Background: an optimization exercise with open tools, aiming at small area. Do not read the settings as production practice. RTL that was checked went through simulation tests only; none was proved equivalent to the original. Some runs may be left out. An edit can pass the tests and still lose a function that they never use. The RTL of runs 1, 9 and 10 was laid out without a check of its function.

**Run 1: wire density map**

Scale bar: 50 um. 25 x 25 tiles, from black (low) to pale yellow (high), scaled to the fullest tile. Values are wire area over tile area, all layers added.
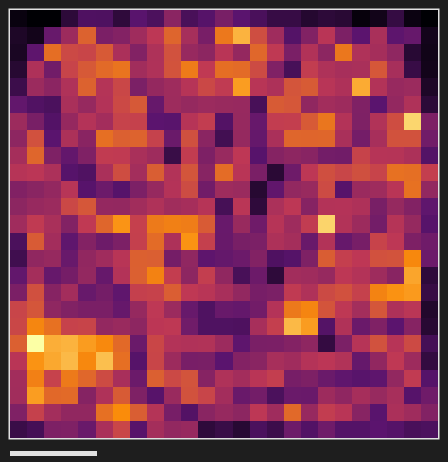
**Run 1: placed cells, one colour a class**

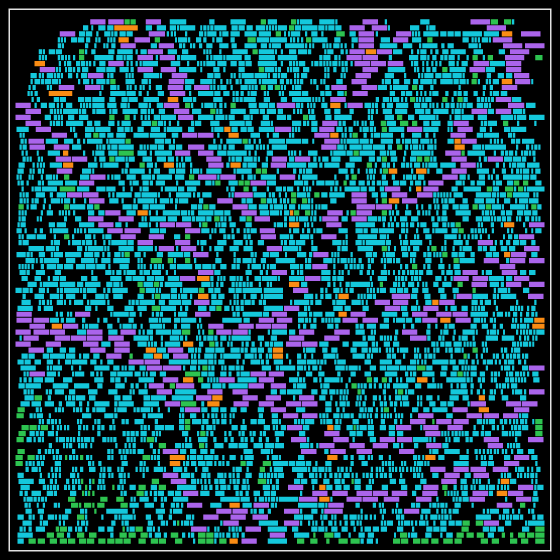
**Run 1: cell outlines without signal wires**

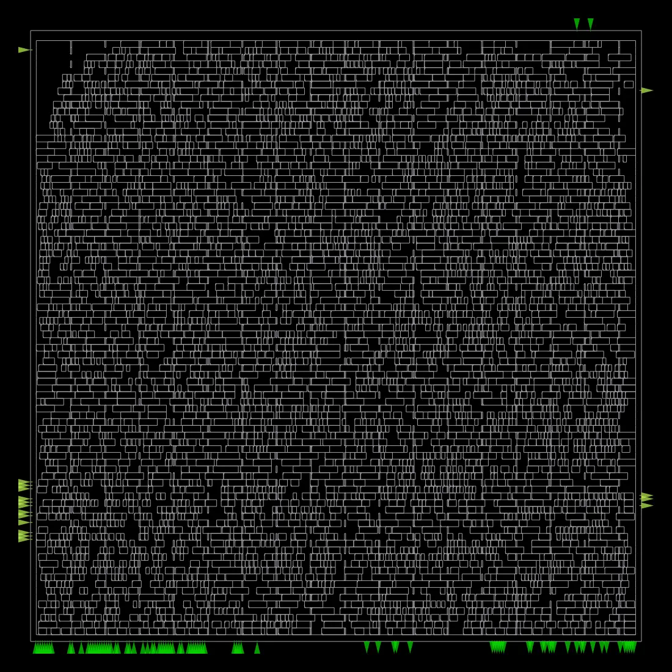
## flow/design.v in outline (module list and top-level ports)
// module CORDIC_COS_SIN: 1620 lines
module CORDIC_COS_SIN #(
    parameter DATA_WIDTH = 16,
    parameter PHASE_WIDTH = 32,
    parameter STAGE = 16
) (
    input clk,
    input rst,
    input en,
    input mode,
    input signed [DATA_WIDTH-1:0] x0,
    input signed [DATA_WIDTH-1:0] y0,
    input signed [PHASE_WIDTH-1:0] phase,
    output valid,
    output [DATA_WIDTH:0] cos,
    output [DATA_WIDTH:0] sin
);
  // ...
==> flow/run.sh <==
#!/bin/bash
# synth_recipe.tcl (not shown) runs the flow's synth.tcl, then flattens the netlist and writes it again
# the make line also repeats each setting of config.mk as NAME=value (left out here)
make -C /OpenROAD-flow-scripts/flow DESIGN_CONFIG=/design/flow/config.mk WORK_HOME=/design/flow/orfs CLKGATE_MAP_FILE= SYNTH_SCRIPT=/design/flow/synth_recipe.tcl finish
==> flow/config.mk <==
export PLATFORM = sky130hd
export DESIGN_NAME = CORDIC_COS_SIN
export DESIGN_NICKNAME = CORDIC_COS_SIN
export VERILOG_FILES = /design/flow/design.v
export SDC_FILE = /design/flow/constraint.sdc
export NUM_CORES = 4
export LEC_CHECK = 0
export ABC_AREA = 1
export CAP_MARGIN = 20
export CORE_MARGIN = 2
export CORE_UTILIZATION = 55
export CTS_BUF_LIST = sky130_fd_sc_hd__clkbuf_4 sky130_fd_sc_hd__clkbuf_8
export CTS_CLUSTER_DIAMETER = 60
export CTS_CLUSTER_SIZE = 30
export GPL_TIMING_DRIVEN = 0
export SETUP_SLACK_MARGIN = -0.1
export SLEW_MARGIN = 20
==> flow/constraint.sdc <==
create_clock -name core_clock -period 5.0 [get_ports {clk}]
set_input_delay 1.0000 -clock core_clock [delete_from_list [all_inputs] [get_ports {clk}]]
set_output_delay 1.0000 -clock core_clock [all_outputs]
set_load 0.01 [all_outputs]
==> notes.md, run 1 <==
# clock sinks 358; Max Fclk 204.1 MHz; post-synthesis sequential area ratio 0.2235; crit path kind register to register; Mean Syn Cell Area 7.810 um^2; largest buffer count on any clock path 3; GR Util met1 0.2817; Initial DRC Count 948; Root Buffer clkbuf_8; status timing/DRC/antenna clean; Final Non-Filler Cells 5173; NumNets Final 4946; design area 37510 um^2; worst slack, placed -1.312 ns; R2R cell count 36; GRT busiest layer met2; TritonCTS clock tree yes; Min Hold Slack 0.3395 ns; synthesis-to-layout area growth 16.31%; Final Skew 0.03020 ns; Min Clock Period, post-route 4.899 ns; Mapped Nets 4691; core area 57810 um^2; share of layout cells above drive strength 1 0.1246; Row Count 88; Mapped Cells 4129; FFs w/ async S/R, synth 0.02235; Unique masters post-synth 64; Worst Setup Slack, final 0.1007 ns; io pins 103; CP max FO 4; pin count of the biggest net entering global routing 23; RSZ-0062 raised after global routing yes; Setup crit start kind register; Critical Path End Type register; hold depth 0; vias in the first global route 24500; number of flops mapped to enable cells by yosys 0; final hold violation count 0; cts bufs inserted 34; Placed Cells 4988; Crit path required time 5.51 ns; gr ovfl total 0; Final setup viols 0; initial antenna violation count 1; Buffers on Ports 94; vias per cell 4.992; GP Congestion 0.8692; worst rel slew slack 0.4015; most common cell after layout, fill and taps aside inv_1; Post-Syn Area 32250 um^2; maxcap violations 0; DP Area 34150 um^2; DR pass1 iterations 5; global-route wire length before repair 114200 um; Critical Path AT 5.41 ns; M2 GR Usage 0.4135; Post-synth top flop dfxtp_1; Initial Util 0.5579; CP peak stage delay 0.36 ns; reg-to-reg slack, setup 0.10 ns; hold-fix buffers at CTS 0; TNS Setup 0 ns; ANT nets after route 0; DP HPWL 56130 um; Hold WC Path Type register to register; most frequent cells in the layout 676 x inv_1, 673 x nand2_1, 479 x xor2_1; count of state elements after synthesis 358; H-tree levels 2; area of the die 60580 um^2; worst skew pair latency 0.62 ns; clk slew on worst S/H paths 0.11 ns; DRC 0; die width 246.1 um; final worst path period share 0.9799
Notes on 'wire density map' above:
28% of the tiles are over half the peak. The mean over all tiles is 0.18. The densest ninth of the die: south-west.
Detailed Route WL: 69510 um
DR vias: 25820
DR WL/cell: 13.44 um
Tot GR Track Use: 0.2266

Notes on 'placed cells, one colour a class' above:
Key: orange = clock drivers and dummy loads [cells 59, share of their area 2.2%]; purple = flip-flops [cells 358, share of their area 20%]; cyan = all other logic [cells 3731, share of their area 72%]; green = other buffers and delay cells [cells 259, share of their area 6.0%]

Notes on 'cell outlines without signal wires' above:
Core Util, Final: 0.6488
FF+latch count: 358

-- run 1: per-layer routing --
| metal | vias to the layer above | part of all wire |
|---|---|---|
| met4 | 0 | 0.023 |
| met2 | 237 | 0.51 |
| met3 | 93 | 0.022 |
| met1 | 11900 | 0.45 |
| li1 | 13600 | - |
| met5 | - | 0 |
-- run 1: cell families after synthesis --
logic type	count (synthesis)	share of synthesized area
and+or+nand+nor	1277	0.1696
buffers and inverters	763	0.09087
xor gates and xnor gates	705	0.1961
AOI/OAI and AO/OA	530	0.09273
adders and majority gates	494	0.2266
DFF	358	0.2235
muxes	2	0.0006208
-- run 1: what timing repair did --
item                       4_1_cts  5_1_grt
setup endpoints to repair      123      144
resized for setup               89      275
cloned                           0        0
hold endpoints to repair         0        0
setup buffers                   23      105
pin swaps                       10      112
-- run 1: cells in the mapped netlist (13+ instances only) --
library cell / number / area (um^2)
inv_1: 700 / 2628
nand2_1: 693 / 2601
xor2_1: 502 / 4397
dfxtp_1: 350 / 7007
ha_1: 344 / 4304
nor2_1: 226 / 848.3
nand3_1: 188 / 940.9
xnor2_1: 186 / 1629
o21ai_0: 184 / 920.9
a21oi_1: 176 / 880.8
fa_1: 150 / 3003
nand4_1: 58 / 362.9
nor3_1: 37 / 185.2
a31oi_1: 30 / 187.7
a21o_1: 26 / 195.2
o21ai_1: 21 / 105.1
o22ai_1: 21 / 131.4
clkbuf_1: 18 / 67.56
inv_2: 16 / 60.06
nand2_2: 16 / 100.1
a211oi_1: 14 / 105.1
o21bai_1: 14 / 105.1
o31ai_1: 13 / 97.59
-- run 1: final cells by class --
class	instances	area [um^2]
Fill cell	5240	20300
Timing Repair Buffer	221	1941
Clock buffer	38	516.7
Multi-Input combinational cell	3008	23580
Tap cell	765	957.2
Clock inverter	21	270.3
Sequential cell	358	7251
Buffer	38	239.0
Inverter	723	2745
Antenna cell	1	2.502
-- run 1: worst max-delay path, delay by kind of cell, from the launching register on --
kind	cells	cell delay, ns
compound gates	6	1.14
xor+xnor	2	0.39
fa+ha+maj	3	0.72
buf+inv	7	0.41
flops	1	0.36
simple gates	18	1.77
**Run 1: clock network drawn from the DEF**

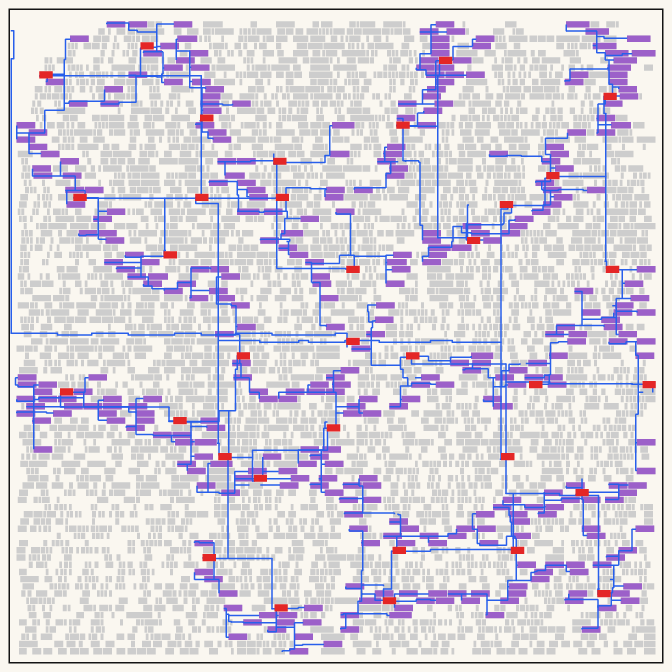

==> inputs of run 2 (changes only) <==
--- a/flow/design.v
+++ b/flow/design.v
@@ -795,29 +795,50 @@
 wire xa9_sg = y8[16];
-wire [16:8] xa9_or, xa9_and;
-assign xa9_or[8] = xa9_c[8];
-assign xa9_and[8] = xa9_c[8];
-assign xa9_or[9] = xa9_or[8] | x8[8];
-assign xa9_and[9] = xa9_and[8] & x8[8];
-assign xa9_c[9] = xa9_sg ? xa9_or[9] : xa9_and[9];
-assign xa9_or[10] = xa9_or[9] | x8[9];
-assign xa9_and[10] = xa9_and[9] & x8[9];
-assign xa9_c[10] = xa9_sg ? xa9_or[10] : xa9_and[10];
-assign xa9_or[11] = xa9_or[10] | x8[10];
-assign xa9_and[11] = xa9_and[10] & x8[10];
-assign xa9_c[11] = xa9_sg ? xa9_or[11] : xa9_and[11];
-assign xa9_or[12] = xa9_or[11] | x8[11];
-assign xa9_and[12] = xa9_and[11] & x8[11];
-assign xa9_c[12] = xa9_sg ? xa9_or[12] : xa9_and[12];
-assign xa9_or[13] = xa9_or[12] | x8[12];
-assign xa9_and[13] = xa9_and[12] & x8[12];
-assign xa9_c[13] = xa9_sg ? xa9_or[13] : xa9_and[13];
-assign xa9_or[14] = xa9_or[13] | x8[13];
-assign xa9_and[14] = xa9_and[13] & x8[13];
-assign xa9_c[14] = xa9_sg ? xa9_or[14] : xa9_and[14];
-assign xa9_or[15] = xa9_or[14] | x8[14];
-assign xa9_and[15] = xa9_and[14] & x8[14];
-assign xa9_c[15] = xa9_sg ? xa9_or[15] : xa9_and[15];
-assign xa9_or[16] = xa9_or[15] | x8[15];
-assign xa9_and[16] = xa9_and[15] & x8[15];
-assign xa9_c[16] = xa9_sg ? xa9_or[16] : xa9_and[16];
+wire xa9_or0_1 = x8[9] | x8[8];
+wire xa9_or0_3 = x8[11] | x8[10];
+wire xa9_or0_5 = x8[13] | x8[12];
+wire xa9_or0_7 = x8[15] | x8[14];
+wire xa9_or1_2 = x8[10] | xa9_or0_1;
+wire xa9_or1_3 = xa9_or0_3 | xa9_or0_1;
+wire xa9_or1_6 = x8[14] | xa9_or0_5;
+wire xa9_or1_7 = xa9_or0_7 | xa9_or0_5;
+wire xa9_or2_4 = x8[12] | xa9_or1_3;
+wire xa9_or2_5 = xa9_or0_5 | xa9_or1_3;
+wire xa9_or2_6 = xa9_or1_6 | xa9_or1_3;
+wire xa9_or2_7 = xa9_or1_7 | xa9_or1_3;
+wire xa9_OR9 = x8[8];
+wire xa9_OR10 = xa9_or0_1;
+wire xa9_OR11 = xa9_or1_2;
+wire xa9_OR12 = xa9_or1_3;
+wire xa9_OR13 = xa9_or2_4;
+wire xa9_OR14 = xa9_or2_5;
+wire xa9_OR15 = xa9_or2_6;
+wire xa9_OR16 = xa9_or2_7;
+wire xa9_and0_1 = x8[9] & x8[8];
+wire xa9_and0_3 = x8[11] & x8[10];
+wire xa9_and0_5 = x8[13] & x8[12];
+wire xa9_and0_7 = x8[15] & x8[14];
+wire xa9_and1_2 = x8[10] & xa9_and0_1;
+wire xa9_and1_3 = xa9_and0_3 & xa9_and0_1;
+wire xa9_and1_6 = x8[14] & xa9_and0_5;
+wire xa9_and1_7 = xa9_and0_7 & xa9_and0_5;
+wire xa9_and2_4 = x8[12] & xa9_and1_3;
+wire xa9_and2_5 = xa9_and0_5 & xa9_and1_3;
+wire xa9_and2_6 = xa9_and1_6 & xa9_and1_3;
+wire xa9_and2_7 = xa9_and1_7 & xa9_and1_3;
+wire xa9_AND9 = x8[8];
+wire xa9_AND10 = xa9_and0_1;
+wire xa9_AND11 = xa9_and1_2;
+wire xa9_AND12 = xa9_and1_3;
+wire xa9_AND13 = xa9_and2_4;
+wire xa9_AND14 = xa9_and2_5;
+wire xa9_AND15 = xa9_and2_6;
+wire xa9_AND16 = xa9_and2_7;
+assign xa9_c[9] = xa9_sg ? (xa9_c[8] | xa9_OR9) : (xa9_c[8] & xa9_AND9);
+assign xa9_c[10] = xa9_sg ? (xa9_c[8] | xa9_OR10) : (xa9_c[8] & xa9_AND10);
+assign xa9_c[11] = xa9_sg ? (xa9_c[8] | xa9_OR11) : (xa9_c[8] & xa9_AND11);
+assign xa9_c[12] = xa9_sg ? (xa9_c[8] | xa9_OR12) : (xa9_c[8] & xa9_AND12);
+assign xa9_c[13] = xa9_sg ? (xa9_c[8] | xa9_OR13) : (xa9_c[8] & xa9_AND13);
+assign xa9_c[14] = xa9_sg ? (xa9_c[8] | xa9_OR14) : (xa9_c[8] & xa9_AND14);
+assign xa9_c[15] = xa9_sg ? (xa9_c[8] | xa9_OR15) : (xa9_c[8] & xa9_AND15);
+assign xa9_c[16] = xa9_sg ? (xa9_c[8] | xa9_OR16) : (xa9_c[8] & xa9_AND16);
 wire [16:0] xa9 = xa9_p[16:0] ^ xa9_c[16:0];
@@ -844,29 +865,50 @@
 wire y9_sg = ~x8[16];
-wire [16:8] y9_or, y9_and;
-assign y9_or[8] = y9_c[8];
-assign y9_and[8] = y9_c[8];
-assign y9_or[9] = y9_or[8] | y8[8];
-assign y9_and[9] = y9_and[8] & y8[8];
-assign y9_c[9] = y9_sg ? y9_or[9] : y9_and[9];
-assign y9_or[10] = y9_or[9] | y8[9];
-assign y9_and[10] = y9_and[9] & y8[9];
-assign y9_c[10] = y9_sg ? y9_or[10] : y9_and[10];
-assign y9_or[11] = y9_or[10] | y8[10];
-assign y9_and[11] = y9_and[10] & y8[10];
-assign y9_c[11] = y9_sg ? y9_or[11] : y9_and[11];
-assign y9_or[12] = y9_or[11] | y8[11];
-assign y9_and[12] = y9_and[11] & y8[11];
-assign y9_c[12] = y9_sg ? y9_or[12] : y9_and[12];
-assign y9_or[13] = y9_or[12] | y8[12];
-assign y9_and[13] = y9_and[12] & y8[12];
-assign y9_c[13] = y9_sg ? y9_or[13] : y9_and[13];
-assign y9_or[14] = y9_or[13] | y8[13];
-assign y9_and[14] = y9_and[13] & y8[13];
-assign y9_c[14] = y9_sg ? y9_or[14] : y9_and[14];
-assign y9_or[15] = y9_or[14] | y8[14];
-assign y9_and[15] = y9_and[14] & y8[14];
-assign y9_c[15] = y9_sg ? y9_or[15] : y9_and[15];
-assign y9_or[16] = y9_or[15] | y8[15];
-assign y9_and[16] = y9_and[15] & y8[15];
-assign y9_c[16] = y9_sg ? y9_or[16] : y9_and[16];
+wire y9_or0_1 = y8[9] | y8[8];
+wire y9_or0_3 = y8[11] | y8[10];
+wire y9_or0_5 = y8[13] | y8[12];
+wire y9_or0_7 = y8[15] | y8[14];
+wire y9_or1_2 = y8[10] | y9_or0_1;
+wire y9_or1_3 = y9_or0_3 | y9_or0_1;
+wire y9_or1_6 = y8[14] | y9_or0_5;
+wire y9_or1_7 = y9_or0_7 | y9_or0_5;
+wire y9_or2_4 = y8[12] | y9_or1_3;
+wire y9_or2_5 = y9_or0_5 | y9_or1_3;
+wire y9_or2_6 = y9_or1_6 | y9_or1_3;
+wire y9_or2_7 = y9_or1_7 | y9_or1_3;
+wire y9_OR9 = y8[8];
+wire y9_OR10 = y9_or0_1;
+wire y9_OR11 = y9_or1_2;
+wire y9_OR12 = y9_or1_3;
+wire y9_OR13 = y9_or2_4;
+wire y9_OR14 = y9_or2_5;
+wire y9_OR15 = y9_or2_6;
+wire y9_OR16 = y9_or2_7;
+wire y9_and0_1 = y8[9] & y8[8];
+wire y9_and0_3 = y8[11] & y8[10];
+wire y9_and0_5 = y8[13] & y8[12];
+wire y9_and0_7 = y8[15] & y8[14];
+wire y9_and1_2 = y8[10] & y9_and0_1;
+wire y9_and1_3 = y9_and0_3 & y9_and0_1;
+wire y9_and1_6 = y8[14] & y9_and0_5;
+wire y9_and1_7 = y9_and0_7 & y9_and0_5;
+wire y9_and2_4 = y8[12] & y9_and1_3;
+wire y9_and2_5 = y9_and0_5 & y9_and1_3;
+wire y9_and2_6 = y9_and1_6 & y9_and1_3;
+wire y9_and2_7 = y9_and1_7 & y9_and1_3;
+wire y9_AND9 = y8[8];
+wire y9_AND10 = y9_and0_1;
+wire y9_AND11 = y9_and1_2;
+wire y9_AND12 = y9_and1_3;
+wire y9_AND13 = y9_and2_4;
+wire y9_AND14 = y9_and2_5;
+wire y9_AND15 = y9_and2_6;
+wire y9_AND16 = y9_and2_7;
+assign y9_c[9] = y9_sg ? (y9_c[8] | y9_OR9) : (y9_c[8] & y9_AND9);
+assign y9_c[10] = y9_sg ? (y9_c[8] | y9_OR10) : (y9_c[8] & y9_AND10);
+assign y9_c[11] = y9_sg ? (y9_c[8] | y9_OR11) : (y9_c[8] & y9_AND11);
+assign y9_c[12] = y9_sg ? (y9_c[8] | y9_OR12) : (y9_c[8] & y9_AND12);
+assign y9_c[13] = y9_sg ? (y9_c[8] | y9_OR13) : (y9_c[8] & y9_AND13);
+assign y9_c[14] = y9_sg ? (y9_c[8] | y9_OR14) : (y9_c[8] & y9_AND14);
+assign y9_c[15] = y9_sg ? (y9_c[8] | y9_OR15) : (y9_c[8] & y9_AND15);
+assign y9_c[16] = y9_sg ? (y9_c[8] | y9_OR16) : (y9_c[8] & y9_AND16);
 wire [16:0] y9 = y9_p[16:0] ^ y9_c[16:0];
@@ -1000,35 +1042,62 @@
 wire xa11_sg = y10[16];
-wire [16:6] xa11_or, xa11_and;
-assign xa11_or[6] = xa11_c[6];
-assign xa11_and[6] = xa11_c[6];
-assign xa11_or[7] = xa11_or[6] | x10[6];
-assign xa11_and[7] = xa11_and[6] & x10[6];
-assign xa11_c[7] = xa11_sg ? xa11_or[7] : xa11_and[7];
-assign xa11_or[8] = xa11_or[7] | x10[7];
-assign xa11_and[8] = xa11_and[7] & x10[7];
-assign xa11_c[8] = xa11_sg ? xa11_or[8] : xa11_and[8];
-assign xa11_or[9] = xa11_or[8] | x10[8];
-assign xa11_and[9] = xa11_and[8] & x10[8];
-assign xa11_c[9] = xa11_sg ? xa11_or[9] : xa11_and[9];
-assign xa11_or[10] = xa11_or[9] | x10[9];
-assign xa11_and[10] = xa11_and[9] & x10[9];
-assign xa11_c[10] = xa11_sg ? xa11_or[10] : xa11_and[10];
-assign xa11_or[11] = xa11_or[10] | x10[10];
-assign xa11_and[11] = xa11_and[10] & x10[10];
-assign xa11_c[11] = xa11_sg ? xa11_or[11] : xa11_and[11];
-assign xa11_or[12] = xa11_or[11] | x10[11];
-assign xa11_and[12] = xa11_and[11] & x10[11];
-assign xa11_c[12] = xa11_sg ? xa11_or[12] : xa11_and[12];
-assign xa11_or[13] = xa11_or[12] | x10[12];
-assign xa11_and[13] = xa11_and[12] & x10[12];
-assign xa11_c[13] = xa11_sg ? xa11_or[13] : xa11_and[13];
-assign xa11_or[14] = xa11_or[13] | x10[13];
-assign xa11_and[14] = xa11_and[13] & x10[13];
-assign xa11_c[14] = xa11_sg ? xa11_or[14] : xa11_and[14];
-assign xa11_or[15] = xa11_or[14] | x10[14];
-assign xa11_and[15] = xa11_and[14] & x10[14];
-assign xa11_c[15] = xa11_sg ? xa11_or[15] : xa11_and[15];
-assign xa11_or[16] = xa11_or[15] | x10[15];
-assign xa11_and[16] = xa11_and[15] & x10[15];
-assign xa11_c[16] = xa11_sg ? xa11_or[16] : xa11_and[16];
+wire xa11_or0_1 = x10[7] | x10[6];
+wire xa11_or0_3 = x10[9] | x10[8];
+wire xa11_or0_5 = x10[11] | x10[10];
+wire xa11_or0_7 = x10[13] | x10[12];
+wire xa11_or0_9 = x10[15] | x10[14];
+wire xa11_or1_2 = x10[8] | xa11_or0_1;
+wire xa11_or1_3 = xa11_or0_3 | xa11_or0_1;
+wire xa11_or1_6 = x10[12] | xa11_or0_5;
+wire xa11_or1_7 = xa11_or0_7 | xa11_or0_5;
+wire xa11_or2_4 = x10[10] | xa11_or1_3;
+wire xa11_or2_5 = xa11_or0_5 | xa11_or1_3;
+wire xa11_or2_6 = xa11_or1_6 | xa11_or1_3;
+wire xa11_or2_7 = xa11_or1_7 | xa11_or1_3;
+wire xa11_or3_8 = x10[14] | xa11_or2_7;
+wire xa11_or3_9 = xa11_or0_9 | xa11_or2_7;
+wire xa11_OR7 = x10[6];
+wire xa11_OR8 = xa11_or0_1;
+wire xa11_OR9 = xa11_or1_2;
+wire xa11_OR10 = xa11_or1_3;
+wire xa11_OR11 = xa11_or2_4;
+wire xa11_OR12 = xa11_or2_5;
+wire xa11_OR13 = xa11_or2_6;
+wire xa11_OR14 = xa11_or2_7;
+wire xa11_OR15 = xa11_or3_8;
+wire xa11_OR16 = xa11_or3_9;
+wire xa11_and0_1 = x10[7] & x10[6];
+wire xa11_and0_3 = x10[9] & x10[8];
+wire xa11_and0_5 = x10[11] & x10[10];
+wire xa11_and0_7 = x10[13] & x10[12];
+wire xa11_and0_9 = x10[15] & x10[14];
+wire xa11_and1_2 = x10[8] & xa11_and0_1;
+wire xa11_and1_3 = xa11_and0_3 & xa11_and0_1;
+wire xa11_and1_6 = x10[12] & xa11_and0_5;
+wire xa11_and1_7 = xa11_and0_7 & xa11_and0_5;
+wire xa11_and2_4 = x10[10] & xa11_and1_3;
+wire xa11_and2_5 = xa11_and0_5 & xa11_and1_3;
+wire xa11_and2_6 = xa11_and1_6 & xa11_and1_3;
+wire xa11_and2_7 = xa11_and1_7 & xa11_and1_3;
+wire xa11_and3_8 = x10[14] & xa11_and2_7;
+wire xa11_and3_9 = xa11_and0_9 & xa11_and2_7;
+wire xa11_AND7 = x10[6];
+wire xa11_AND8 = xa11_and0_1;
+wire xa11_AND9 = xa11_and1_2;
+wire xa11_AND10 = xa11_and1_3;
+wire xa11_AND11 = xa11_and2_4;
+wire xa11_AND12 = xa11_and2_5;
+wire xa11_AND13 = xa11_and2_6;
+wire xa11_AND14 = xa11_and2_7;
+wire xa11_AND15 = xa11_and3_8;
+wire xa11_AND16 = xa11_and3_9;
+assign xa11_c[7] = xa11_sg ? (xa11_c[6] | xa11_OR7) : (xa11_c[6] & xa11_AND7);
+assign xa11_c[8] = xa11_sg ? (xa11_c[6] | xa11_OR8) : (xa11_c[6] & xa11_AND8);
+assign xa11_c[9] = xa11_sg ? (xa11_c[6] | xa11_OR9) : (xa11_c[6] & xa11_AND9);
+assign xa11_c[10] = xa11_sg ? (xa11_c[6] | xa11_OR10) : (xa11_c[6] & xa11_AND10);
+assign xa11_c[11] = xa11_sg ? (xa11_c[6] | xa11_OR11) : (xa11_c[6] & xa11_AND11);
+assign xa11_c[12] = xa11_sg ? (xa11_c[6] | xa11_OR12) : (xa11_c[6] & xa11_AND12);
+assign xa11_c[13] = xa11_sg ? (xa11_c[6] | xa11_OR13) : (xa11_c[6] & xa11_AND13);
+assign xa11_c[14] = xa11_sg ? (xa11_c[6] | xa11_OR14) : (xa11_c[6] & xa11_AND14);
+assign xa11_c[15] = xa11_sg ? (xa11_c[6] | xa11_OR15) : (xa11_c[6] & xa11_AND15);
+assign xa11_c[16] = xa11_sg ? (xa11_c[6] | xa11_OR16) : (xa11_c[6] & xa11_AND16);
 wire [16:0] xa11 = xa11_p[16:0] ^ xa11_c[16:0];
@@ -1051,35 +1120,62 @@
 wire y11_sg = ~x10[16];
-wire [16:6] y11_or, y11_and;
-assign y11_or[6] = y11_c[6];
-assign y11_and[6] = y11_c[6];
-assign y11_or[7] = y11_or[6] | y10[6];
-assign y11_and[7] = y11_and[6] & y10[6];
-assign y11_c[7] = y11_sg ? y11_or[7] : y11_and[7];
-assign y11_or[8] = y11_or[7] | y10[7];
-assign y11_and[8] = y11_and[7] & y10[7];
-assign y11_c[8] = y11_sg ? y11_or[8] : y11_and[8];
-assign y11_or[9] = y11_or[8] | y10[8];
-assign y11_and[9] = y11_and[8] & y10[8];
-assign y11_c[9] = y11_sg ? y11_or[9] : y11_and[9];
-assign y11_or[10] = y11_or[9] | y10[9];
-assign y11_and[10] = y11_and[9] & y10[9];
-assign y11_c[10] = y11_sg ? y11_or[10] : y11_and[10];
-assign y11_or[11] = y11_or[10] | y10[10];
-assign y11_and[11] = y11_and[10] & y10[10];
-assign y11_c[11] = y11_sg ? y11_or[11] : y11_and[11];
-assign y11_or[12] = y11_or[11] | y10[11];
-assign y11_and[12] = y11_and[11] & y10[11];
-assign y11_c[12] = y11_sg ? y11_or[12] : y11_and[12];
-assign y11_or[13] = y11_or[12] | y10[12];
-assign y11_and[13] = y11_and[12] & y10[12];
-assign y11_c[13] = y11_sg ? y11_or[13] : y11_and[13];
-assign y11_or[14] = y11_or[13] | y10[13];
-assign y11_and[14] = y11_and[13] & y10[13];
-assign y11_c[14] = y11_sg ? y11_or[14] : y11_and[14];
-assign y11_or[15] = y11_or[14] | y10[14];
-assign y11_and[15] = y11_and[14] & y10[14];
-assign y11_c[15] = y11_sg ? y11_or[15] : y11_and[15];
-assign y11_or[16] = y11_or[15] | y10[15];
-assign y11_and[16] = y11_and[15] & y10[15];
-assign y11_c[16] = y11_sg ? y11_or[16] : y11_and[16];
+wire y11_or0_1 = y10[7] | y10[6];
+wire y11_or0_3 = y10[9] | y10[8];
+wire y11_or0_5 = y10[11] | y10[10];
+wire y11_or0_7 = y10[13] | y10[12];
+wire y11_or0_9 = y10[15] | y10[14];
+wire y11_or1_2 = y10[8] | y11_or0_1;
+wire y11_or1_3 = y11_or0_3 | y11_or0_1;
+wire y11_or1_6 = y10[12] | y11_or0_5;
+wire y11_or1_7 = y11_or0_7 | y11_or0_5;
+wire y11_or2_4 = y10[10] | y11_or1_3;
+wire y11_or2_5 = y11_or0_5 | y11_or1_3;
+wire y11_or2_6 = y11_or1_6 | y11_or1_3;
+wire y11_or2_7 = y11_or1_7 | y11_or1_3;
+wire y11_or3_8 = y10[14] | y11_or2_7;
+wire y11_or3_9 = y11_or0_9 | y11_or2_7;
+wire y11_OR7 = y10[6];
+wire y11_OR8 = y11_or0_1;
+wire y11_OR9 = y11_or1_2;
+wire y11_OR10 = y11_or1_3;
+wire y11_OR11 = y11_or2_4;
+wire y11_OR12 = y11_or2_5;
+wire y11_OR13 = y11_or2_6;
+wire y11_OR14 = y11_or2_7;
+wire y11_OR15 = y11_or3_8;
+wire y11_OR16 = y11_or3_9;
+wire y11_and0_1 = y10[7] & y10[6];
+wire y11_and0_3 = y10[9] & y10[8];
+wire y11_and0_5 = y10[11] & y10[10];
+wire y11_and0_7 = y10[13] & y10[12];
+wire y11_and0_9 = y10[15] & y10[14];
+wire y11_and1_2 = y10[8] & y11_and0_1;
+wire y11_and1_3 = y11_and0_3 & y11_and0_1;
+wire y11_and1_6 = y10[12] & y11_and0_5;
+wire y11_and1_7 = y11_and0_7 & y11_and0_5;
+wire y11_and2_4 = y10[10] & y11_and1_3;
+wire y11_and2_5 = y11_and0_5 & y11_and1_3;
+wire y11_and2_6 = y11_and1_6 & y11_and1_3;
+wire y11_and2_7 = y11_and1_7 & y11_and1_3;
+wire y11_and3_8 = y10[14] & y11_and2_7;
+wire y11_and3_9 = y11_and0_9 & y11_and2_7;
+wire y11_AND7 = y10[6];
+wire y11_AND8 = y11_and0_1;
+wire y11_AND9 = y11_and1_2;
+wire y11_AND10 = y11_and1_3;
+wire y11_AND11 = y11_and2_4;
+wire y11_AND12 = y11_and2_5;
+wire y11_AND13 = y11_and2_6;
+wire y11_AND14 = y11_and2_7;
+wire y11_AND15 = y11_and3_8;
+wire y11_AND16 = y11_and3_9;
+assign y11_c[7] = y11_sg ? (y11_c[6] | y11_OR7) : (y11_c[6] & y11_AND7);
+assign y11_c[8] = y11_sg ? (y11_c[6] | y11_OR8) : (y11_c[6] & y11_AND8);
+assign y11_c[9] = y11_sg ? (y11_c[6] | y11_OR9) : (y11_c[6] & y11_AND9);
+assign y11_c[10] = y11_sg ? (y11_c[6] | y11_OR10) : (y11_c[6] & y11_AND10);
+assign y11_c[11] = y11_sg ? (y11_c[6] | y11_OR11) : (y11_c[6] & y11_AND11);
+assign y11_c[12] = y11_sg ? (y11_c[6] | y11_OR12) : (y11_c[6] & y11_AND12);
+assign y11_c[13] = y11_sg ? (y11_c[6] | y11_OR13) : (y11_c[6] & y11_AND13);
+assign y11_c[14] = y11_sg ? (y11_c[6] | y11_OR14) : (y11_c[6] & y11_AND14);
+assign y11_c[15] = y11_sg ? (y11_c[6] | y11_OR15) : (y11_c[6] & y11_AND15);
+assign y11_c[16] = y11_sg ? (y11_c[6] | y11_OR16) : (y11_c[6] & y11_AND16);
 wire [16:0] y11 = y11_p[16:0] ^ y11_c[16:0];
--- a/flow/config.mk
+++ b/flow/config.mk
@@ -15,3 +15,2 @@
 export GPL_TIMING_DRIVEN = 0
-export SETUP_SLACK_MARGIN = -0.1
 export SLEW_MARGIN = 20
**Run 2: clock network drawn from the DEF**

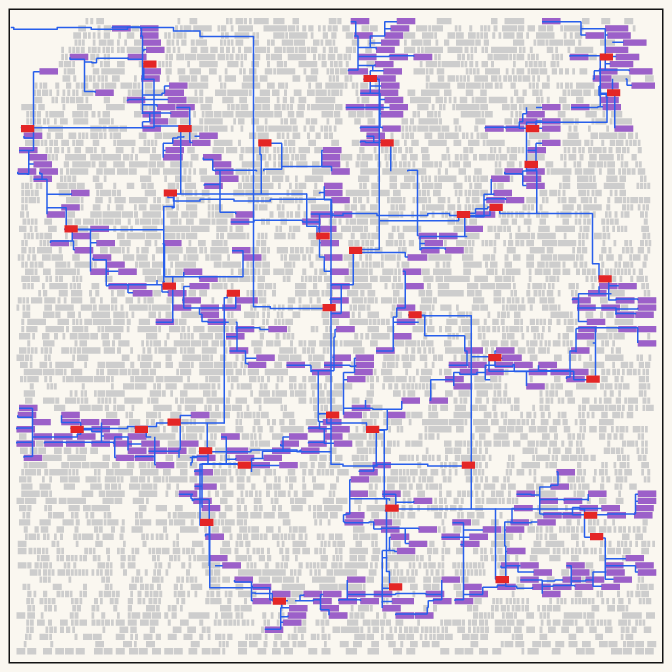
Key: blue = clock wires [length 4680 um]; purple = flip-flops [count 358]; red = cells driving clock nets [count 38]
Position of the flops: widely spread.

**Run 2: placed cells, one colour a class**

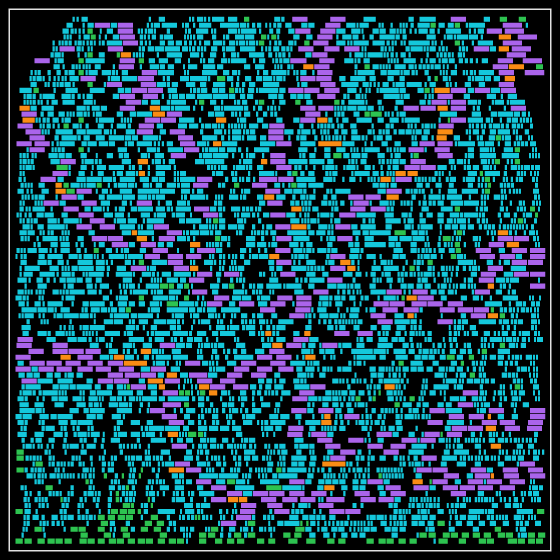
Key: purple = flip-flops [cells 358, share of their area 20%]; orange = clock drivers and dummy loads [cells 70, share of their area 2.7%]; green = other buffers and delay cells [cells 214, share of their area 5.0%]; cyan = all other logic [cells 3859, share of their area 72%]
Row Count: 89
design area: 37410 um^2
Seq/total area: 0.1935

==> notes.md, run 2 <==
FFs w/ async S/R, synth 0.02235 (unchanged); final hold violation count 0 (unchanged); DR vias 26530 (+2.7%); DR pass1 iterations 5 (unchanged); Synth top cells by count 835 x nand2_1, 697 x inv_1, 512 x xor2_1; core area 58910 um^2 (+1.9%); Die Y 247.7 um; cts bufs inserted 38 (+12%); Hold WC Path Type register to register; Synth Area in Adders 0.2243 (-0.002260); number of flops mapped to enable cells by yosys 0 (unchanged); Unique masters post-synth 60 (-6.3%); R2R cell count 29 (-19%); Buffers on Ports 95 (+1.1%); slowest CP cell dfxtp_4; initial antenna violation count 0 (-1); largest family of logic cells by synthesized area adder cells; Mapped Nets 4829 (+2.9%); top cell type's share of synthesized area 0.2145 (-0.002755); worst rel slew slack 0.3093 (-0.09216); Final Non-Filler Cells 5274 (+2.0%); Critical Path End Type register; hold depth 0 (unchanged); GP Congestion 0.8757 (+0.75%); TritonCTS clock tree yes; Max Fclk 206.8 MHz (+1.3%); RSZ-0062 raised after global routing yes; Tot GR Track Use 0.2270 (+0.0004062); diode count 0 (-1); pin count of the biggest net entering global routing 25 (+8.7%); largest buffer count on any clock path 3 (unchanged); Initial Util 0.5544 (-0.003408); post-synthesis simple-gate area fraction 0.1855 (+0.01597); Placed Cells 5134 (+2.9%); crit path kind register to register; Detailed Route WL 69660 um (+0.21%); worst-margin pin slew 1.033 ns; share of layout cells above drive strength 1 0.09442 (-0.03015); worst skew pair latency 0.65 ns (+0.03 ns); count of state elements after synthesis 358 (unchanged); NumNets Final 5034 (+1.8%); Min Hold Slack 0.3433 ns (+0.003796 ns); Synth Warn # 1; vias per cell 5.029 (+0.76%); Compound-Gate Fraction of Synth Area 0.08853 (-0.004202); Mean Syn Cell Area 7.656 um^2 (-2.0%); synthesis-to-layout area growth 14.53%; Post-synth top flop dfxtp_1; Min Clock Period, post-route 4.836 ns (-0.06285 ns); clk slew on worst S/H paths 0.11 ns (about the same); CP max FO 5 (+1); status timing/DRC/antenna clean; most common cell after layout, fill and taps aside nand2_1; die width 247.7 um (+0.63%); Final Skew 0.03871 ns (+0.008507 ns); Crit path required time 5.51 ns (about the same); Critical Path AT 5.35 ns (-0.06 ns); area of the die 61350 um^2 (+1.3%); Final setup viols 0 (unchanged); CP peak stage delay 0.40 ns (+0.04 ns); Root Buffer clkbuf_8; post-synthesis sequential area ratio 0.2207 (-0.002834); io pins 103 (unchanged); reg-to-reg slack, setup 0.16 ns (+0.06 ns); DR WL/cell 13.21 um (-1.7%); Initial DRC Count 1099 (+16%); H-tree levels 2 (unchanged); Slew Viols, Final 0; Mapped Cells 4266 (+3.3%); top cells by area, synth dfxtp_1 21%, xor2_1 14%, ha_1 13%; DP HPWL 56910 um (+1.4%); gr ovfl total 0 (unchanged); multiplexer area fraction after synthesis 0 (-0.0006208); # clock sinks 358 (unchanged); Post-Syn Area 32660 um^2 (+1.3%); xor/xnor share of the synthesized area 0.1920 (-0.004173); DRC 0 (unchanged); maxcap violations 0 (unchanged); ANT nets after route 0 (unchanged); post-synth top area cell dfxtp_1; vias in the first global route 25110 (+2.5%); final worst path period share 0.9673 (-0.01257); most common cell in the netlist nand2_1; global-route wire length before repair 116000 um (+1.5%); most frequent cells in the layout 818 x nand2_1, 679 x inv_1, 489 x xor2_1; Setup crit start kind register
[run 2: per-layer routing]
layer | vias up | part of all wire | GRT usage
met2 | 289 | 0.51 | 0.4175
met1 | 12190 | 0.44 | 0.2798
met5 | - | 0 | 0
li1 | 13950 | - | -
met3 | 97 | 0.026 | 0.02628
met4 | 0 | 0.022 | 0.05918
[run 2: what timing repair did]
action | 4_1_cts | 5_1_grt
setup endpoints to repair | 121 | 125
resized for setup | 72 | 239
hold buffers | 0 | 0
pin swaps | 7 | 54
setup buffers | 15 | 57
[run 2: per-stage QoR]
step / cell area (um^2) / TNS (ns) / setup WS [ns] / utilization
after CTS: 35980 / 0 / 0.008832 / 0.6108
final: 37410 / 0 / 0.1636 / 0.6350
after detailed placement: 34580 / -52.29 / -1.084 / 0.5870
after global routing: 37410 / -0.9017 / -0.1091 / 0.6350
after global placement: 34580 / -49.11 / -1.059 / 0.5870
after floorplan: 32660 / 0 / 0.1409 / -
[run 2: logic make-up (layout without fill, tap and decap cells)]
family	after synthesis	after routing
flip-flops	358	358
AO/OA/AOI/OAI	521	521
buffers and inverters	754	989
adder cells (fa/ha/maj)	495	495
XOR/XNOR	704	704
AND/OR/NAND/NOR	1434	1434
[run 2: critical path: cells and delay by family, from the launching register on]
family / cells / cell delay, ns
xor gates and xnor gates: 4 / 0.64
AOI/OAI and AO/OA: 3 / 0.45
and+or+nand+nor: 10 / 1.05
adders and majority gates: 4 / 1.23
buffers and inverters: 8 / 0.96
DFF: 1 / 0.40
[run 2: cell type report]
cell class              count  area [um^2]
plain buffers              47        307.8
clock buffers              39        536.8
repair buffers            167         1523
fillers                  5498        21500
clock inverters            31        444.2
flip-flops and latches    358         7239
multi-input cells        3154        23730
inverters                 705         2663
well taps                 773        967.2
**Run 2: wire density map**

Scale bar: 50 um. 25 x 25 tiles, from black (low) to pale yellow (high), scaled to the fullest tile. Values are wire area over tile area, all layers added.
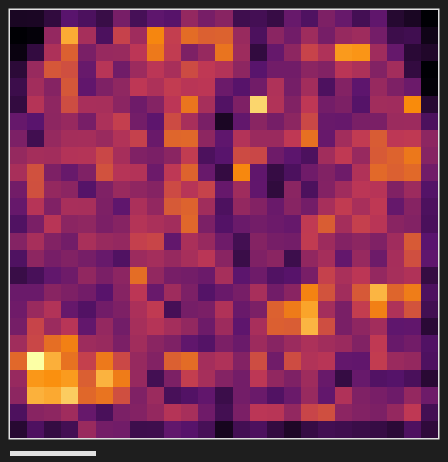

==> inputs of run 3 (changes only) <==
--- a/flow/config.mk
+++ b/flow/config.mk
@@ -15,2 +15,3 @@
 export GPL_TIMING_DRIVEN = 0
+export SETUP_SLACK_MARGIN = -0.1
 export SLEW_MARGIN = 20
**Run 3: wire density map**

Scale bar: 50 um. 25 x 25 tiles, from black (low) to pale yellow (high), scaled to the fullest tile. Values are wire area over tile area, all layers added.
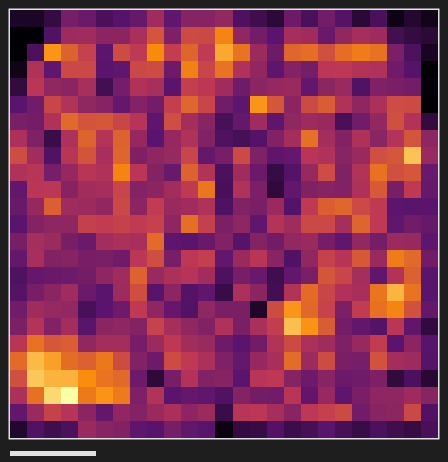
25% of the tiles are over half the peak. The mean over all tiles is 0.17. 1.0% of the tiles are nearly empty. The fullest tile reaches 0.43.

==> notes.md, run 3 <==
CP max FO 3 (-2); post-synth top area cell dfxtp_1; count of state elements after synthesis 358 (unchanged); status timing/DRC/antenna clean; top cell type's share of synthesized area 0.2145 (unchanged); io pins 103 (unchanged); Synth Area in Adders 0.2243 (unchanged); Core Util, Final 0.6259 (-0.009112); Synth top cells by count 835 x nand2_1, 697 x inv_1, 512 x xor2_1; Compound-Gate Fraction of Synth Area 0.08853 (unchanged); Detailed Route WL 68880 um (-1.1%); Row Count 89 (unchanged); Min Clock Period, post-route 4.813 ns (-0.02330 ns); Unique masters post-synth 60 (unchanged); Setup crit start kind register; Crit path required time 5.58 ns (+0.07 ns); most common cell in the netlist nand2_1; vias in the first global route 25060 (-0.20%); Synth Warn # 1 (unchanged); most common cell after layout, fill and taps aside nand2_1; cts bufs inserted 37 (-2.6%); largest family of logic cells by synthesized area adder cells; worst rel slew slack 0.3071 (-0.002232); largest buffer count on any clock path 3 (unchanged); global-route wire length before repair 115700 um (-0.22%); maxcap violations 0 (unchanged); final hold violation count 0 (unchanged); DRC 0 (unchanged); DR WL/cell 13.15 um (-0.44%); Die Y 247.7 um (unchanged); Critical Path AT 5.39 ns (+0.04 ns); Initial Util 0.5544 (unchanged); Mean Syn Cell Area 7.656 um^2 (unchanged); number of flops mapped to enable cells by yosys 0 (unchanged); Critical Path End Type register; R2R cell count 27 (-6.9%); pin count of the biggest net entering global routing 24 (-4.0%); Mapped Cells 4266 (unchanged); Tot GR Track Use 0.2266 (-0.0004397); Slew Viols, Final 0 (unchanged); Mapped Nets 4829 (unchanged); Hold WC Path Type register to register; multiplexer area fraction after synthesis 0 (unchanged); xor/xnor share of the synthesized area 0.1920 (unchanged); FFs w/ async S/R, synth 0.02235 (unchanged); crit path kind register to register; area of the die 61350 um^2 (unchanged); hold-fix buffers at CTS 0 (unchanged); most frequent cells in the layout 822 x nand2_1, 686 x inv_1, 493 x xor2_1; Final setup viols 0 (unchanged); Buffers on Ports 95 (unchanged); # clock sinks 358 (unchanged); H-tree levels 2 (unchanged); DP Area 34580 um^2 (about the same); ANT nets after route 0 (unchanged); die width 247.7 um (unchanged); hold depth 0 (unchanged); vias per cell 5.009 (-0.41%); Final Skew 0.04936 ns (+0.01065 ns); worst-margin pin slew 1.036 ns (+0.003336 ns); final worst path period share 0.9626 (-0.004661); synthesis-to-layout area growth 12.89%; top cells by area, synth dfxtp_1 21%, xor2_1 14%, ha_1 13%; DR pass1 iterations 5 (unchanged); worst skew pair latency 0.64 ns (about the same); GP Congestion 0.8777 (+0.23%); post-synthesis sequential area ratio 0.2207 (unchanged); initial antenna violation count 1 (+1); DR vias 26240 (-1.1%); core area 58910 um^2 (unchanged); Post-Syn Area 32660 um^2 (unchanged); Initial DRC Count 969 (-12%); Post-synth top flop dfxtp_1; clk slew on worst S/H paths 0.12 ns (about the same); share of layout cells above drive strength 1 0.07661 (-0.01781); gr ovfl total 0 (unchanged); NumNets Final 5001 (-0.66%); Root Buffer clkbuf_8; DP HPWL 56790 um (-0.21%); RSZ-0062 raised after global routing yes; reg-to-reg slack, setup 0.19 ns (+0.02 ns); post-synthesis simple-gate area fraction 0.1855 (unchanged); design area 36870 um^2 (-1.4%); Max Fclk 207.8 MHz (+0.48%); TritonCTS clock tree yes
**Run 3: clock network drawn from the DEF**

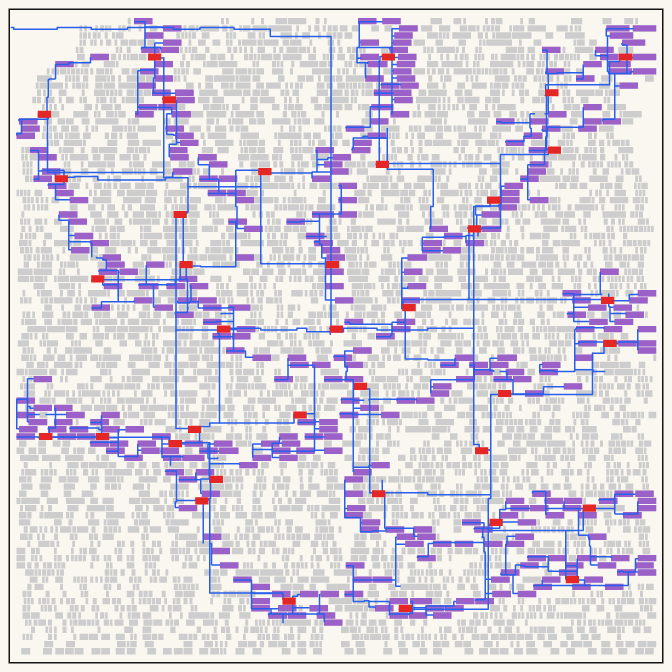
Key: blue = clock wires [length 4720 um]; purple = flip-flops [count 358]; red = cells driving clock nets [count 37]
Position of the flops: widely spread.

[run 3: cell counts after synthesis]
Identical to the previous run, type by type.
[run 3: stage by stage]
step	setup WS, ns	hold slack (ns)	instances	setup TNS [ns]
final	0.1869	0.3369	5238	0
after global routing	-0.2044	0.3546	5238	-5.261
after CTS	-0.09771	0.3418	5206	-1.131
after detailed placement	-1.120	0.3179	5134	-60.26
after global placement	-1.090	0.3166	5134	-55.74
after floorplan	-0.08357	0.3096	4266	-0.09725
[run 3: repair_timing]
item,4_1_cts,5_1_grt
resized for setup,51,201
endpoints found under the setup margin,118,123
buffers inserted,7,32
pin swaps,3,33
[run 3: worst max-delay path: stages, from the launching register on]
cell	delay, ns
dfxtp_2	0.39
inv_1	0.06
ha_1	0.27
nand3_1	0.07
nand2_1	0.11
nand3_1	0.08
nand2_1	0.10
nand3_1	0.08
nand2_1	0.10
nand3_1	0.08
nand2_1	0.12
a21o_1	0.12
a21oi_1	0.07
fa_1	0.41
nand2_1	0.12
nor2_1	0.06
o21ai_0	0.33
xor2_2	0.23
inv_1	0.12
ha_1	0.33
a21o_1	0.19
a31o_2	0.24
a31oi_4	0.20
nand4_1	0.16
nor2_2	0.20
o21bai_1	0.14
xor2_1	0.23
xor2_1	0.17
[run 3: cell families (layout without fill, tap and decap cells)]
logic type,Yosys count,in the layout
compound gates,521,521
xor+xnor,704,704
fa+ha+maj,495,495
buf+inv,754,952
flops,358,358
other cells,0,1
simple gates,1434,1434
[run 3: layout make-up]
type                       count  area (um^2)
antenna                        1        2.502
clock buffer                  37        509.2
timing repair buffer         134         1267
fill                        5515        22040
multi-input combinational   3154        23530
buffer                        48        296.5
inverter                     705         2660
clock inverter                28        401.6
tap                          773        967.2
sequential                   358         7239
[run 3: layer usage]
layer,share of wire,GRT usage
met4,0.024,0.06411
met3,0.022,0.02292
met2,0.51,0.4173
met1,0.45,0.2789
met5,0,0
**Run 3: placed cells, one colour a class**

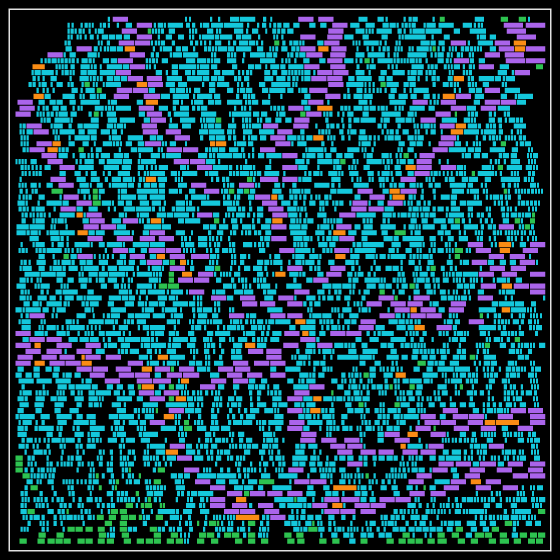

==> inputs of run 4 (changes only) <==
--- a/flow/config.mk
+++ b/flow/config.mk
@@ -10,3 +10,3 @@
 export CORE_MARGIN = 2
-export CORE_UTILIZATION = 55
+export CORE_UTILIZATION = 50
 export CTS_BUF_LIST = sky130_fd_sc_hd__clkbuf_4 sky130_fd_sc_hd__clkbuf_8
**Run 4: placed cells, one colour a class**

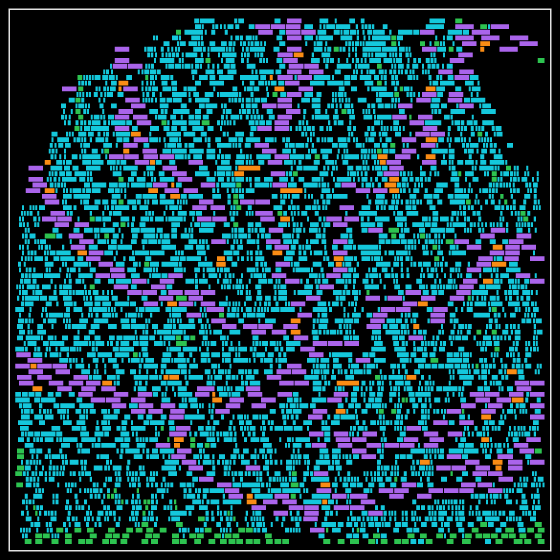
Key: cyan = all other logic [cells 3859, share of their area 73%]; green = other buffers and delay cells [cells 201, share of their area 4.7%]; orange = clock drivers and dummy loads [cells 64, share of their area 2.3%]; purple = flip-flops [cells 358, share of their area 20%]
core area: 64460 um^2
design area: 36990 um^2
Core Util, Final: 0.5738
Row Count: 93

==> notes.md, run 4 <==
Hold WC Path Type register to register; die width 259.6 um (+4.8%); vias per cell 4.896 (-2.2%); NumNets Final 5020 (+0.38%); Max Fclk 206.9 MHz (-0.43%); post-synthesis sequential area ratio 0.2207 (unchanged); gr ovfl total 0 (unchanged); Root Buffer clkbuf_8; Crit path required time 5.49 ns (-0.09 ns); count of state elements after synthesis 358 (unchanged); share of layout cells above drive strength 1 0.08121 (+0.004601); most common cell in the netlist nand2_1; CP peak stage delay 0.42 ns (about the same); DP Area 34680 um^2 (+0.30%); synthesis-to-layout area growth 13.25%; Die Y 259.6 um (+4.8%); Mean Syn Cell Area 7.656 um^2 (unchanged); final worst path period share 0.9668 (+0.004131); worst skew pair latency 0.64 ns (about the same); Slew Viols, Final 0 (unchanged); most common cell after layout, fill and taps aside nand2_1; Setup crit start kind register; Mapped Cells 4266 (unchanged); Detailed Route WL 68460 um (-0.61%); TritonCTS clock tree yes; Critical Path AT 5.32 ns (-0.07 ns); worst rel slew slack 0.3210 (+0.01397); CP bufs+invs 6 (+4); largest buffer count on any clock path 3 (unchanged); CP max FO 8 (+5); DRC 0 (unchanged); Unique masters post-synth 60 (unchanged); number of flops mapped to enable cells by yosys 0 (unchanged); TNS Setup 0 ns (unchanged); vias in the first global route 24800 (-1.0%); crit-path most repeated cell nand2_1; Initial Util 0.5067 (-0.04779); DR WL/cell 12.82 um (-2.5%); DP HPWL 56520 um (-0.48%); global-route wire length before repair 115100 um (-0.56%); status timing/DRC/antenna clean; hold depth 0 (unchanged); most frequent cells in the layout 824 x nand2_1, 686 x inv_1, 492 x xor2_1; H-tree levels 2 (unchanged); Post-Syn Area 32660 um^2 (unchanged); Final setup viols 0 (unchanged); Mapped Nets 4829 (unchanged); kind of cell adding the most delay to the critical path adder cells; DR vias 26140 (-0.36%); post-synth top area cell dfxtp_1; top cells by area, synth dfxtp_1 21%, xor2_1 14%, ha_1 13%; cts bufs inserted 37 (unchanged); RSZ-0062 raised after global routing yes; Synth Warn # 1 (unchanged); pin count of the biggest net entering global routing 21 (-13%); critical path depth 29 (+7.4%); slowest CP cell dfxtp_4; GP Congestion 0.8875 (+1.1%)
**Run 4: I/O nets highlighted**

Scale bar: 100 um.
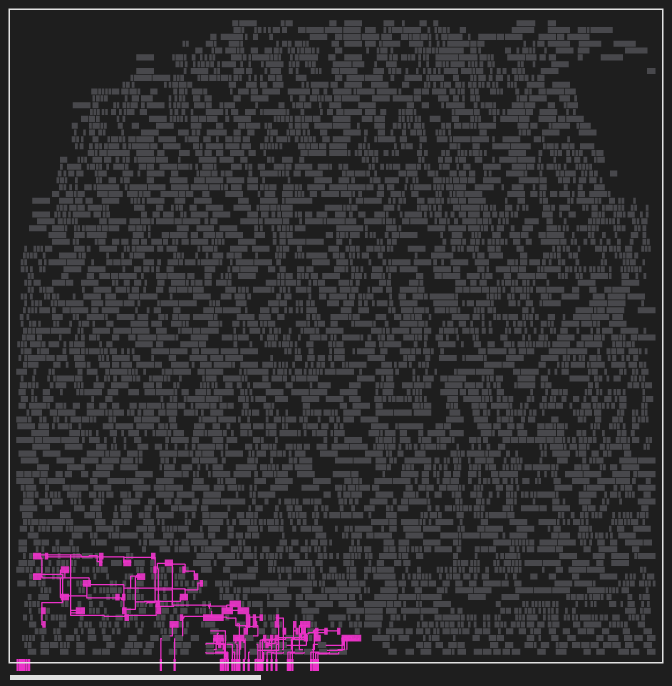
Key: magenta = phase [bits 32, direction input, edge south, end cells 77, buffers 31, wire 1070 um]
io pins: 103
Buffers on Ports: 95

-- run 4: logic make-up (layout without fill, tap and decap cells) --
kind of cell / Yosys count / count (layout) / synth area share
adder cells (fa/ha/maj): 495 / 495 / 0.2243
AO/OA/AOI/OAI: 521 / 521 / 0.08853
AND/OR/NAND/NOR: 1434 / 1434 / 0.1855
other: 0 / 2 / 0
XOR/XNOR: 704 / 704 / 0.1920
flip-flops: 358 / 358 / 0.2207
buffers and inverters: 754 / 970 / 0.08899
-- run 4: cell type report --
cell class | instances | area, um^2
fillers | 6234 | 27480
multi-input cells | 3154 | 23490
flip-flops and latches | 358 | 7236
inverters | 705 | 2660
repair buffers | 154 | 1415
well taps | 855 | 1070
clock buffers | 38 | 523.0
clock inverters | 26 | 309.0
plain buffers | 47 | 285.3
diodes | 2 | 5.005
-- run 4: timing repair --
| item | 4_1_cts | 5_1_grt |
|---|---|---|
| gates resized for setup | 48 | 200 |
| setup buffers | 10 | 49 |
| setup endpoints to repair | 113 | 125 |
| pin swaps | 4 | 37 |
-- run 4: layer usage --
| layer | global-route usage | wire (um) | vias to the layer above |
|---|---|---|---|
| met1 | 0.2489 | 30490 | 11890 |
| li1 | - | - | 13920 |
| met3 | 0.02027 | 1488 | 97 |
| met2 | 0.3784 | 34950 | 234 |
| met5 | 0 | 0 | - |
| met4 | 0.05077 | 1532 | 0 |
-- run 4: metrics by stage --
stage               setup WS [ns]  utilization  instances  hold WS [ns]
floorplan                -0.08357            -       4266        0.3096
CTS                       -0.1465       0.5551       5290        0.3420
detailed placement         -1.115       0.5380       5216        0.3200
finish                     0.1662       0.5738       5339        0.3387
global route              -0.1811       0.5738       5339        0.3449
global placement           -1.071       0.5380       5216        0.3147
**Run 4: clock network drawn from the DEF**

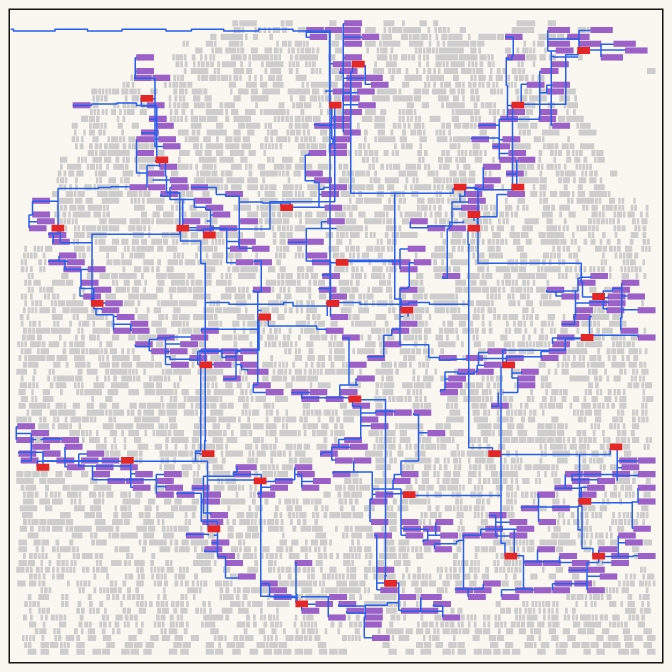

==> inputs of run 5 (changes only) <==
==> flow/flow/run.sh (new file) <==
#!/bin/bash
set -euo pipefail
bash standard.sh BUFFER_PORTS_ARGS="-buffer_cell sky130_fd_sc_hd__buf_2" finish > standard_flow.log 2>&1
==> flow/standard.sh (new file) <==
#!/bin/bash
# synth_recipe.tcl (not shown) runs the flow's synth.tcl, then flattens the netlist and writes it again
# the make line also repeats each setting of config.mk as NAME=value (left out here)
make -C /OpenROAD-flow-scripts/flow DESIGN_CONFIG=/design/flow/config.mk WORK_HOME=/design/flow/orfs CLKGATE_MAP_FILE= SYNTH_SCRIPT=/design/flow/synth_recipe.tcl "${@:-finish}"
--- a/flow/config.mk
+++ b/flow/config.mk
@@ -10,3 +10,3 @@
 export CORE_MARGIN = 2
-export CORE_UTILIZATION = 50
+export CORE_UTILIZATION = 55
 export CTS_BUF_LIST = sky130_fd_sc_hd__clkbuf_4 sky130_fd_sc_hd__clkbuf_8
removed: flow/run.sh
**Run 5: clock network drawn from the DEF**

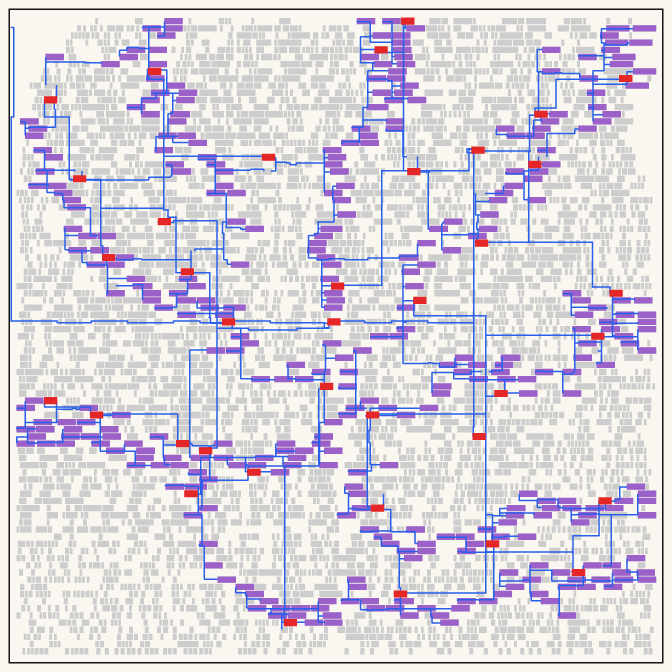
Key: blue = clock wires [length 4850 um]; red = cells driving clock nets [count 37]; purple = flip-flops [count 358]
Position of the flops: widely spread. There are 38 routed clock nets.
worst skew pair latency: 0.64 ns
Final Skew: 0.03692 ns

**Run 5: I/O nets highlighted**

Scale bar: 50 um.
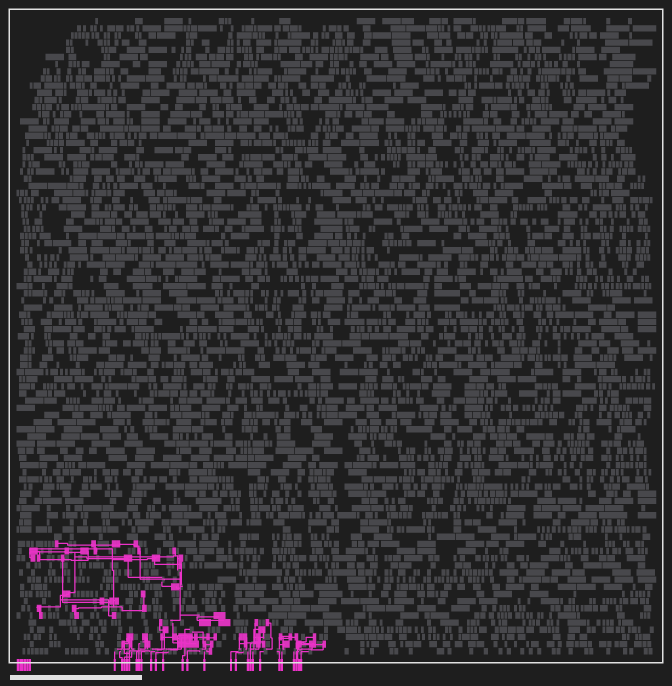
Key: magenta = phase [bits 32, direction input, edge south, end cells 77, buffers 31, wire 926 um]

==> notes.md, run 5 <==
DR WL/cell 13.07 um (+2.0%); share of layout cells above drive strength 1 0.09685 (+0.01564); post-synthesis sequential area ratio 0.2207 (unchanged); design area 36450 um^2 (-1.4%); NumNets Final 5016 (-0.080%); largest buffer count on any clock path 3 (unchanged); crit path kind register to register; pin count of the biggest net entering global routing 23 (+9.5%); post-CTS setup buffer count 7 (-3); vias per cell 4.972 (+1.6%); synthesis-to-layout area growth 11.61%; Post-Syn Area 32660 um^2 (unchanged); most common cell after layout, fill and taps aside nand2_1; DP HPWL 56670 um (+0.26%); Hold WC Path Type input pin to async pin; cts bufs inserted 37 (unchanged); most frequent cells in the layout 827 x nand2_1, 685 x inv_1, 491 x xor2_1; Core Util, Final 0.6188 (+0.04503); gr ovfl total 0 (unchanged); worst rel slew slack 0.3093 (-0.01174); Synth Warn # 1 (unchanged); io pins 103 (unchanged); Final Non-Filler Cells 5255 (-1.6%); Fillers 5617 (-9.9%); Unique masters post-synth 60 (unchanged); CP max FO 10 (+2); Setup crit start kind register; Mapped Nets 4829 (unchanged); Detailed Route WL 68710 um (+0.37%); Die Y 247.7 um (-4.6%); cells resized by post-CTS repair 42 (-13%); most common cell in the netlist nand2_1; H-tree levels 2 (unchanged); Worst Setup Slack, final 0.2125 ns (+0.04626 ns); die width 247.7 um (-4.6%); Root Buffer clkbuf_8; Buffers on Ports 95 (unchanged); Mean Syn Cell Area 7.656 um^2 (unchanged); worst slack, placed -1.118 ns (-0.002390 ns); number of flops mapped to enable cells by yosys 0 (unchanged); status timing/DRC/antenna clean; Row Count 89 (-4.3%); Placed Cells 5134 (-1.6%); DRC 0 (unchanged); worst-margin pin slew 1.033 ns; reg-to-reg slack, setup 0.21 ns; Initial DRC Count 950; Crit path required time 5.53 ns (+0.04 ns); DR pass1 iterations 7; top cells by area, synth dfxtp_1 21%, xor2_1 14%, ha_1 13%; global-route wire length before repair 114700 um (-0.36%); count of state elements after synthesis 358 (unchanged); RSZ-0062 raised after global routing yes; post-synth top area cell dfxtp_1; Initial Util 0.5544 (+0.04779); FFs w/ async S/R, synth 0.02235; final worst path period share 0.9575 (-0.009252); Max Fclk 208.9 MHz (+0.97%); clk slew on worst S/H paths 0.10 ns; Final setup viols 0 (unchanged); DP Area 34100 um^2 (-1.7%); Critical Path AT 5.32 ns (about the same); GP Congestion 0.8594 (-3.2%); Mapped Cells 4266 (unchanged); TritonCTS clock tree yes; core area 58910 um^2 (-8.6%); DR vias 26130 (-0.042%); vias in the first global route 24770 (-0.11%); Slew Viols, Final 0 (unchanged)
run 5: cell counts after synthesis:
No cell type changed its count.
run 5: kinds of logic after synthesis:
family                   count (synthesis)  synth area share
flip-flops                             358            0.2207
AO/OA/AOI/OAI                          521           0.08853
buffers and inverters                  754           0.08899
adder cells (fa/ha/maj)                495            0.2243
AND/OR/NAND/NOR                       1434            0.1855
XOR/XNOR                               704            0.1920
run 5: layout make-up:
cell class	instances	area (um^2)	area share
antenna	1	2.502	0.00006865
buffer	47	286.5	0.007860
clock buffer	38	523.0	0.01435
clock inverter	29	430.4	0.01181
inverter	705	2664	0.07307
multi-input combinational	3154	23460	0.6435
sequential	358	7233	0.1984
tap	773	967.2	0.02653
timing repair buffer	150	889.6	0.02440
run 5: per-layer routing:
layer | vias up | wire, um | part of all wire | GRT usage
li1 | 13920 | - | - | -
met4 | 0 | 1507 | 0.022 | 0.06129
met5 | - | 0 | 0 | 0
met2 | 239 | 34850 | 0.51 | 0.4201
met1 | 11890 | 30810 | 0.45 | 0.2746
met3 | 89 | 1545 | 0.022 | 0.02163
run 5: per-stage QoR:
stage / setup TNS (ns) / hold slack (ns)
after global routing: -5.461 / 0.2493
after detailed placement: -58.02 / 0.3230
final: 0 / 0.2773
after CTS: -2.069 / 0.2250
after global placement: -52.84 / 0.3114
after floorplan: -0.09725 / 0.3096
run 5: critical path: stages, from the launching register on:
cell and delay, ns:
dfxtp_4 0.43, inv_2 0.08, ha_2 0.31, a21o_1 0.20
a31oi_4 0.20, o21ai_1 0.09, or2_1 0.24, nand2_4 0.13
inv_2 0.10, nand2_1 0.07, nand2_1 0.08, buf_4 0.19
buf_4 0.20, xnor2_1 0.18, ha_1 0.23, fa_2 0.38
a31oi_4 0.17, inv_1 0.10, a31oi_4 0.19, inv_1 0.10
a31oi_4 0.19, inv_2 0.09, nor2_2 0.15, nand3_2 0.10
o21ai_2 0.20, nand2_1 0.08, xor2_1 0.12, inv_1 0.05
**Run 5: cell outlines without signal wires**

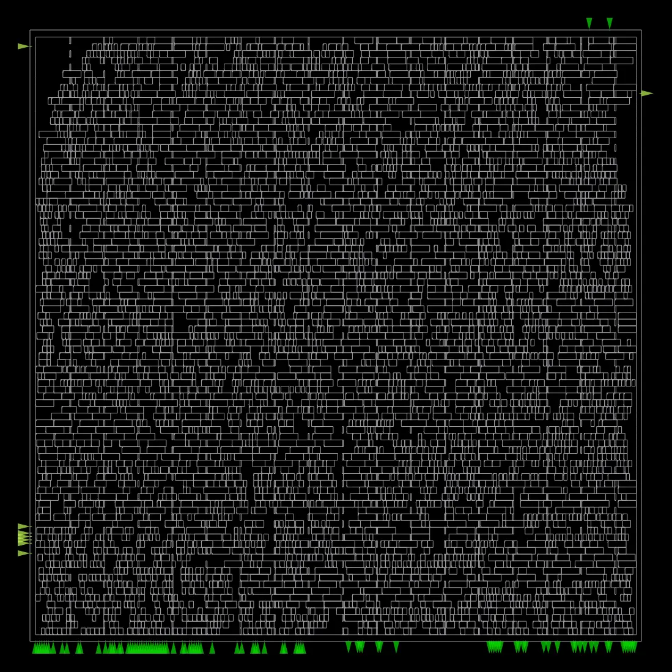

==> inputs of run 6 (changes only) <==
--- a/flow/config.mk
+++ b/flow/config.mk
@@ -15,3 +15,3 @@
 export GPL_TIMING_DRIVEN = 0
-export SETUP_SLACK_MARGIN = -0.1
+export SETUP_SLACK_MARGIN = -0.2
 export SLEW_MARGIN = 20
**Run 6: cell outlines without signal wires**

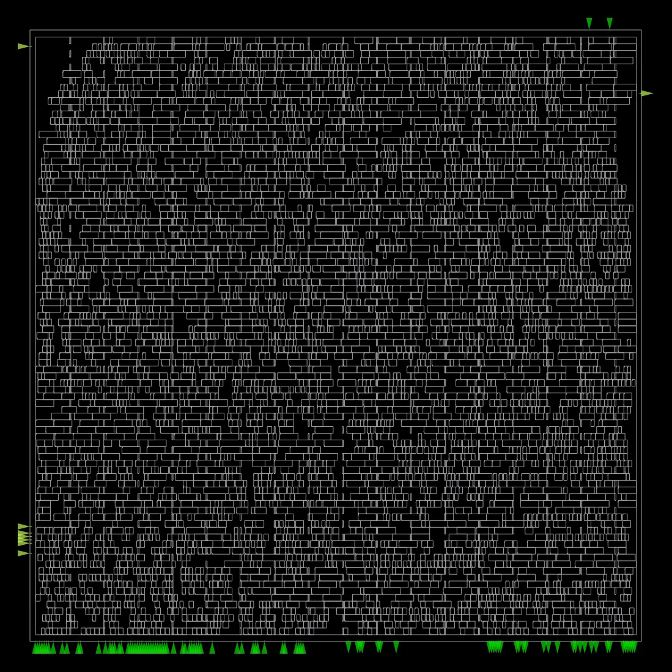
Final Non-Filler Cells: 5241
core area: 58910 um^2
Seq/total area: 0.2002
Fillers: 5665
Row Count: 89

==> notes.md, run 6 <==
status timing/DRC/antenna clean; share of layout cells above drive strength 1 0.08507 (-0.01179); global-route wire length before repair 114600 um (about the same); # clock sinks 358; DR pass1 iterations 5 (-2); GR Util met1 0.2744 (about the same); DRC 0 (unchanged); post-synthesis sequential area ratio 0.2207 (unchanged); xor/xnor share of the synthesized area 0.1920 (unchanged); Core Util, Final 0.6130 (-0.005862); CP peak stage delay 0.41 ns (-0.02 ns); top cells by area, synth dfxtp_1 21%, xor2_1 14%, ha_1 13%; R2R cell count 29; Synth top cells by count 835 x nand2_1, 697 x inv_1, 512 x xor2_1; post-synthesis simple-gate area fraction 0.1855 (unchanged); final hold violation count 0; multi-input logic area 23220 um^2 (-1.0%); synthesis-to-layout area growth 10.55%; GP Congestion 0.8594 (unchanged); GR Layer Usage met3 0.02163 (unchanged); largest family of logic cells by synthesized area adder cells; initial antenna violation count 1; Mapped Cells 4266 (unchanged); M2 GR Usage 0.4200 (about the same); Hold WC Path Type input pin to async pin; io pins 103 (unchanged); crit-path most repeated cell nand2_1; Initial DRC Count 942 (-0.84%); maxcap violations 0; H-tree levels 2 (unchanged); clk slew on worst S/H paths 0.11 ns (about the same); largest buffer count on any clock path 3 (unchanged); most common cell after layout, fill and taps aside nand2_1; Max Fclk 207.5 MHz (-0.68%); Critical Path End Type register; final worst path period share 0.9640 (+0.006541); vias in the first global route 24760 (-0.052%); most common cell in the netlist nand2_1; worst rel slew slack 0.3012 (-0.008114); multiplexer area fraction after synthesis 0 (unchanged); Root Buffer clkbuf_8; Initial Util 0.5544 (unchanged); Critical Path AT 5.39 ns (+0.07 ns); Crit path required time 5.57 ns (+0.04 ns); DR vias 26100 (-0.13%); most frequent cells in the layout 830 x nand2_1, 690 x inv_1, 497 x xor2_1; Die Y 247.7 um (unchanged); Mean Syn Cell Area 7.656 um^2 (unchanged); NumNets Final 5002 (-0.28%); RSZ-0062 raised after global routing yes; kind of cell adding the most delay to the critical path adder cells; Post-Syn Area 32660 um^2 (unchanged); Detailed Route WL 68360 um (-0.51%); Synth Warn # 1 (unchanged); Sequential Area 7228 um^2 (about the same); Synth Area in Adders 0.2243 (unchanged); Tot GR Track Use 0.2252; post-synth top area cell dfxtp_1; vias per cell 4.979 (+0.14%); count of state elements after synthesis 358 (unchanged); FFs w/ async S/R, synth 0.02235 (unchanged); slowest CP cell dfxtp_4; worst-margin pin slew 1.045 ns (+0.01213 ns); die width 247.7 um (unchanged); pin count of the biggest net entering global routing 23 (unchanged); critical path depth 29 (+7.4%); GRT busiest layer met2; gr ovfl total 0 (unchanged); ANT nets after route 0; Setup crit start kind register; Final setup viols 0 (unchanged); crit path kind register to register; reg-to-reg slack, setup 0.18 ns (-0.03 ns); TritonCTS clock tree yes; CP max FO 10 (unchanged); Post-synth top flop dfxtp_1; area of the die 61350 um^2; number of flops mapped to enable cells by yosys 0 (unchanged); Min Hold Slack 0.2769 ns (-0.0004240 ns); Mapped Nets 4829 (unchanged); CP bufs+invs 7 (-1); Min Clock Period, post-route 4.820 ns; top cell type's share of synthesized area 0.2145; cts bufs inserted 37 (unchanged); DP HPWL 56670 um (unchanged); Slew Viols, Final 0 (unchanged); Buffers on Ports 95 (unchanged); DR WL/cell 13.04 um (-0.24%); Unique masters post-synth 60 (unchanged); Compound-Gate Fraction of Synth Area 0.08853 (unchanged)
**Run 6: clock network drawn from the DEF**

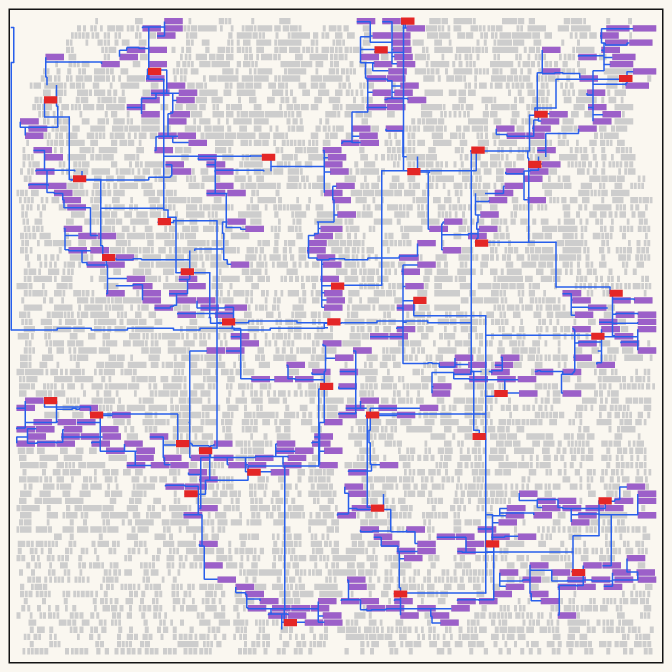
Key: blue = clock wires [length 4840 um]; red = cells driving clock nets [count 37]; purple = flip-flops [count 358]
Position of the flops: widely spread.
Final Skew: 0.04028 ns
worst skew pair latency: 0.65 ns

==> run 6: changes by cell type in the layout (fill, tap and decap cells not counted), sizes merged <==
cell and delta:
buf -13, clkbuf -1
==> run 6: layout make-up <==
type,count,area share
Clock inverter,29,0.01192
Tap cell,773,0.02679
Clock buffer,38,0.01448
Inverter,705,0.07377
Multi-Input combinational cell,3154,0.6430
Timing Repair Buffer,136,0.02207
Buffer,47,0.007762
Sequential cell,358,0.2002
Antenna cell,1,0.00006930
==> run 6: logic make-up (layout without fill, tap and decap cells) <==
family | Yosys count | in the layout
AND/OR/NAND/NOR | 1434 | 1434
buffers and inverters | 754 | 955
XOR/XNOR | 704 | 704
AO/OA/AOI/OAI | 521 | 521
adder cells (fa/ha/maj) | 495 | 495
flip-flops | 358 | 358
other | 0 | 1
==> run 6: metal layers <==
layer / wire length, um / vias up
met5: 0 / -
met4: 1556 / 0
met3: 1415 / 94
met2: 34590 / 219
met1: 30800 / 11900
li1: - / 13890
==> run 6: what timing repair did <==
item                                    CTS  global route
buffers inserted                          2            39
hold endpoints to repair                  0             0
hold buffers                              0             0
pin swaps                                 1            26
endpoints found under the setup margin  106           112
gates resized for setup                  34           132
==> run 6: through the flow <==
stage | instance area (um^2) | worst slack, ns | cells | TNS [ns]
after floorplan | 32660 | -0.08357 | 4266 | -0.09725
after global placement | 34100 | -1.025 | 5134 | -52.84
after detailed placement | 34100 | -1.118 | 5134 | -58.02
after CTS | 35220 | -0.1993 | 5203 | -4.563
after global routing | 36110 | -0.2296 | 5241 | -13.06
final | 36110 | 0.1798 | 5241 | 0
**Run 6: placed cells, one colour a class**

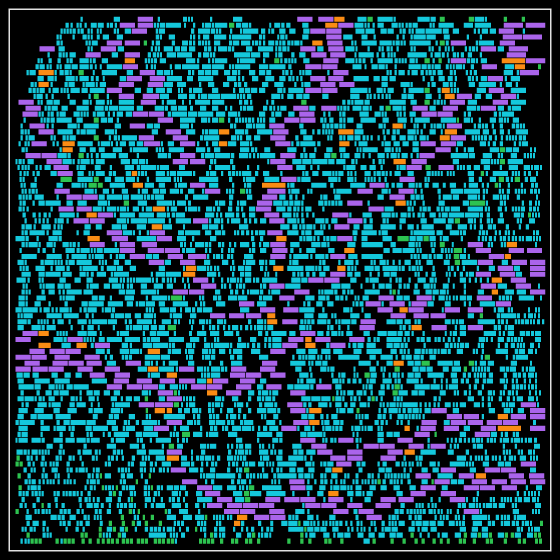

==> inputs of run 7 (changes only) <==
==> flow/flow/run.sh (replaced) <==
#!/bin/bash
set -euo pipefail
bash standard.sh BUFFER_PORTS_ARGS="-buffer_cell sky130_fd_sc_hd__buf_1" finish > standard_flow.log 2>&1
**Run 7: placed cells, one colour a class**

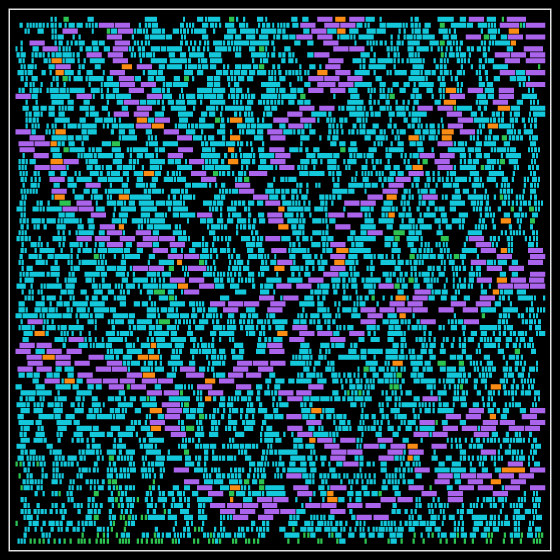
Key: cyan = all other logic [cells 3859, share of their area 74%]; green = other buffers and delay cells [cells 183, share of their area 2.7%]; purple = flip-flops [cells 358, share of their area 21%]; orange = clock drivers and dummy loads [cells 69, share of their area 2.5%]
Seq/total area: 0.2012
design area: 35960 um^2

**Run 7: clock network drawn from the DEF**

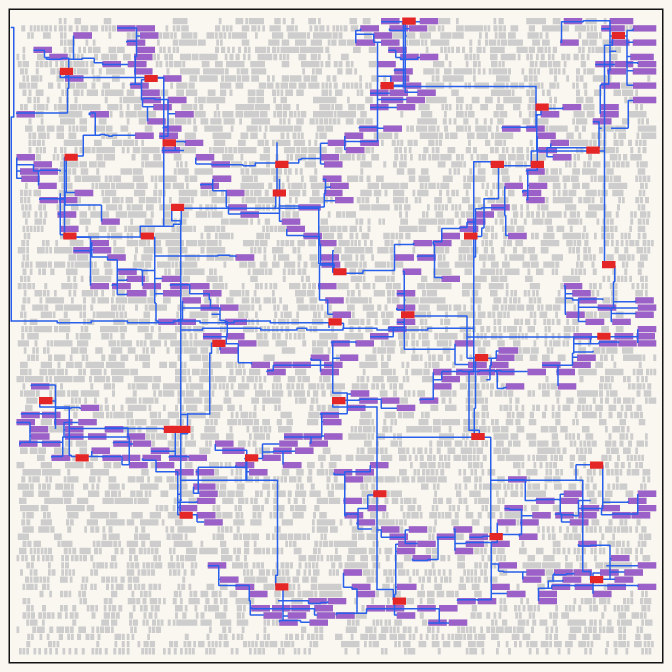
Key: purple = flip-flops [count 358]; red = cells driving clock nets [count 38]; blue = clock wires [length 4860 um]
Position of the flops: widely spread.
worst skew pair latency: 0.66 ns
Final Skew: 0.06414 ns

==> notes.md, run 7 <==
Synth Warn # 1 (unchanged); cts bufs inserted 38 (+2.7%); Detailed Route WL 69360 um (+1.5%); worst slack, placed -1.124 ns (-0.005770 ns); Final Non-Filler Cells 5243 (+0.038%); crit-path most repeated cell nand2_1; Mapped Nets 4829 (unchanged); Compound-Gate Fraction of Synth Area 0.08853 (unchanged); H-tree levels 2 (unchanged); initial antenna violation count 1 (unchanged); Max Fclk 205.2 MHz (-1.1%); Die Y 247.7 um (unchanged); CP max FO 3 (-7); Root Buffer clkbuf_8; top cells by area, synth dfxtp_1 21%, xor2_1 14%, ha_1 13%; share of layout cells above drive strength 1 0.06735 (-0.01772); Tot GR Track Use 0.2277 (+0.002539); post-synth top area cell dfxtp_1; TNS Setup 0 ns (unchanged); crit path kind register to register; DP Area 33990 um^2 (-0.35%); gr ovfl total 0 (unchanged); DR pass1 iterations 7 (+2); hold-fix buffers at CTS 0 (unchanged); Worst Setup Slack, final 0.1278 ns (-0.05202 ns); top cell type's share of synthesized area 0.2145 (unchanged); R2R cell count 29 (unchanged); Critical Path AT 5.41 ns (+0.02 ns); # clock sinks 358 (unchanged); Placed Cells 5134 (unchanged); NumNets Final 5003 (+0.020%); core area 58910 um^2 (unchanged); vias in the first global route 24850 (+0.38%); multi-input logic area 23250 um^2 (+0.13%); final hold violation count 0 (unchanged); status timing/DRC/antenna clean; most common cell after layout, fill and taps aside nand2_1; critical path depth 29 (unchanged); post-synthesis simple-gate area fraction 0.1855 (unchanged); Post-synth top flop dfxtp_1; GP Congestion 0.8715 (+1.4%); worst rel slew slack 0.3089 (+0.007743); xor/xnor share of the synthesized area 0.1920 (unchanged); TritonCTS clock tree yes; DR WL/cell 13.23 um (+1.4%); worst-margin pin slew 1.033 ns (-0.01157 ns); synthesis-to-layout area growth 10.09%; number of flops mapped to enable cells by yosys 0 (unchanged); Mapped Cells 4266 (unchanged); Fillers 5692 (+0.48%); DP HPWL 57500 um (+1.5%); DR vias 26090 (-0.042%); DRC 0 (unchanged); area of the die 61350 um^2 (unchanged); global-route wire length before repair 115800 um (+1.0%); Synth top cells by count 835 x nand2_1, 697 x inv_1, 512 x xor2_1
[run 7: cell counts after synthesis]
Identical to the previous run, type by type.
[run 7: worst reg2reg max path: cells and delay by family (launching register included)]
family                   cells  cell delay (ns)
XOR/XNOR                     3             0.72
AND/OR/NAND/NOR             15             1.49
flip-flops                   1             0.38
AO/OA/AOI/OAI                6             0.90
adder cells (fa/ha/maj)      3             1.06
buffers and inverters        2             0.24
[run 7: layer usage]
metal	global-route usage	wire length, um	up-vias
met3	0.02054	1584	78
met4	0.05530	1354	0
met1	0.2825	31340	11840
met5	0	0	-
li1	-	-	13900
met2	0.4228	35080	269
[run 7: kinds of logic after synthesis]
| group | after synthesis |
|---|---|
| compound gates | 521 |
| buf+inv | 754 |
| flops | 358 |
| simple gates | 1434 |
| fa+ha+maj | 495 |
| xor+xnor | 704 |
[run 7: cell type report]
class,count,share of cell area
Clock inverter,28,0.009430
Clock buffer,41,0.01535
Buffer,47,0.007934
Sequential cell,358,0.2012
Tap cell,773,0.02690
Inverter,705,0.07405
Timing Repair Buffer,136,0.01862
Antenna cell,1,0.00006959
Multi-Input combinational cell,3154,0.6465
[run 7: what timing repair did]
item	CTS	global route
pin swaps	1	28
resized for setup	37	149
endpoints found under the setup margin	102	109
buffers inserted	2	39
gates cloned	0	0
[run 7: through the flow]
stage	hold WS [ns]	util
2_1_floorplan	0.3096	-
3_3_place_gp	0.3199	0.5769
3_5_place_dp	0.3223	0.5769
4_1_cts	0.2097	0.5950
5_1_grt	0.2665	0.6104
6_report	0.2640	0.6104
**Run 7: wire density map**

Scale bar: 50 um. 25 x 25 tiles, from black (low) to pale yellow (high), scaled to the fullest tile. Values are wire area over tile area, all layers added.
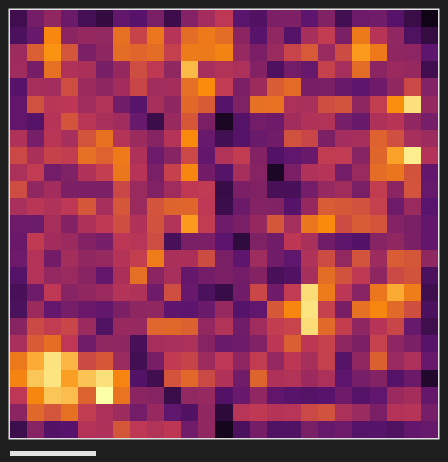

==> inputs of run 8 (changes only) <==
--- a/flow/config.mk
+++ b/flow/config.mk
@@ -15,3 +15,3 @@
 export GPL_TIMING_DRIVEN = 0
-export SETUP_SLACK_MARGIN = -0.2
+export SETUP_SLACK_MARGIN = -0.1
 export SLEW_MARGIN = 20
**Run 8: wire density map**

Scale bar: 50 um. 25 x 25 tiles, from black (low) to pale yellow (high), scaled to the fullest tile. Values are wire area over tile area, all layers added.
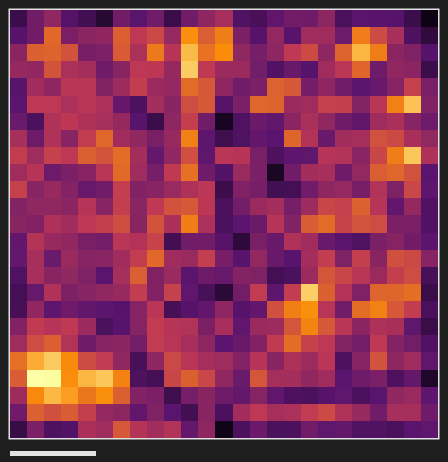
The fullest tile reaches 0.43. The densest ninth of the die: south-west. 25% of the tiles are over half the peak. The mean over all tiles is 0.18.
Tot GR Track Use: 0.2285
DR WL/cell: 13.31 um
Detailed Route WL: 69980 um
DR vias: 26170

==> notes.md, run 8 <==
initial antenna violation count 1 (unchanged); GP Congestion 0.8715 (unchanged); most common cell after layout, fill and taps aside nand2_1; top cell type's share of synthesized area 0.2145 (unchanged); maxcap violations 0; H-tree levels 2 (unchanged); hold-fix buffers at CTS 0 (unchanged); clk slew on worst S/H paths 0.12 ns; Mapped Nets 4829 (unchanged); NumNets Final 5017 (+0.28%); vias in the first global route 24880 (+0.084%); die width 247.7 um; reg-to-reg slack, setup 0.17 ns; core area 58910 um^2 (unchanged); crit-path most repeated cell nand2_1; Slew Viols, Final 0; share of layout cells above drive strength 1 0.07852 (+0.01117); Initial Util 0.5544; top cells by area, synth dfxtp_1 21%, xor2_1 14%, ha_1 13%; TritonCTS clock tree yes; Worst Setup Slack, final 0.1736 ns (+0.04583 ns); Post-synth top flop dfxtp_1; gr ovfl total 0 (unchanged); Mapped Cells 4266 (unchanged); final hold violation count 0 (unchanged); DR pass1 iterations 8 (+1); R2R cell count 26 (-10%); io pins 103; crit path kind register to register; CP max FO 10 (+7); worst skew pair latency 0.66 ns (about the same); worst rel slew slack 0.2954 (-0.01351); area of the die 61350 um^2 (unchanged); global-route wire length before repair 116100 um (+0.29%); synthesis-to-layout area growth 11.17%; DP Area 33990 um^2 (unchanged); Synth top cells by count 835 x nand2_1, 697 x inv_1, 512 x xor2_1; # clock sinks 358 (unchanged); Synth Warn # 1 (unchanged); worst-margin pin slew 1.053 ns (+0.02020 ns); Unique masters post-synth 60; Final Skew 0.06108 ns (-0.003063 ns); worst slack, placed -1.124 ns (unchanged); Final Non-Filler Cells 5257 (+0.27%); Die Y 247.7 um (unchanged); Max Fclk 207.2 MHz (+0.95%); DRC 0 (unchanged); FFs w/ async S/R, synth 0.02235; Min Hold Slack 0.2647 ns (+0.0006420 ns); Placed Cells 5134 (unchanged); DP HPWL 57500 um (unchanged); post-synth top area cell dfxtp_1; Setup crit start kind register; Root Buffer clkbuf_8; critical path depth 26 (-10%); cts bufs inserted 38 (unchanged); number of flops mapped to enable cells by yosys 0 (unchanged); status timing/DRC/antenna clean; Critical Path AT 5.41 ns (about the same)
**Run 8: placed cells, one colour a class**

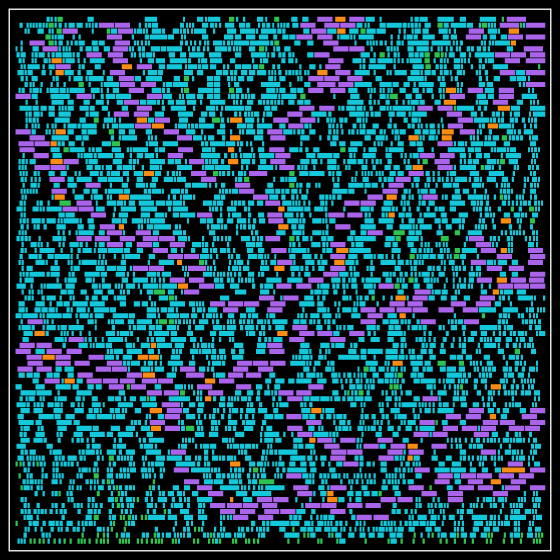
Key: orange = clock drivers and dummy loads [cells 69, share of their area 2.5%]; green = other buffers and delay cells [cells 197, share of their area 3.1%]; purple = flip-flops [cells 358, share of their area 20%]; cyan = all other logic [cells 3859, share of their area 74%]
Seq/total area: 0.1992
design area: 36310 um^2
Core Util, Final: 0.6164

## run 8: repair_timing
action                     in CTS  in global routing
buffers inserted                8                 46
resized for setup              47                188
pin swaps                       3                 43
hold endpoints to repair        0                  0
setup endpoints to repair     116                123
## run 8: per-stage QoR
step                      setup TNS (ns)
after global routing              -4.401
after detailed placement          -57.25
after global placement            -54.58
after floorplan                 -0.09725
final                                  0
after CTS                         -1.729
## run 8: kinds of logic (layout without fill, tap and decap cells)
kind of cell	after synthesis	after routing	synth area share
buffers and inverters	754	971	0.08899
XOR/XNOR	704	704	0.1920
adder cells (fa/ha/maj)	495	495	0.2243
other	0	1	0
flip-flops	358	358	0.2207
AND/OR/NAND/NOR	1434	1434	0.1855
AO/OA/AOI/OAI	521	521	0.08853
## run 8: metal layers
metal	global-route usage	share of wire	vias to the layer above
met5	0	0	-
met4	0.05530	0.018	0
met3	0.02054	0.024	69
met2	0.4239	0.51	276
met1	0.2839	0.45	11900
li1	-	-	13920
## run 8: cell type report
type	count	area [um^2]
Clock buffer	41	551.8
Tap cell	773	967.2
Timing Repair Buffer	149	778.2
Fill cell	5666	22600
Antenna cell	1	2.502
Multi-Input combinational cell	3154	23470
Sequential cell	358	7234
Clock inverter	28	339.1
Inverter	705	2665
Buffer	48	301.5
**Run 8: cell outlines without signal wires**

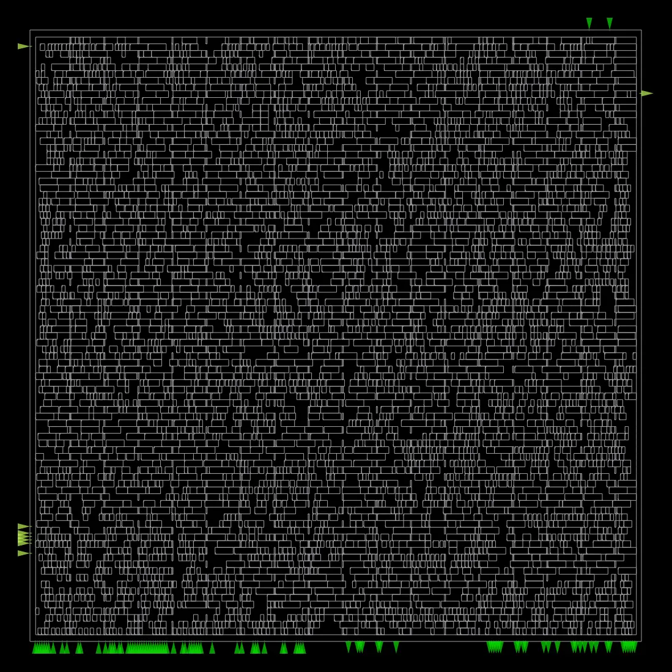

==> inputs of run 9 (changes only) <==
--- a/flow/design.v
+++ b/flow/design.v
@@ -598,23 +598,34 @@
 wire xa7_sg = y6[16];
-wire [16:10] xa7_or, xa7_and;
-assign xa7_or[10] = xa7_c[10];
-assign xa7_and[10] = xa7_c[10];
-assign xa7_or[11] = xa7_or[10] | x6[10];
-assign xa7_and[11] = xa7_and[10] & x6[10];
-assign xa7_c[11] = xa7_sg ? xa7_or[11] : xa7_and[11];
-assign xa7_or[12] = xa7_or[11] | x6[11];
-assign xa7_and[12] = xa7_and[11] & x6[11];
-assign xa7_c[12] = xa7_sg ? xa7_or[12] : xa7_and[12];
-assign xa7_or[13] = xa7_or[12] | x6[12];
-assign xa7_and[13] = xa7_and[12] & x6[12];
-assign xa7_c[13] = xa7_sg ? xa7_or[13] : xa7_and[13];
-assign xa7_or[14] = xa7_or[13] | x6[13];
-assign xa7_and[14] = xa7_and[13] & x6[13];
-assign xa7_c[14] = xa7_sg ? xa7_or[14] : xa7_and[14];
-assign xa7_or[15] = xa7_or[14] | x6[14];
-assign xa7_and[15] = xa7_and[14] & x6[14];
-assign xa7_c[15] = xa7_sg ? xa7_or[15] : xa7_and[15];
-assign xa7_or[16] = xa7_or[15] | x6[15];
-assign xa7_and[16] = xa7_and[15] & x6[15];
-assign xa7_c[16] = xa7_sg ? xa7_or[16] : xa7_and[16];
+wire xa7_or0_1 = x6[11] | x6[10];
+wire xa7_or0_3 = x6[13] | x6[12];
+wire xa7_or0_5 = x6[15] | x6[14];
+wire xa7_or1_2 = x6[12] | xa7_or0_1;
+wire xa7_or1_3 = xa7_or0_3 | xa7_or0_1;
+wire xa7_or2_4 = x6[14] | xa7_or1_3;
+wire xa7_or2_5 = xa7_or0_5 | xa7_or1_3;
+wire xa7_OR11 = x6[10];
+wire xa7_OR12 = xa7_or0_1;
+wire xa7_OR13 = xa7_or1_2;
+wire xa7_OR14 = xa7_or1_3;
+wire xa7_OR15 = xa7_or2_4;
+wire xa7_OR16 = xa7_or2_5;
+wire xa7_and0_1 = x6[11] & x6[10];
+wire xa7_and0_3 = x6[13] & x6[12];
+wire xa7_and0_5 = x6[15] & x6[14];
+wire xa7_and1_2 = x6[12] & xa7_and0_1;
+wire xa7_and1_3 = xa7_and0_3 & xa7_and0_1;
+wire xa7_and2_4 = x6[14] & xa7_and1_3;
+wire xa7_and2_5 = xa7_and0_5 & xa7_and1_3;
+wire xa7_AND11 = x6[10];
+wire xa7_AND12 = xa7_and0_1;
+wire xa7_AND13 = xa7_and1_2;
+wire xa7_AND14 = xa7_and1_3;
+wire xa7_AND15 = xa7_and2_4;
+wire xa7_AND16 = xa7_and2_5;
+assign xa7_c[11] = xa7_sg ? (xa7_c[10] | xa7_OR11) : (xa7_c[10] & xa7_AND11);
+assign xa7_c[12] = xa7_sg ? (xa7_c[10] | xa7_OR12) : (xa7_c[10] & xa7_AND12);
+assign xa7_c[13] = xa7_sg ? (xa7_c[10] | xa7_OR13) : (xa7_c[10] & xa7_AND13);
+assign xa7_c[14] = xa7_sg ? (xa7_c[10] | xa7_OR14) : (xa7_c[10] & xa7_AND14);
+assign xa7_c[15] = xa7_sg ? (xa7_c[10] | xa7_OR15) : (xa7_c[10] & xa7_AND15);
+assign xa7_c[16] = xa7_sg ? (xa7_c[10] | xa7_OR16) : (xa7_c[10] & xa7_AND16);
 wire [16:0] xa7 = xa7_p[16:0] ^ xa7_c[16:0];
@@ -645,23 +656,34 @@
 wire y7_sg = ~x6[16];
-wire [16:10] y7_or, y7_and;
-assign y7_or[10] = y7_c[10];
-assign y7_and[10] = y7_c[10];
-assign y7_or[11] = y7_or[10] | y6[10];
-assign y7_and[11] = y7_and[10] & y6[10];
-assign y7_c[11] = y7_sg ? y7_or[11] : y7_and[11];
-assign y7_or[12] = y7_or[11] | y6[11];
-assign y7_and[12] = y7_and[11] & y6[11];
-assign y7_c[12] = y7_sg ? y7_or[12] : y7_and[12];
-assign y7_or[13] = y7_or[12] | y6[12];
-assign y7_and[13] = y7_and[12] & y6[12];
-assign y7_c[13] = y7_sg ? y7_or[13] : y7_and[13];
-assign y7_or[14] = y7_or[13] | y6[13];
-assign y7_and[14] = y7_and[13] & y6[13];
-assign y7_c[14] = y7_sg ? y7_or[14] : y7_and[14];
-assign y7_or[15] = y7_or[14] | y6[14];
-assign y7_and[15] = y7_and[14] & y6[14];
-assign y7_c[15] = y7_sg ? y7_or[15] : y7_and[15];
-assign y7_or[16] = y7_or[15] | y6[15];
-assign y7_and[16] = y7_and[15] & y6[15];
-assign y7_c[16] = y7_sg ? y7_or[16] : y7_and[16];
+wire y7_or0_1 = y6[11] | y6[10];
+wire y7_or0_3 = y6[13] | y6[12];
+wire y7_or0_5 = y6[15] | y6[14];
+wire y7_or1_2 = y6[12] | y7_or0_1;
+wire y7_or1_3 = y7_or0_3 | y7_or0_1;
+wire y7_or2_4 = y6[14] | y7_or1_3;
+wire y7_or2_5 = y7_or0_5 | y7_or1_3;
+wire y7_OR11 = y6[10];
+wire y7_OR12 = y7_or0_1;
+wire y7_OR13 = y7_or1_2;
+wire y7_OR14 = y7_or1_3;
+wire y7_OR15 = y7_or2_4;
+wire y7_OR16 = y7_or2_5;
+wire y7_and0_1 = y6[11] & y6[10];
+wire y7_and0_3 = y6[13] & y6[12];
+wire y7_and0_5 = y6[15] & y6[14];
+wire y7_and1_2 = y6[12] & y7_and0_1;
+wire y7_and1_3 = y7_and0_3 & y7_and0_1;
+wire y7_and2_4 = y6[14] & y7_and1_3;
+wire y7_and2_5 = y7_and0_5 & y7_and1_3;
+wire y7_AND11 = y6[10];
+wire y7_AND12 = y7_and0_1;
+wire y7_AND13 = y7_and1_2;
+wire y7_AND14 = y7_and1_3;
+wire y7_AND15 = y7_and2_4;
+wire y7_AND16 = y7_and2_5;
+assign y7_c[11] = y7_sg ? (y7_c[10] | y7_OR11) : (y7_c[10] & y7_AND11);
+assign y7_c[12] = y7_sg ? (y7_c[10] | y7_OR12) : (y7_c[10] & y7_AND12);
+assign y7_c[13] = y7_sg ? (y7_c[10] | y7_OR13) : (y7_c[10] & y7_AND13);
+assign y7_c[14] = y7_sg ? (y7_c[10] | y7_OR14) : (y7_c[10] & y7_AND14);
+assign y7_c[15] = y7_sg ? (y7_c[10] | y7_OR15) : (y7_c[10] & y7_AND15);
+assign y7_c[16] = y7_sg ? (y7_c[10] | y7_OR16) : (y7_c[10] & y7_AND16);
 wire [16:0] y7 = y7_p[16:0] ^ y7_c[16:0];
==> flow/run.sh (new file) <==
#!/bin/bash
# synth_recipe.tcl (not shown) runs the flow's synth.tcl, then flattens the netlist and writes it again
# the make line also repeats each setting of config.mk as NAME=value (left out here)
make -C /OpenROAD-flow-scripts/flow DESIGN_CONFIG=/design/flow/config.mk WORK_HOME=/design/flow/orfs CLKGATE_MAP_FILE= SYNTH_SCRIPT=/design/flow/synth_recipe.tcl finish
removed: flow/flow/run.sh
removed: flow/standard.sh
**Run 9: cell outlines without signal wires**

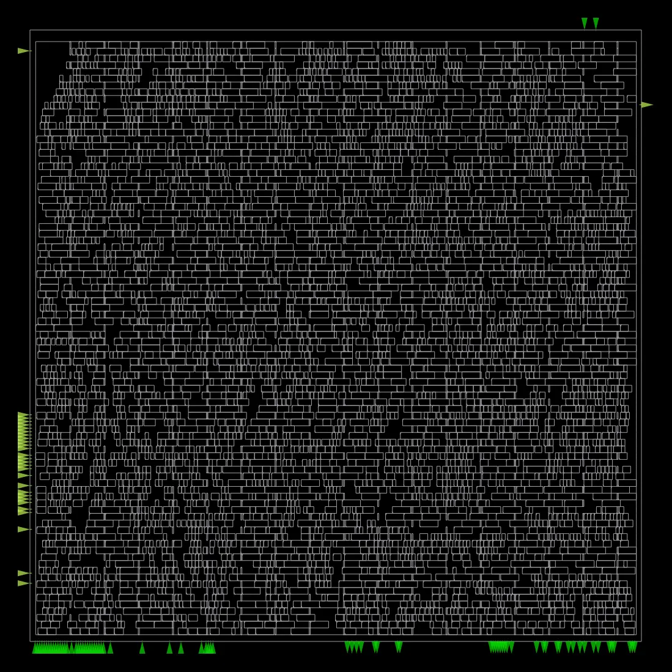
Seq/total area: 0.1918
Fillers: 5167
n_taps: 765
Core Util, Final: 0.6533
Row Count: 88

==> notes.md, run 9 <==
Mean Syn Cell Area 7.722 um^2; GP Congestion 0.8700 (-0.17%); synthesis-to-layout area growth 16.95%; CP peak stage delay 0.39 ns; most common cell in the netlist nand2_1; count of state elements after synthesis 358; area of the die 60900 um^2 (-0.74%); R2R cell count 31 (+19%); Mapped Nets 4747 (-1.7%); Detailed Route WL 71030 um (+1.5%); post-synth top area cell dfxtp_1; Min Clock Period, post-route 4.875 ns; Max Fclk 205.1 MHz (-1.0%); vias in the first global route 24980 (+0.43%); Placed Cells 5057 (-1.5%); worst-margin pin slew 0.8846 ns (-0.1687 ns); xor/xnor share of the synthesized area 0.1975 (+0.005505); gr ovfl total 0 (unchanged); DR pass1 iterations 5 (-3); share of layout cells above drive strength 1 0.1350 (+0.05646); top cells by area, synth dfxtp_1 22%, xor2_1 15%, ha_1 13%; Unique masters post-synth 65 (+8.3%); worst skew pair latency 0.65 ns (about the same); Mapped Cells 4198 (-1.6%); post-synthesis simple-gate area fraction 0.1776 (-0.007899); hold depth 0; Critical Path AT 5.43 ns (+0.02 ns); global-route wire length before repair 116600 um (+0.45%); H-tree levels 2 (unchanged); Synth top cells by count 740 x nand2_1, 714 x inv_1, 547 x xor2_1; largest family of logic cells by synthesized area adder cells; most common cell after layout, fill and taps aside nand2_1; slowest CP cell dfxtp_4; worst rel slew slack 0.4083 (+0.1128); Final setup viols 0; Initial DRC Count 949; Final Skew 0.05373 ns (-0.007351 ns); Hold WC Path Type register to register; Crit path required time 5.55 ns; final hold violation count 0 (unchanged); Synth Warn # 1 (unchanged); Post-Syn Area 32420 um^2; Root Buffer clkbuf_8; die width 246.8 um (-0.37%); Compound-Gate Fraction of Synth Area 0.09202 (+0.003487); CP max FO 8 (-2); TritonCTS clock tree yes; Tot GR Track Use 0.2312 (+0.002705); # clock sinks 358 (unchanged); reg-to-reg slack, setup 0.12 ns (-0.05 ns); DP HPWL 56540 um (-1.7%); crit-path most repeated cell inv_2; crit path kind register to register; Final Non-Filler Cells 5264 (+0.13%); DR WL/cell 13.49 um (+1.4%); Die Y 246.8 um (-0.37%); top cell type's share of synthesized area 0.2161 (+0.001623); clk slew on worst S/H paths 0.10 ns (-0.02 ns); pin count of the biggest net entering global routing 24; Initial Util 0.5587 (+0.004202); DR vias 26140 (-0.11%); most frequent cells in the layout 712 x nand2_1, 675 x inv_1, 528 x xor2_1; final worst path period share 0.9751; NumNets Final 5018 (+0.020%); Post-synth top flop dfxtp_1; Setup crit start kind register; RSZ-0062 raised after global routing yes; ANT nets after route 0; status timing/DRC/antenna clean; initial antenna violation count 1 (unchanged); Synth Area in Adders 0.2204 (-0.003938); DRC 0 (unchanged); cts bufs inserted 37 (-2.6%); Critical Path End Type register; number of flops mapped to enable cells by yosys 0 (unchanged); maxcap violations 0 (unchanged); FFs w/ async S/R, synth 0.02235 (unchanged); io pins 103 (unchanged); largest buffer count on any clock path 3; Slew Viols, Final 0 (unchanged); multiplexer area fraction after synthesis 0 (unchanged); post-synthesis sequential area ratio 0.2223; core area 58030 um^2 (-1.5%)
**Run 9: I/O nets highlighted**

Scale bar: 50 um.
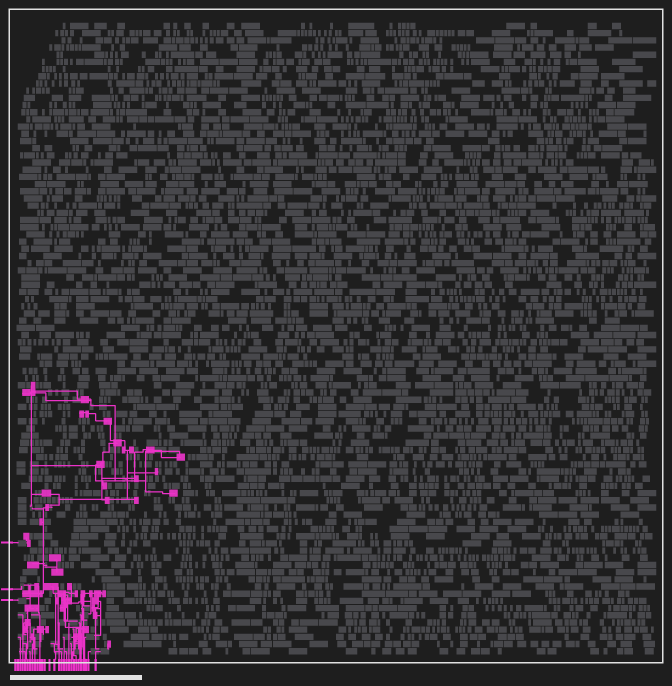
Key: magenta = phase [bits 32, direction input, edge 29 south, 3 west, end cells 72, buffers 30, wire 1070 um]
Buffers on Ports: 94

[run 9: cell families (layout without fill, tap and decap cells)]
family	Yosys count	count (layout)
other cells	0	2
fa+ha+maj	481	481
compound gates	526	526
flops	358	358
xor+xnor	715	715
simple gates	1352	1352
buf+inv	766	1065
[run 9: layout make-up]
cell class | count | area (um^2)
plain buffers | 38 | 224.0
repair buffers | 233 | 1988
clock inverters | 29 | 356.6
clock buffers | 38 | 523.0
multi-input cells | 3074 | 23820
diodes | 2 | 5.005
fillers | 5167 | 20120
inverters | 727 | 2761
well taps | 765 | 957.2
flip-flops and latches | 358 | 7271
[run 9: per-stage QoR]
step	setup WS, ns	area (um^2)	hold slack (ns)	TNS (ns)
floorplan	-0.08335	32430	0.3096	-0.2323
global placement	-1.595	34330	0.3105	-104.56
detailed placement	-1.603	34340	0.3175	-102.00
CTS	-0.1743	35960	0.3430	-2.785
global route	-0.2469	37910	0.3529	-7.086
finish	0.1245	37910	0.3384	0
[run 9: routing by layer]
metal | wire [um] | global-route usage
met1 | 30980 | 0.2767
met2 | 36160 | 0.4314
met3 | 1822 | 0.02312
met4 | 2062 | 0.07335
met5 | 0 | 0
[run 9: critical path, delay by kind of cell, from the launching register on]
| family | cells | cell delay (ns) |
|---|---|---|
| compound gates | 9 | 1.52 |
| fa+ha+maj | 3 | 0.67 |
| flops | 1 | 0.39 |
| simple gates | 8 | 0.74 |
| xor+xnor | 4 | 0.73 |
| buf+inv | 7 | 0.71 |
[run 9: timing repair]
item                                   in CTS  in global routing
endpoints found under the hold margin       0                  0
pin swaps                                  16                124
hold buffers                                0                  0
setup buffers                              35                104
setup endpoints to repair                 156                142
gates resized for setup                   111                314
**Run 9: clock network drawn from the DEF**

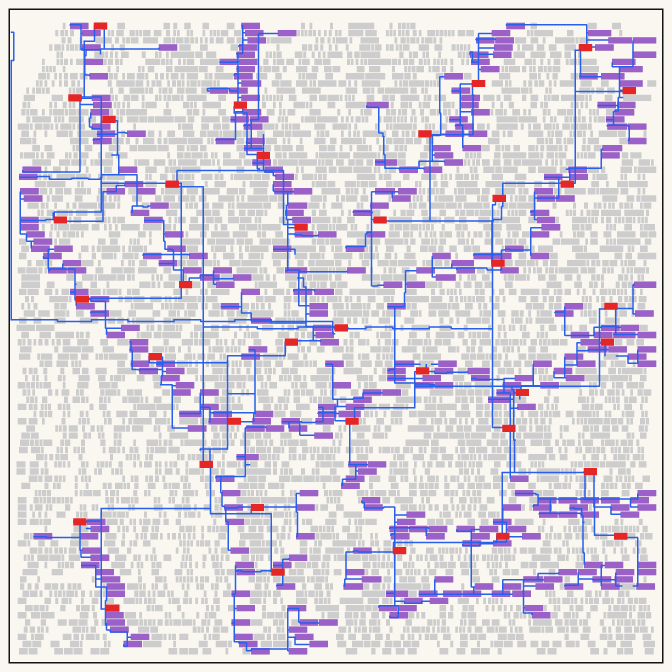

==> run 10: too many edits to list; what changed since run 9 <==
flow/design.v: 1738 -> 3296 lines; modules unchanged: 0
  CORDIC_COS_SIN: edited, 1738 -> 3296 lines
==> flow/config.mk (replaced) <==
export PLATFORM = sky130hd
export DESIGN_NAME = CORDIC_COS_SIN
export DESIGN_NICKNAME = CORDIC_COS_SIN
export VERILOG_FILES = /design/flow/design.v
export SDC_FILE = /design/flow/constraint.sdc
export NUM_CORES = 4
export LEC_CHECK = 0
export CAP_MARGIN = 20
export CORE_MARGIN = 2
export CORE_UTILIZATION = 40
export SLEW_MARGIN = 20
**Run 10: clock network drawn from the DEF**

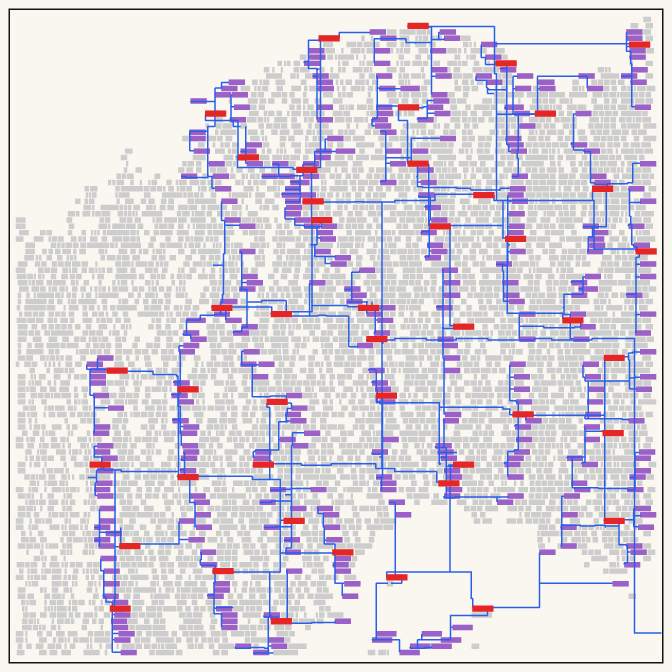
Key: blue = clock wires [length 5200 um]; purple = flip-flops [count 353]; red = cells driving clock nets [count 44]
There are 45 routed clock nets. Position of the flops: widely spread.

**Run 10: placed cells, one colour a class**

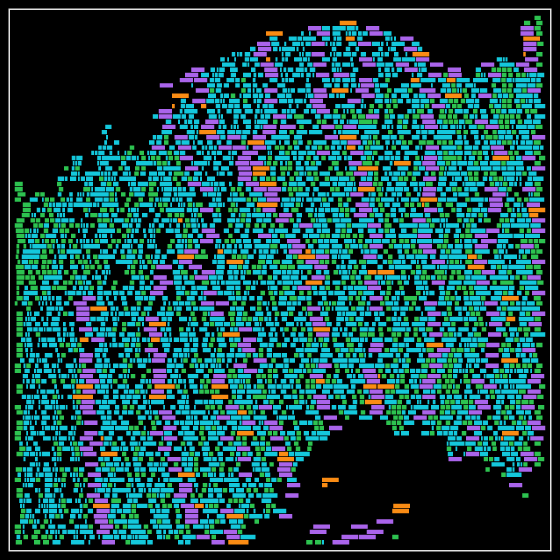
Key: orange = clock drivers and dummy loads [cells 79, share of their area 3.6%]; purple = flip-flops [cells 353, share of their area 16%]; cyan = all other logic [cells 2933, share of their area 59%]; green = other buffers and delay cells [cells 1232, share of their area 22%]

==> notes.md, run 10 <==
status failed layout checks; Layout Check Fails negative setup slack; Placed Cells 5338 (+5.6%); Initial Util 0.4030 (-0.1556); Row Count 102 (+16%); final hold violation count 0 (unchanged); maxcap violations 0 (unchanged); Sequential Area 7132 um^2 (-1.9%); DR vias 26530 (+1.5%); Post-Syn Area 31120 um^2 (-4.0%); M2 GR Usage 0.3669 (-0.06452); TNS Setup -68.21 ns (-68.21 ns); Critical Path End Type register; worst rel slew slack 0.4004 (-0.007827); count of state elements after synthesis 353 (-1.4%); Worst Setup Slack, final -1.749 ns (-1.874 ns); post-synthesis simple-gate area fraction 0.09794 (-0.07969); vias in the first global route 27090 (+8.4%); hold depth 0 (unchanged); multiplexer area fraction after synthesis 0.007518 (+0.007518); Mapped Nets 4043 (-15%); Core Util, Final 0.6038 (-0.04957); DP HPWL 55980 um (-0.99%); core area 77210 um^2 (+33%); Compound-Gate Fraction of Synth Area 0.1470 (+0.05501); number of flops mapped to enable cells by yosys 0 (unchanged); diode count 0 (-2); Critical Path AT 7.23 ns (+1.80 ns); CP peak stage delay 0.39 ns (about the same); Slew Viols, Final 0 (unchanged); synthesis-to-layout area growth 49.80%; Buffers on Ports 95 (+1.1%); io pins 103 (unchanged); worst skew pair latency 0.60 ns (-0.05 ns); Crit path required time 5.48 ns (-0.07 ns); Hold WC Path Type register to register; hold-fix buffers at CTS 0 (unchanged); H-tree levels 2 (unchanged); final worst path period share 1.350 (+0.3748); DR WL/cell 12.85 um (-4.8%); global-route wire length before repair 119300 um (+2.3%); Tot GR Track Use 0.1753 (-0.05594); Setup crit start kind register; Unique masters post-synth 79 (+22%); GR Layer Usage met3 0.01892 (-0.004196); kind of cell adding the most delay to the critical path compound AO/OA/AOI/OAI gates; most frequent cells in the layout 1045 x buf_4, 491 x ha_1, 357 x xnor2_1; Final setup viols 100 (+100); multi-input logic area 25670 um^2 (+7.7%); Fillers 6455 (+25%); critical path depth 35 (+13%); crit-path most repeated cell o21a_1; DP Area 40900 um^2 (+19%); Synth Area in Adders 0.2841 (+0.06370); Detailed Route WL 72420 um (+2.0%); Mapped Cells 3343 (-20%); Root Buffer clkbuf_16; Synth top cells by count 509 x ha_1, 400 x xnor2_1, 345 x dfxtp_1; Die Y 282.9 um (+15%); most common cell after layout, fill and taps aside buf_4; R2R cell count 35 (+13%); Mean Syn Cell Area 9.309 um^2 (+21%); GRT busiest layer met2
run 10: repair_timing:
| item | CTS | global route |
|---|---|---|
| endpoints found under the setup margin | 125 | 149 |
| hold endpoints to repair | 0 | 0 |
| buffers inserted | 194 | 98 |
| pin swaps | 140 | 251 |
| resized for setup | 198 | 416 |
| cloned | 0 | 0 |
run 10: per-stage QoR:
stage / hold slack [ns] / setup slack (ns)
floorplan: 0.3096 / -1.864
global placement: 0.3156 / -1.999
detailed placement: 0.3218 / -2.113
CTS: 0.3367 / -1.687
global route: 0.3454 / -2.095
finish: 0.3338 / -1.749
run 10: cell families (layout without fill, tap and decap cells):
logic type,Yosys count,count (layout)
AOI/OAI and AO/OA,680,680
buffers and inverters,322,1576
muxes,22,22
xor gates and xnor gates,672,672
DFF,353,353
and+or+nand+nor,661,661
adders and majority gates,633,633
run 10: cell type report:
class / instances / share of cell area
multi-input cells: 2668 / 0.5506
repair buffers: 1232 / 0.2124
flip-flops and latches: 353 / 0.1530
clock buffers: 63 / 0.02907
well taps: 1040 / 0.02791
inverters: 265 / 0.02150
clock inverters: 16 / 0.005475
run 10: metal layers:
| layer | share of wire | vias up |
|---|---|---|
| met3 | 0.021 | 135 |
| met1 | 0.37 | 12250 |
| met2 | 0.57 | 271 |
| li1 | - | 13870 |
| met5 | 0 | - |
| met4 | 0.038 | 0 |

==> screenshots <==
I/O nets highlighted.
shot_01.png
Scale bar: 50 um.
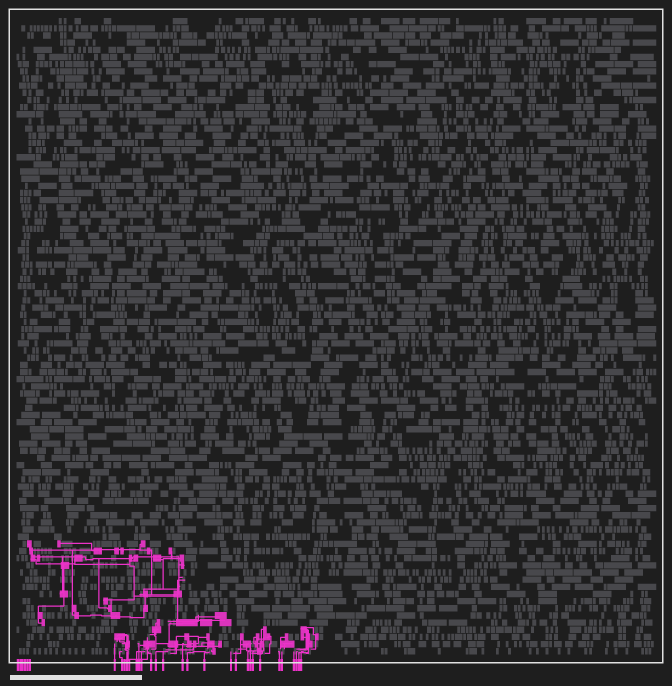
shot_02.png
Scale bar: 100 um.
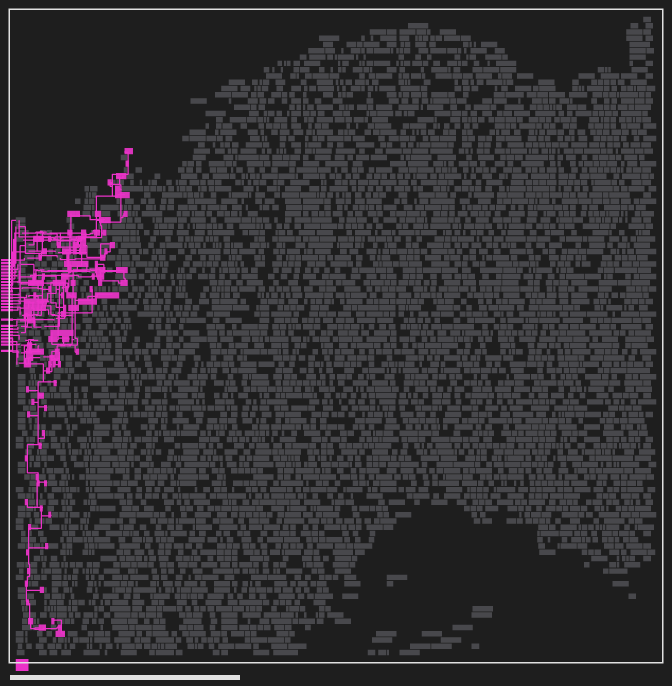
run 10 -> shot_02.png
run 7 -> shot_01.png
Of these, largest die: shot_02.png

Key to shot_01.png:
Key: magenta = phase [bits 32, direction input, edge south, end cells 77, buffers 31, wire 961 um]


==> gallery <==
Wire density map.
Plate I
Scale bar: 100 um. 28 x 28 tiles, from black (low) to pale yellow (high), scaled to the fullest tile. Values are wire area over tile area, all layers added.
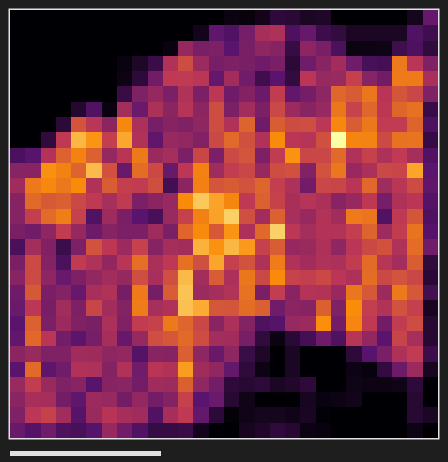
Plate II
Scale bar: 100 um. 26 x 26 tiles, from black (low) to pale yellow (high), scaled to the fullest tile. Values are wire area over tile area, all layers added.
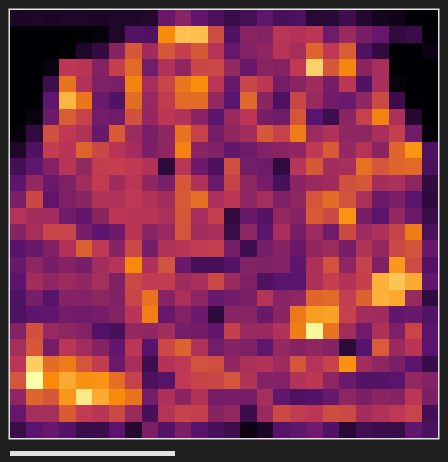
Plate III
Scale bar: 50 um. 25 x 25 tiles, from black (low) to pale yellow (high), scaled to the fullest tile. Values are wire area over tile area, all layers added.
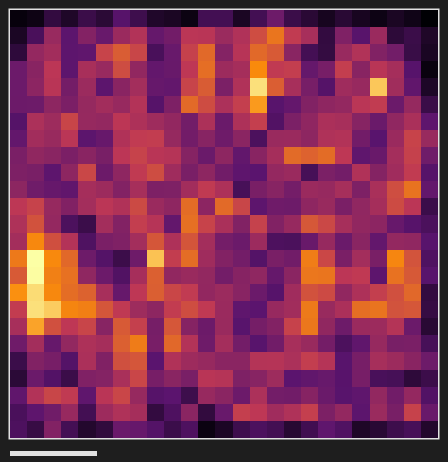
- largest die: Plate I
Plate II is run 4.
Plate I is run 10.
Plate III is run 9.

Key to Plate II:
The emptiest ninth of the die: north-west. 4.7% of the tiles are nearly empty. The fullest tile reaches 0.40.

## re-timing with driven ports
No port has a modelled driver above. Below, the same layouts with a new extraction and two added sets of constraints.
Step 1 (the two cells are an assumption about what drives the block):
set clk [get_ports {clk}]
set_driving_cell -lib_cell sky130_fd_sc_hd__clkbuf_16 $clk
set_driving_cell -lib_cell sky130_fd_sc_hd__buf_2 [delete_from_list [all_inputs] $clk]
Step 2 moves the port delays by t, midway between the first and last clock arrival at a register: inputs arrive t later, outputs are due t later. That takes back most of the time a late clock gives input paths.
a / b / c = no drivers / after step 1 / after step 2; a / b = the first two.
| run | t (ns) | setup WS [ns] | hold slack, ns | worst setup path after step 2 | worst register clock-pin slew, ns |
|---|---|---|---|---|---|
| run 1 | 0.663 | 0.101 / 0.101 / -0.279 | 0.339 / 0.339 / 0.339 | input to register | 0.12 / 0.12 |
| run 2 | 0.685 | 0.164 / 0.164 / -0.318 | 0.343 / 0.343 / 0.343 | input to register | 0.12 / 0.12 |
| run 3 | 0.665 | 0.187 / 0.187 / -0.361 | 0.337 / 0.337 / 0.337 | input to register | 0.12 / 0.12 |
| run 4 | 0.670 | 0.166 / 0.166 / -0.376 | 0.339 / 0.339 / 0.339 | input to register | 0.11 / 0.11 |
| run 5 | 0.674 | 0.213 / 0.213 / -0.285 | 0.277 / 0.241 / 0.341 | input to register | 0.11 / 0.11 |
| run 6 | 0.674 | 0.180 / 0.180 / -0.420 | 0.277 / 0.241 / 0.341 | input to register | 0.11 / 0.11 |
| run 7 | 0.685 | 0.128 / 0.128 / -0.293 | 0.264 / 0.233 / 0.347 | input to register | 0.12 / 0.12 |
| run 8 | 0.684 | 0.174 / 0.174 / -0.268 | 0.265 / 0.232 / 0.346 | input to register | 0.12 / 0.12 |
| run 9 | 0.680 | 0.125 / 0.092 / -0.405 | 0.338 / 0.338 / 0.338 | input to register | 0.12 / 0.12 |
| run 10 | 0.643 | -1.749 / -1.749 / -1.749 | 0.334 / 0.334 / 0.334 | register to register | 0.07 / 0.07 |
With both steps, setup timing fails in 9 of these runs, where it was met with ideal ports. The setup slack of run 6, which loses most, moves by 0.000 ns with the drivers and by -0.600 ns with both steps.
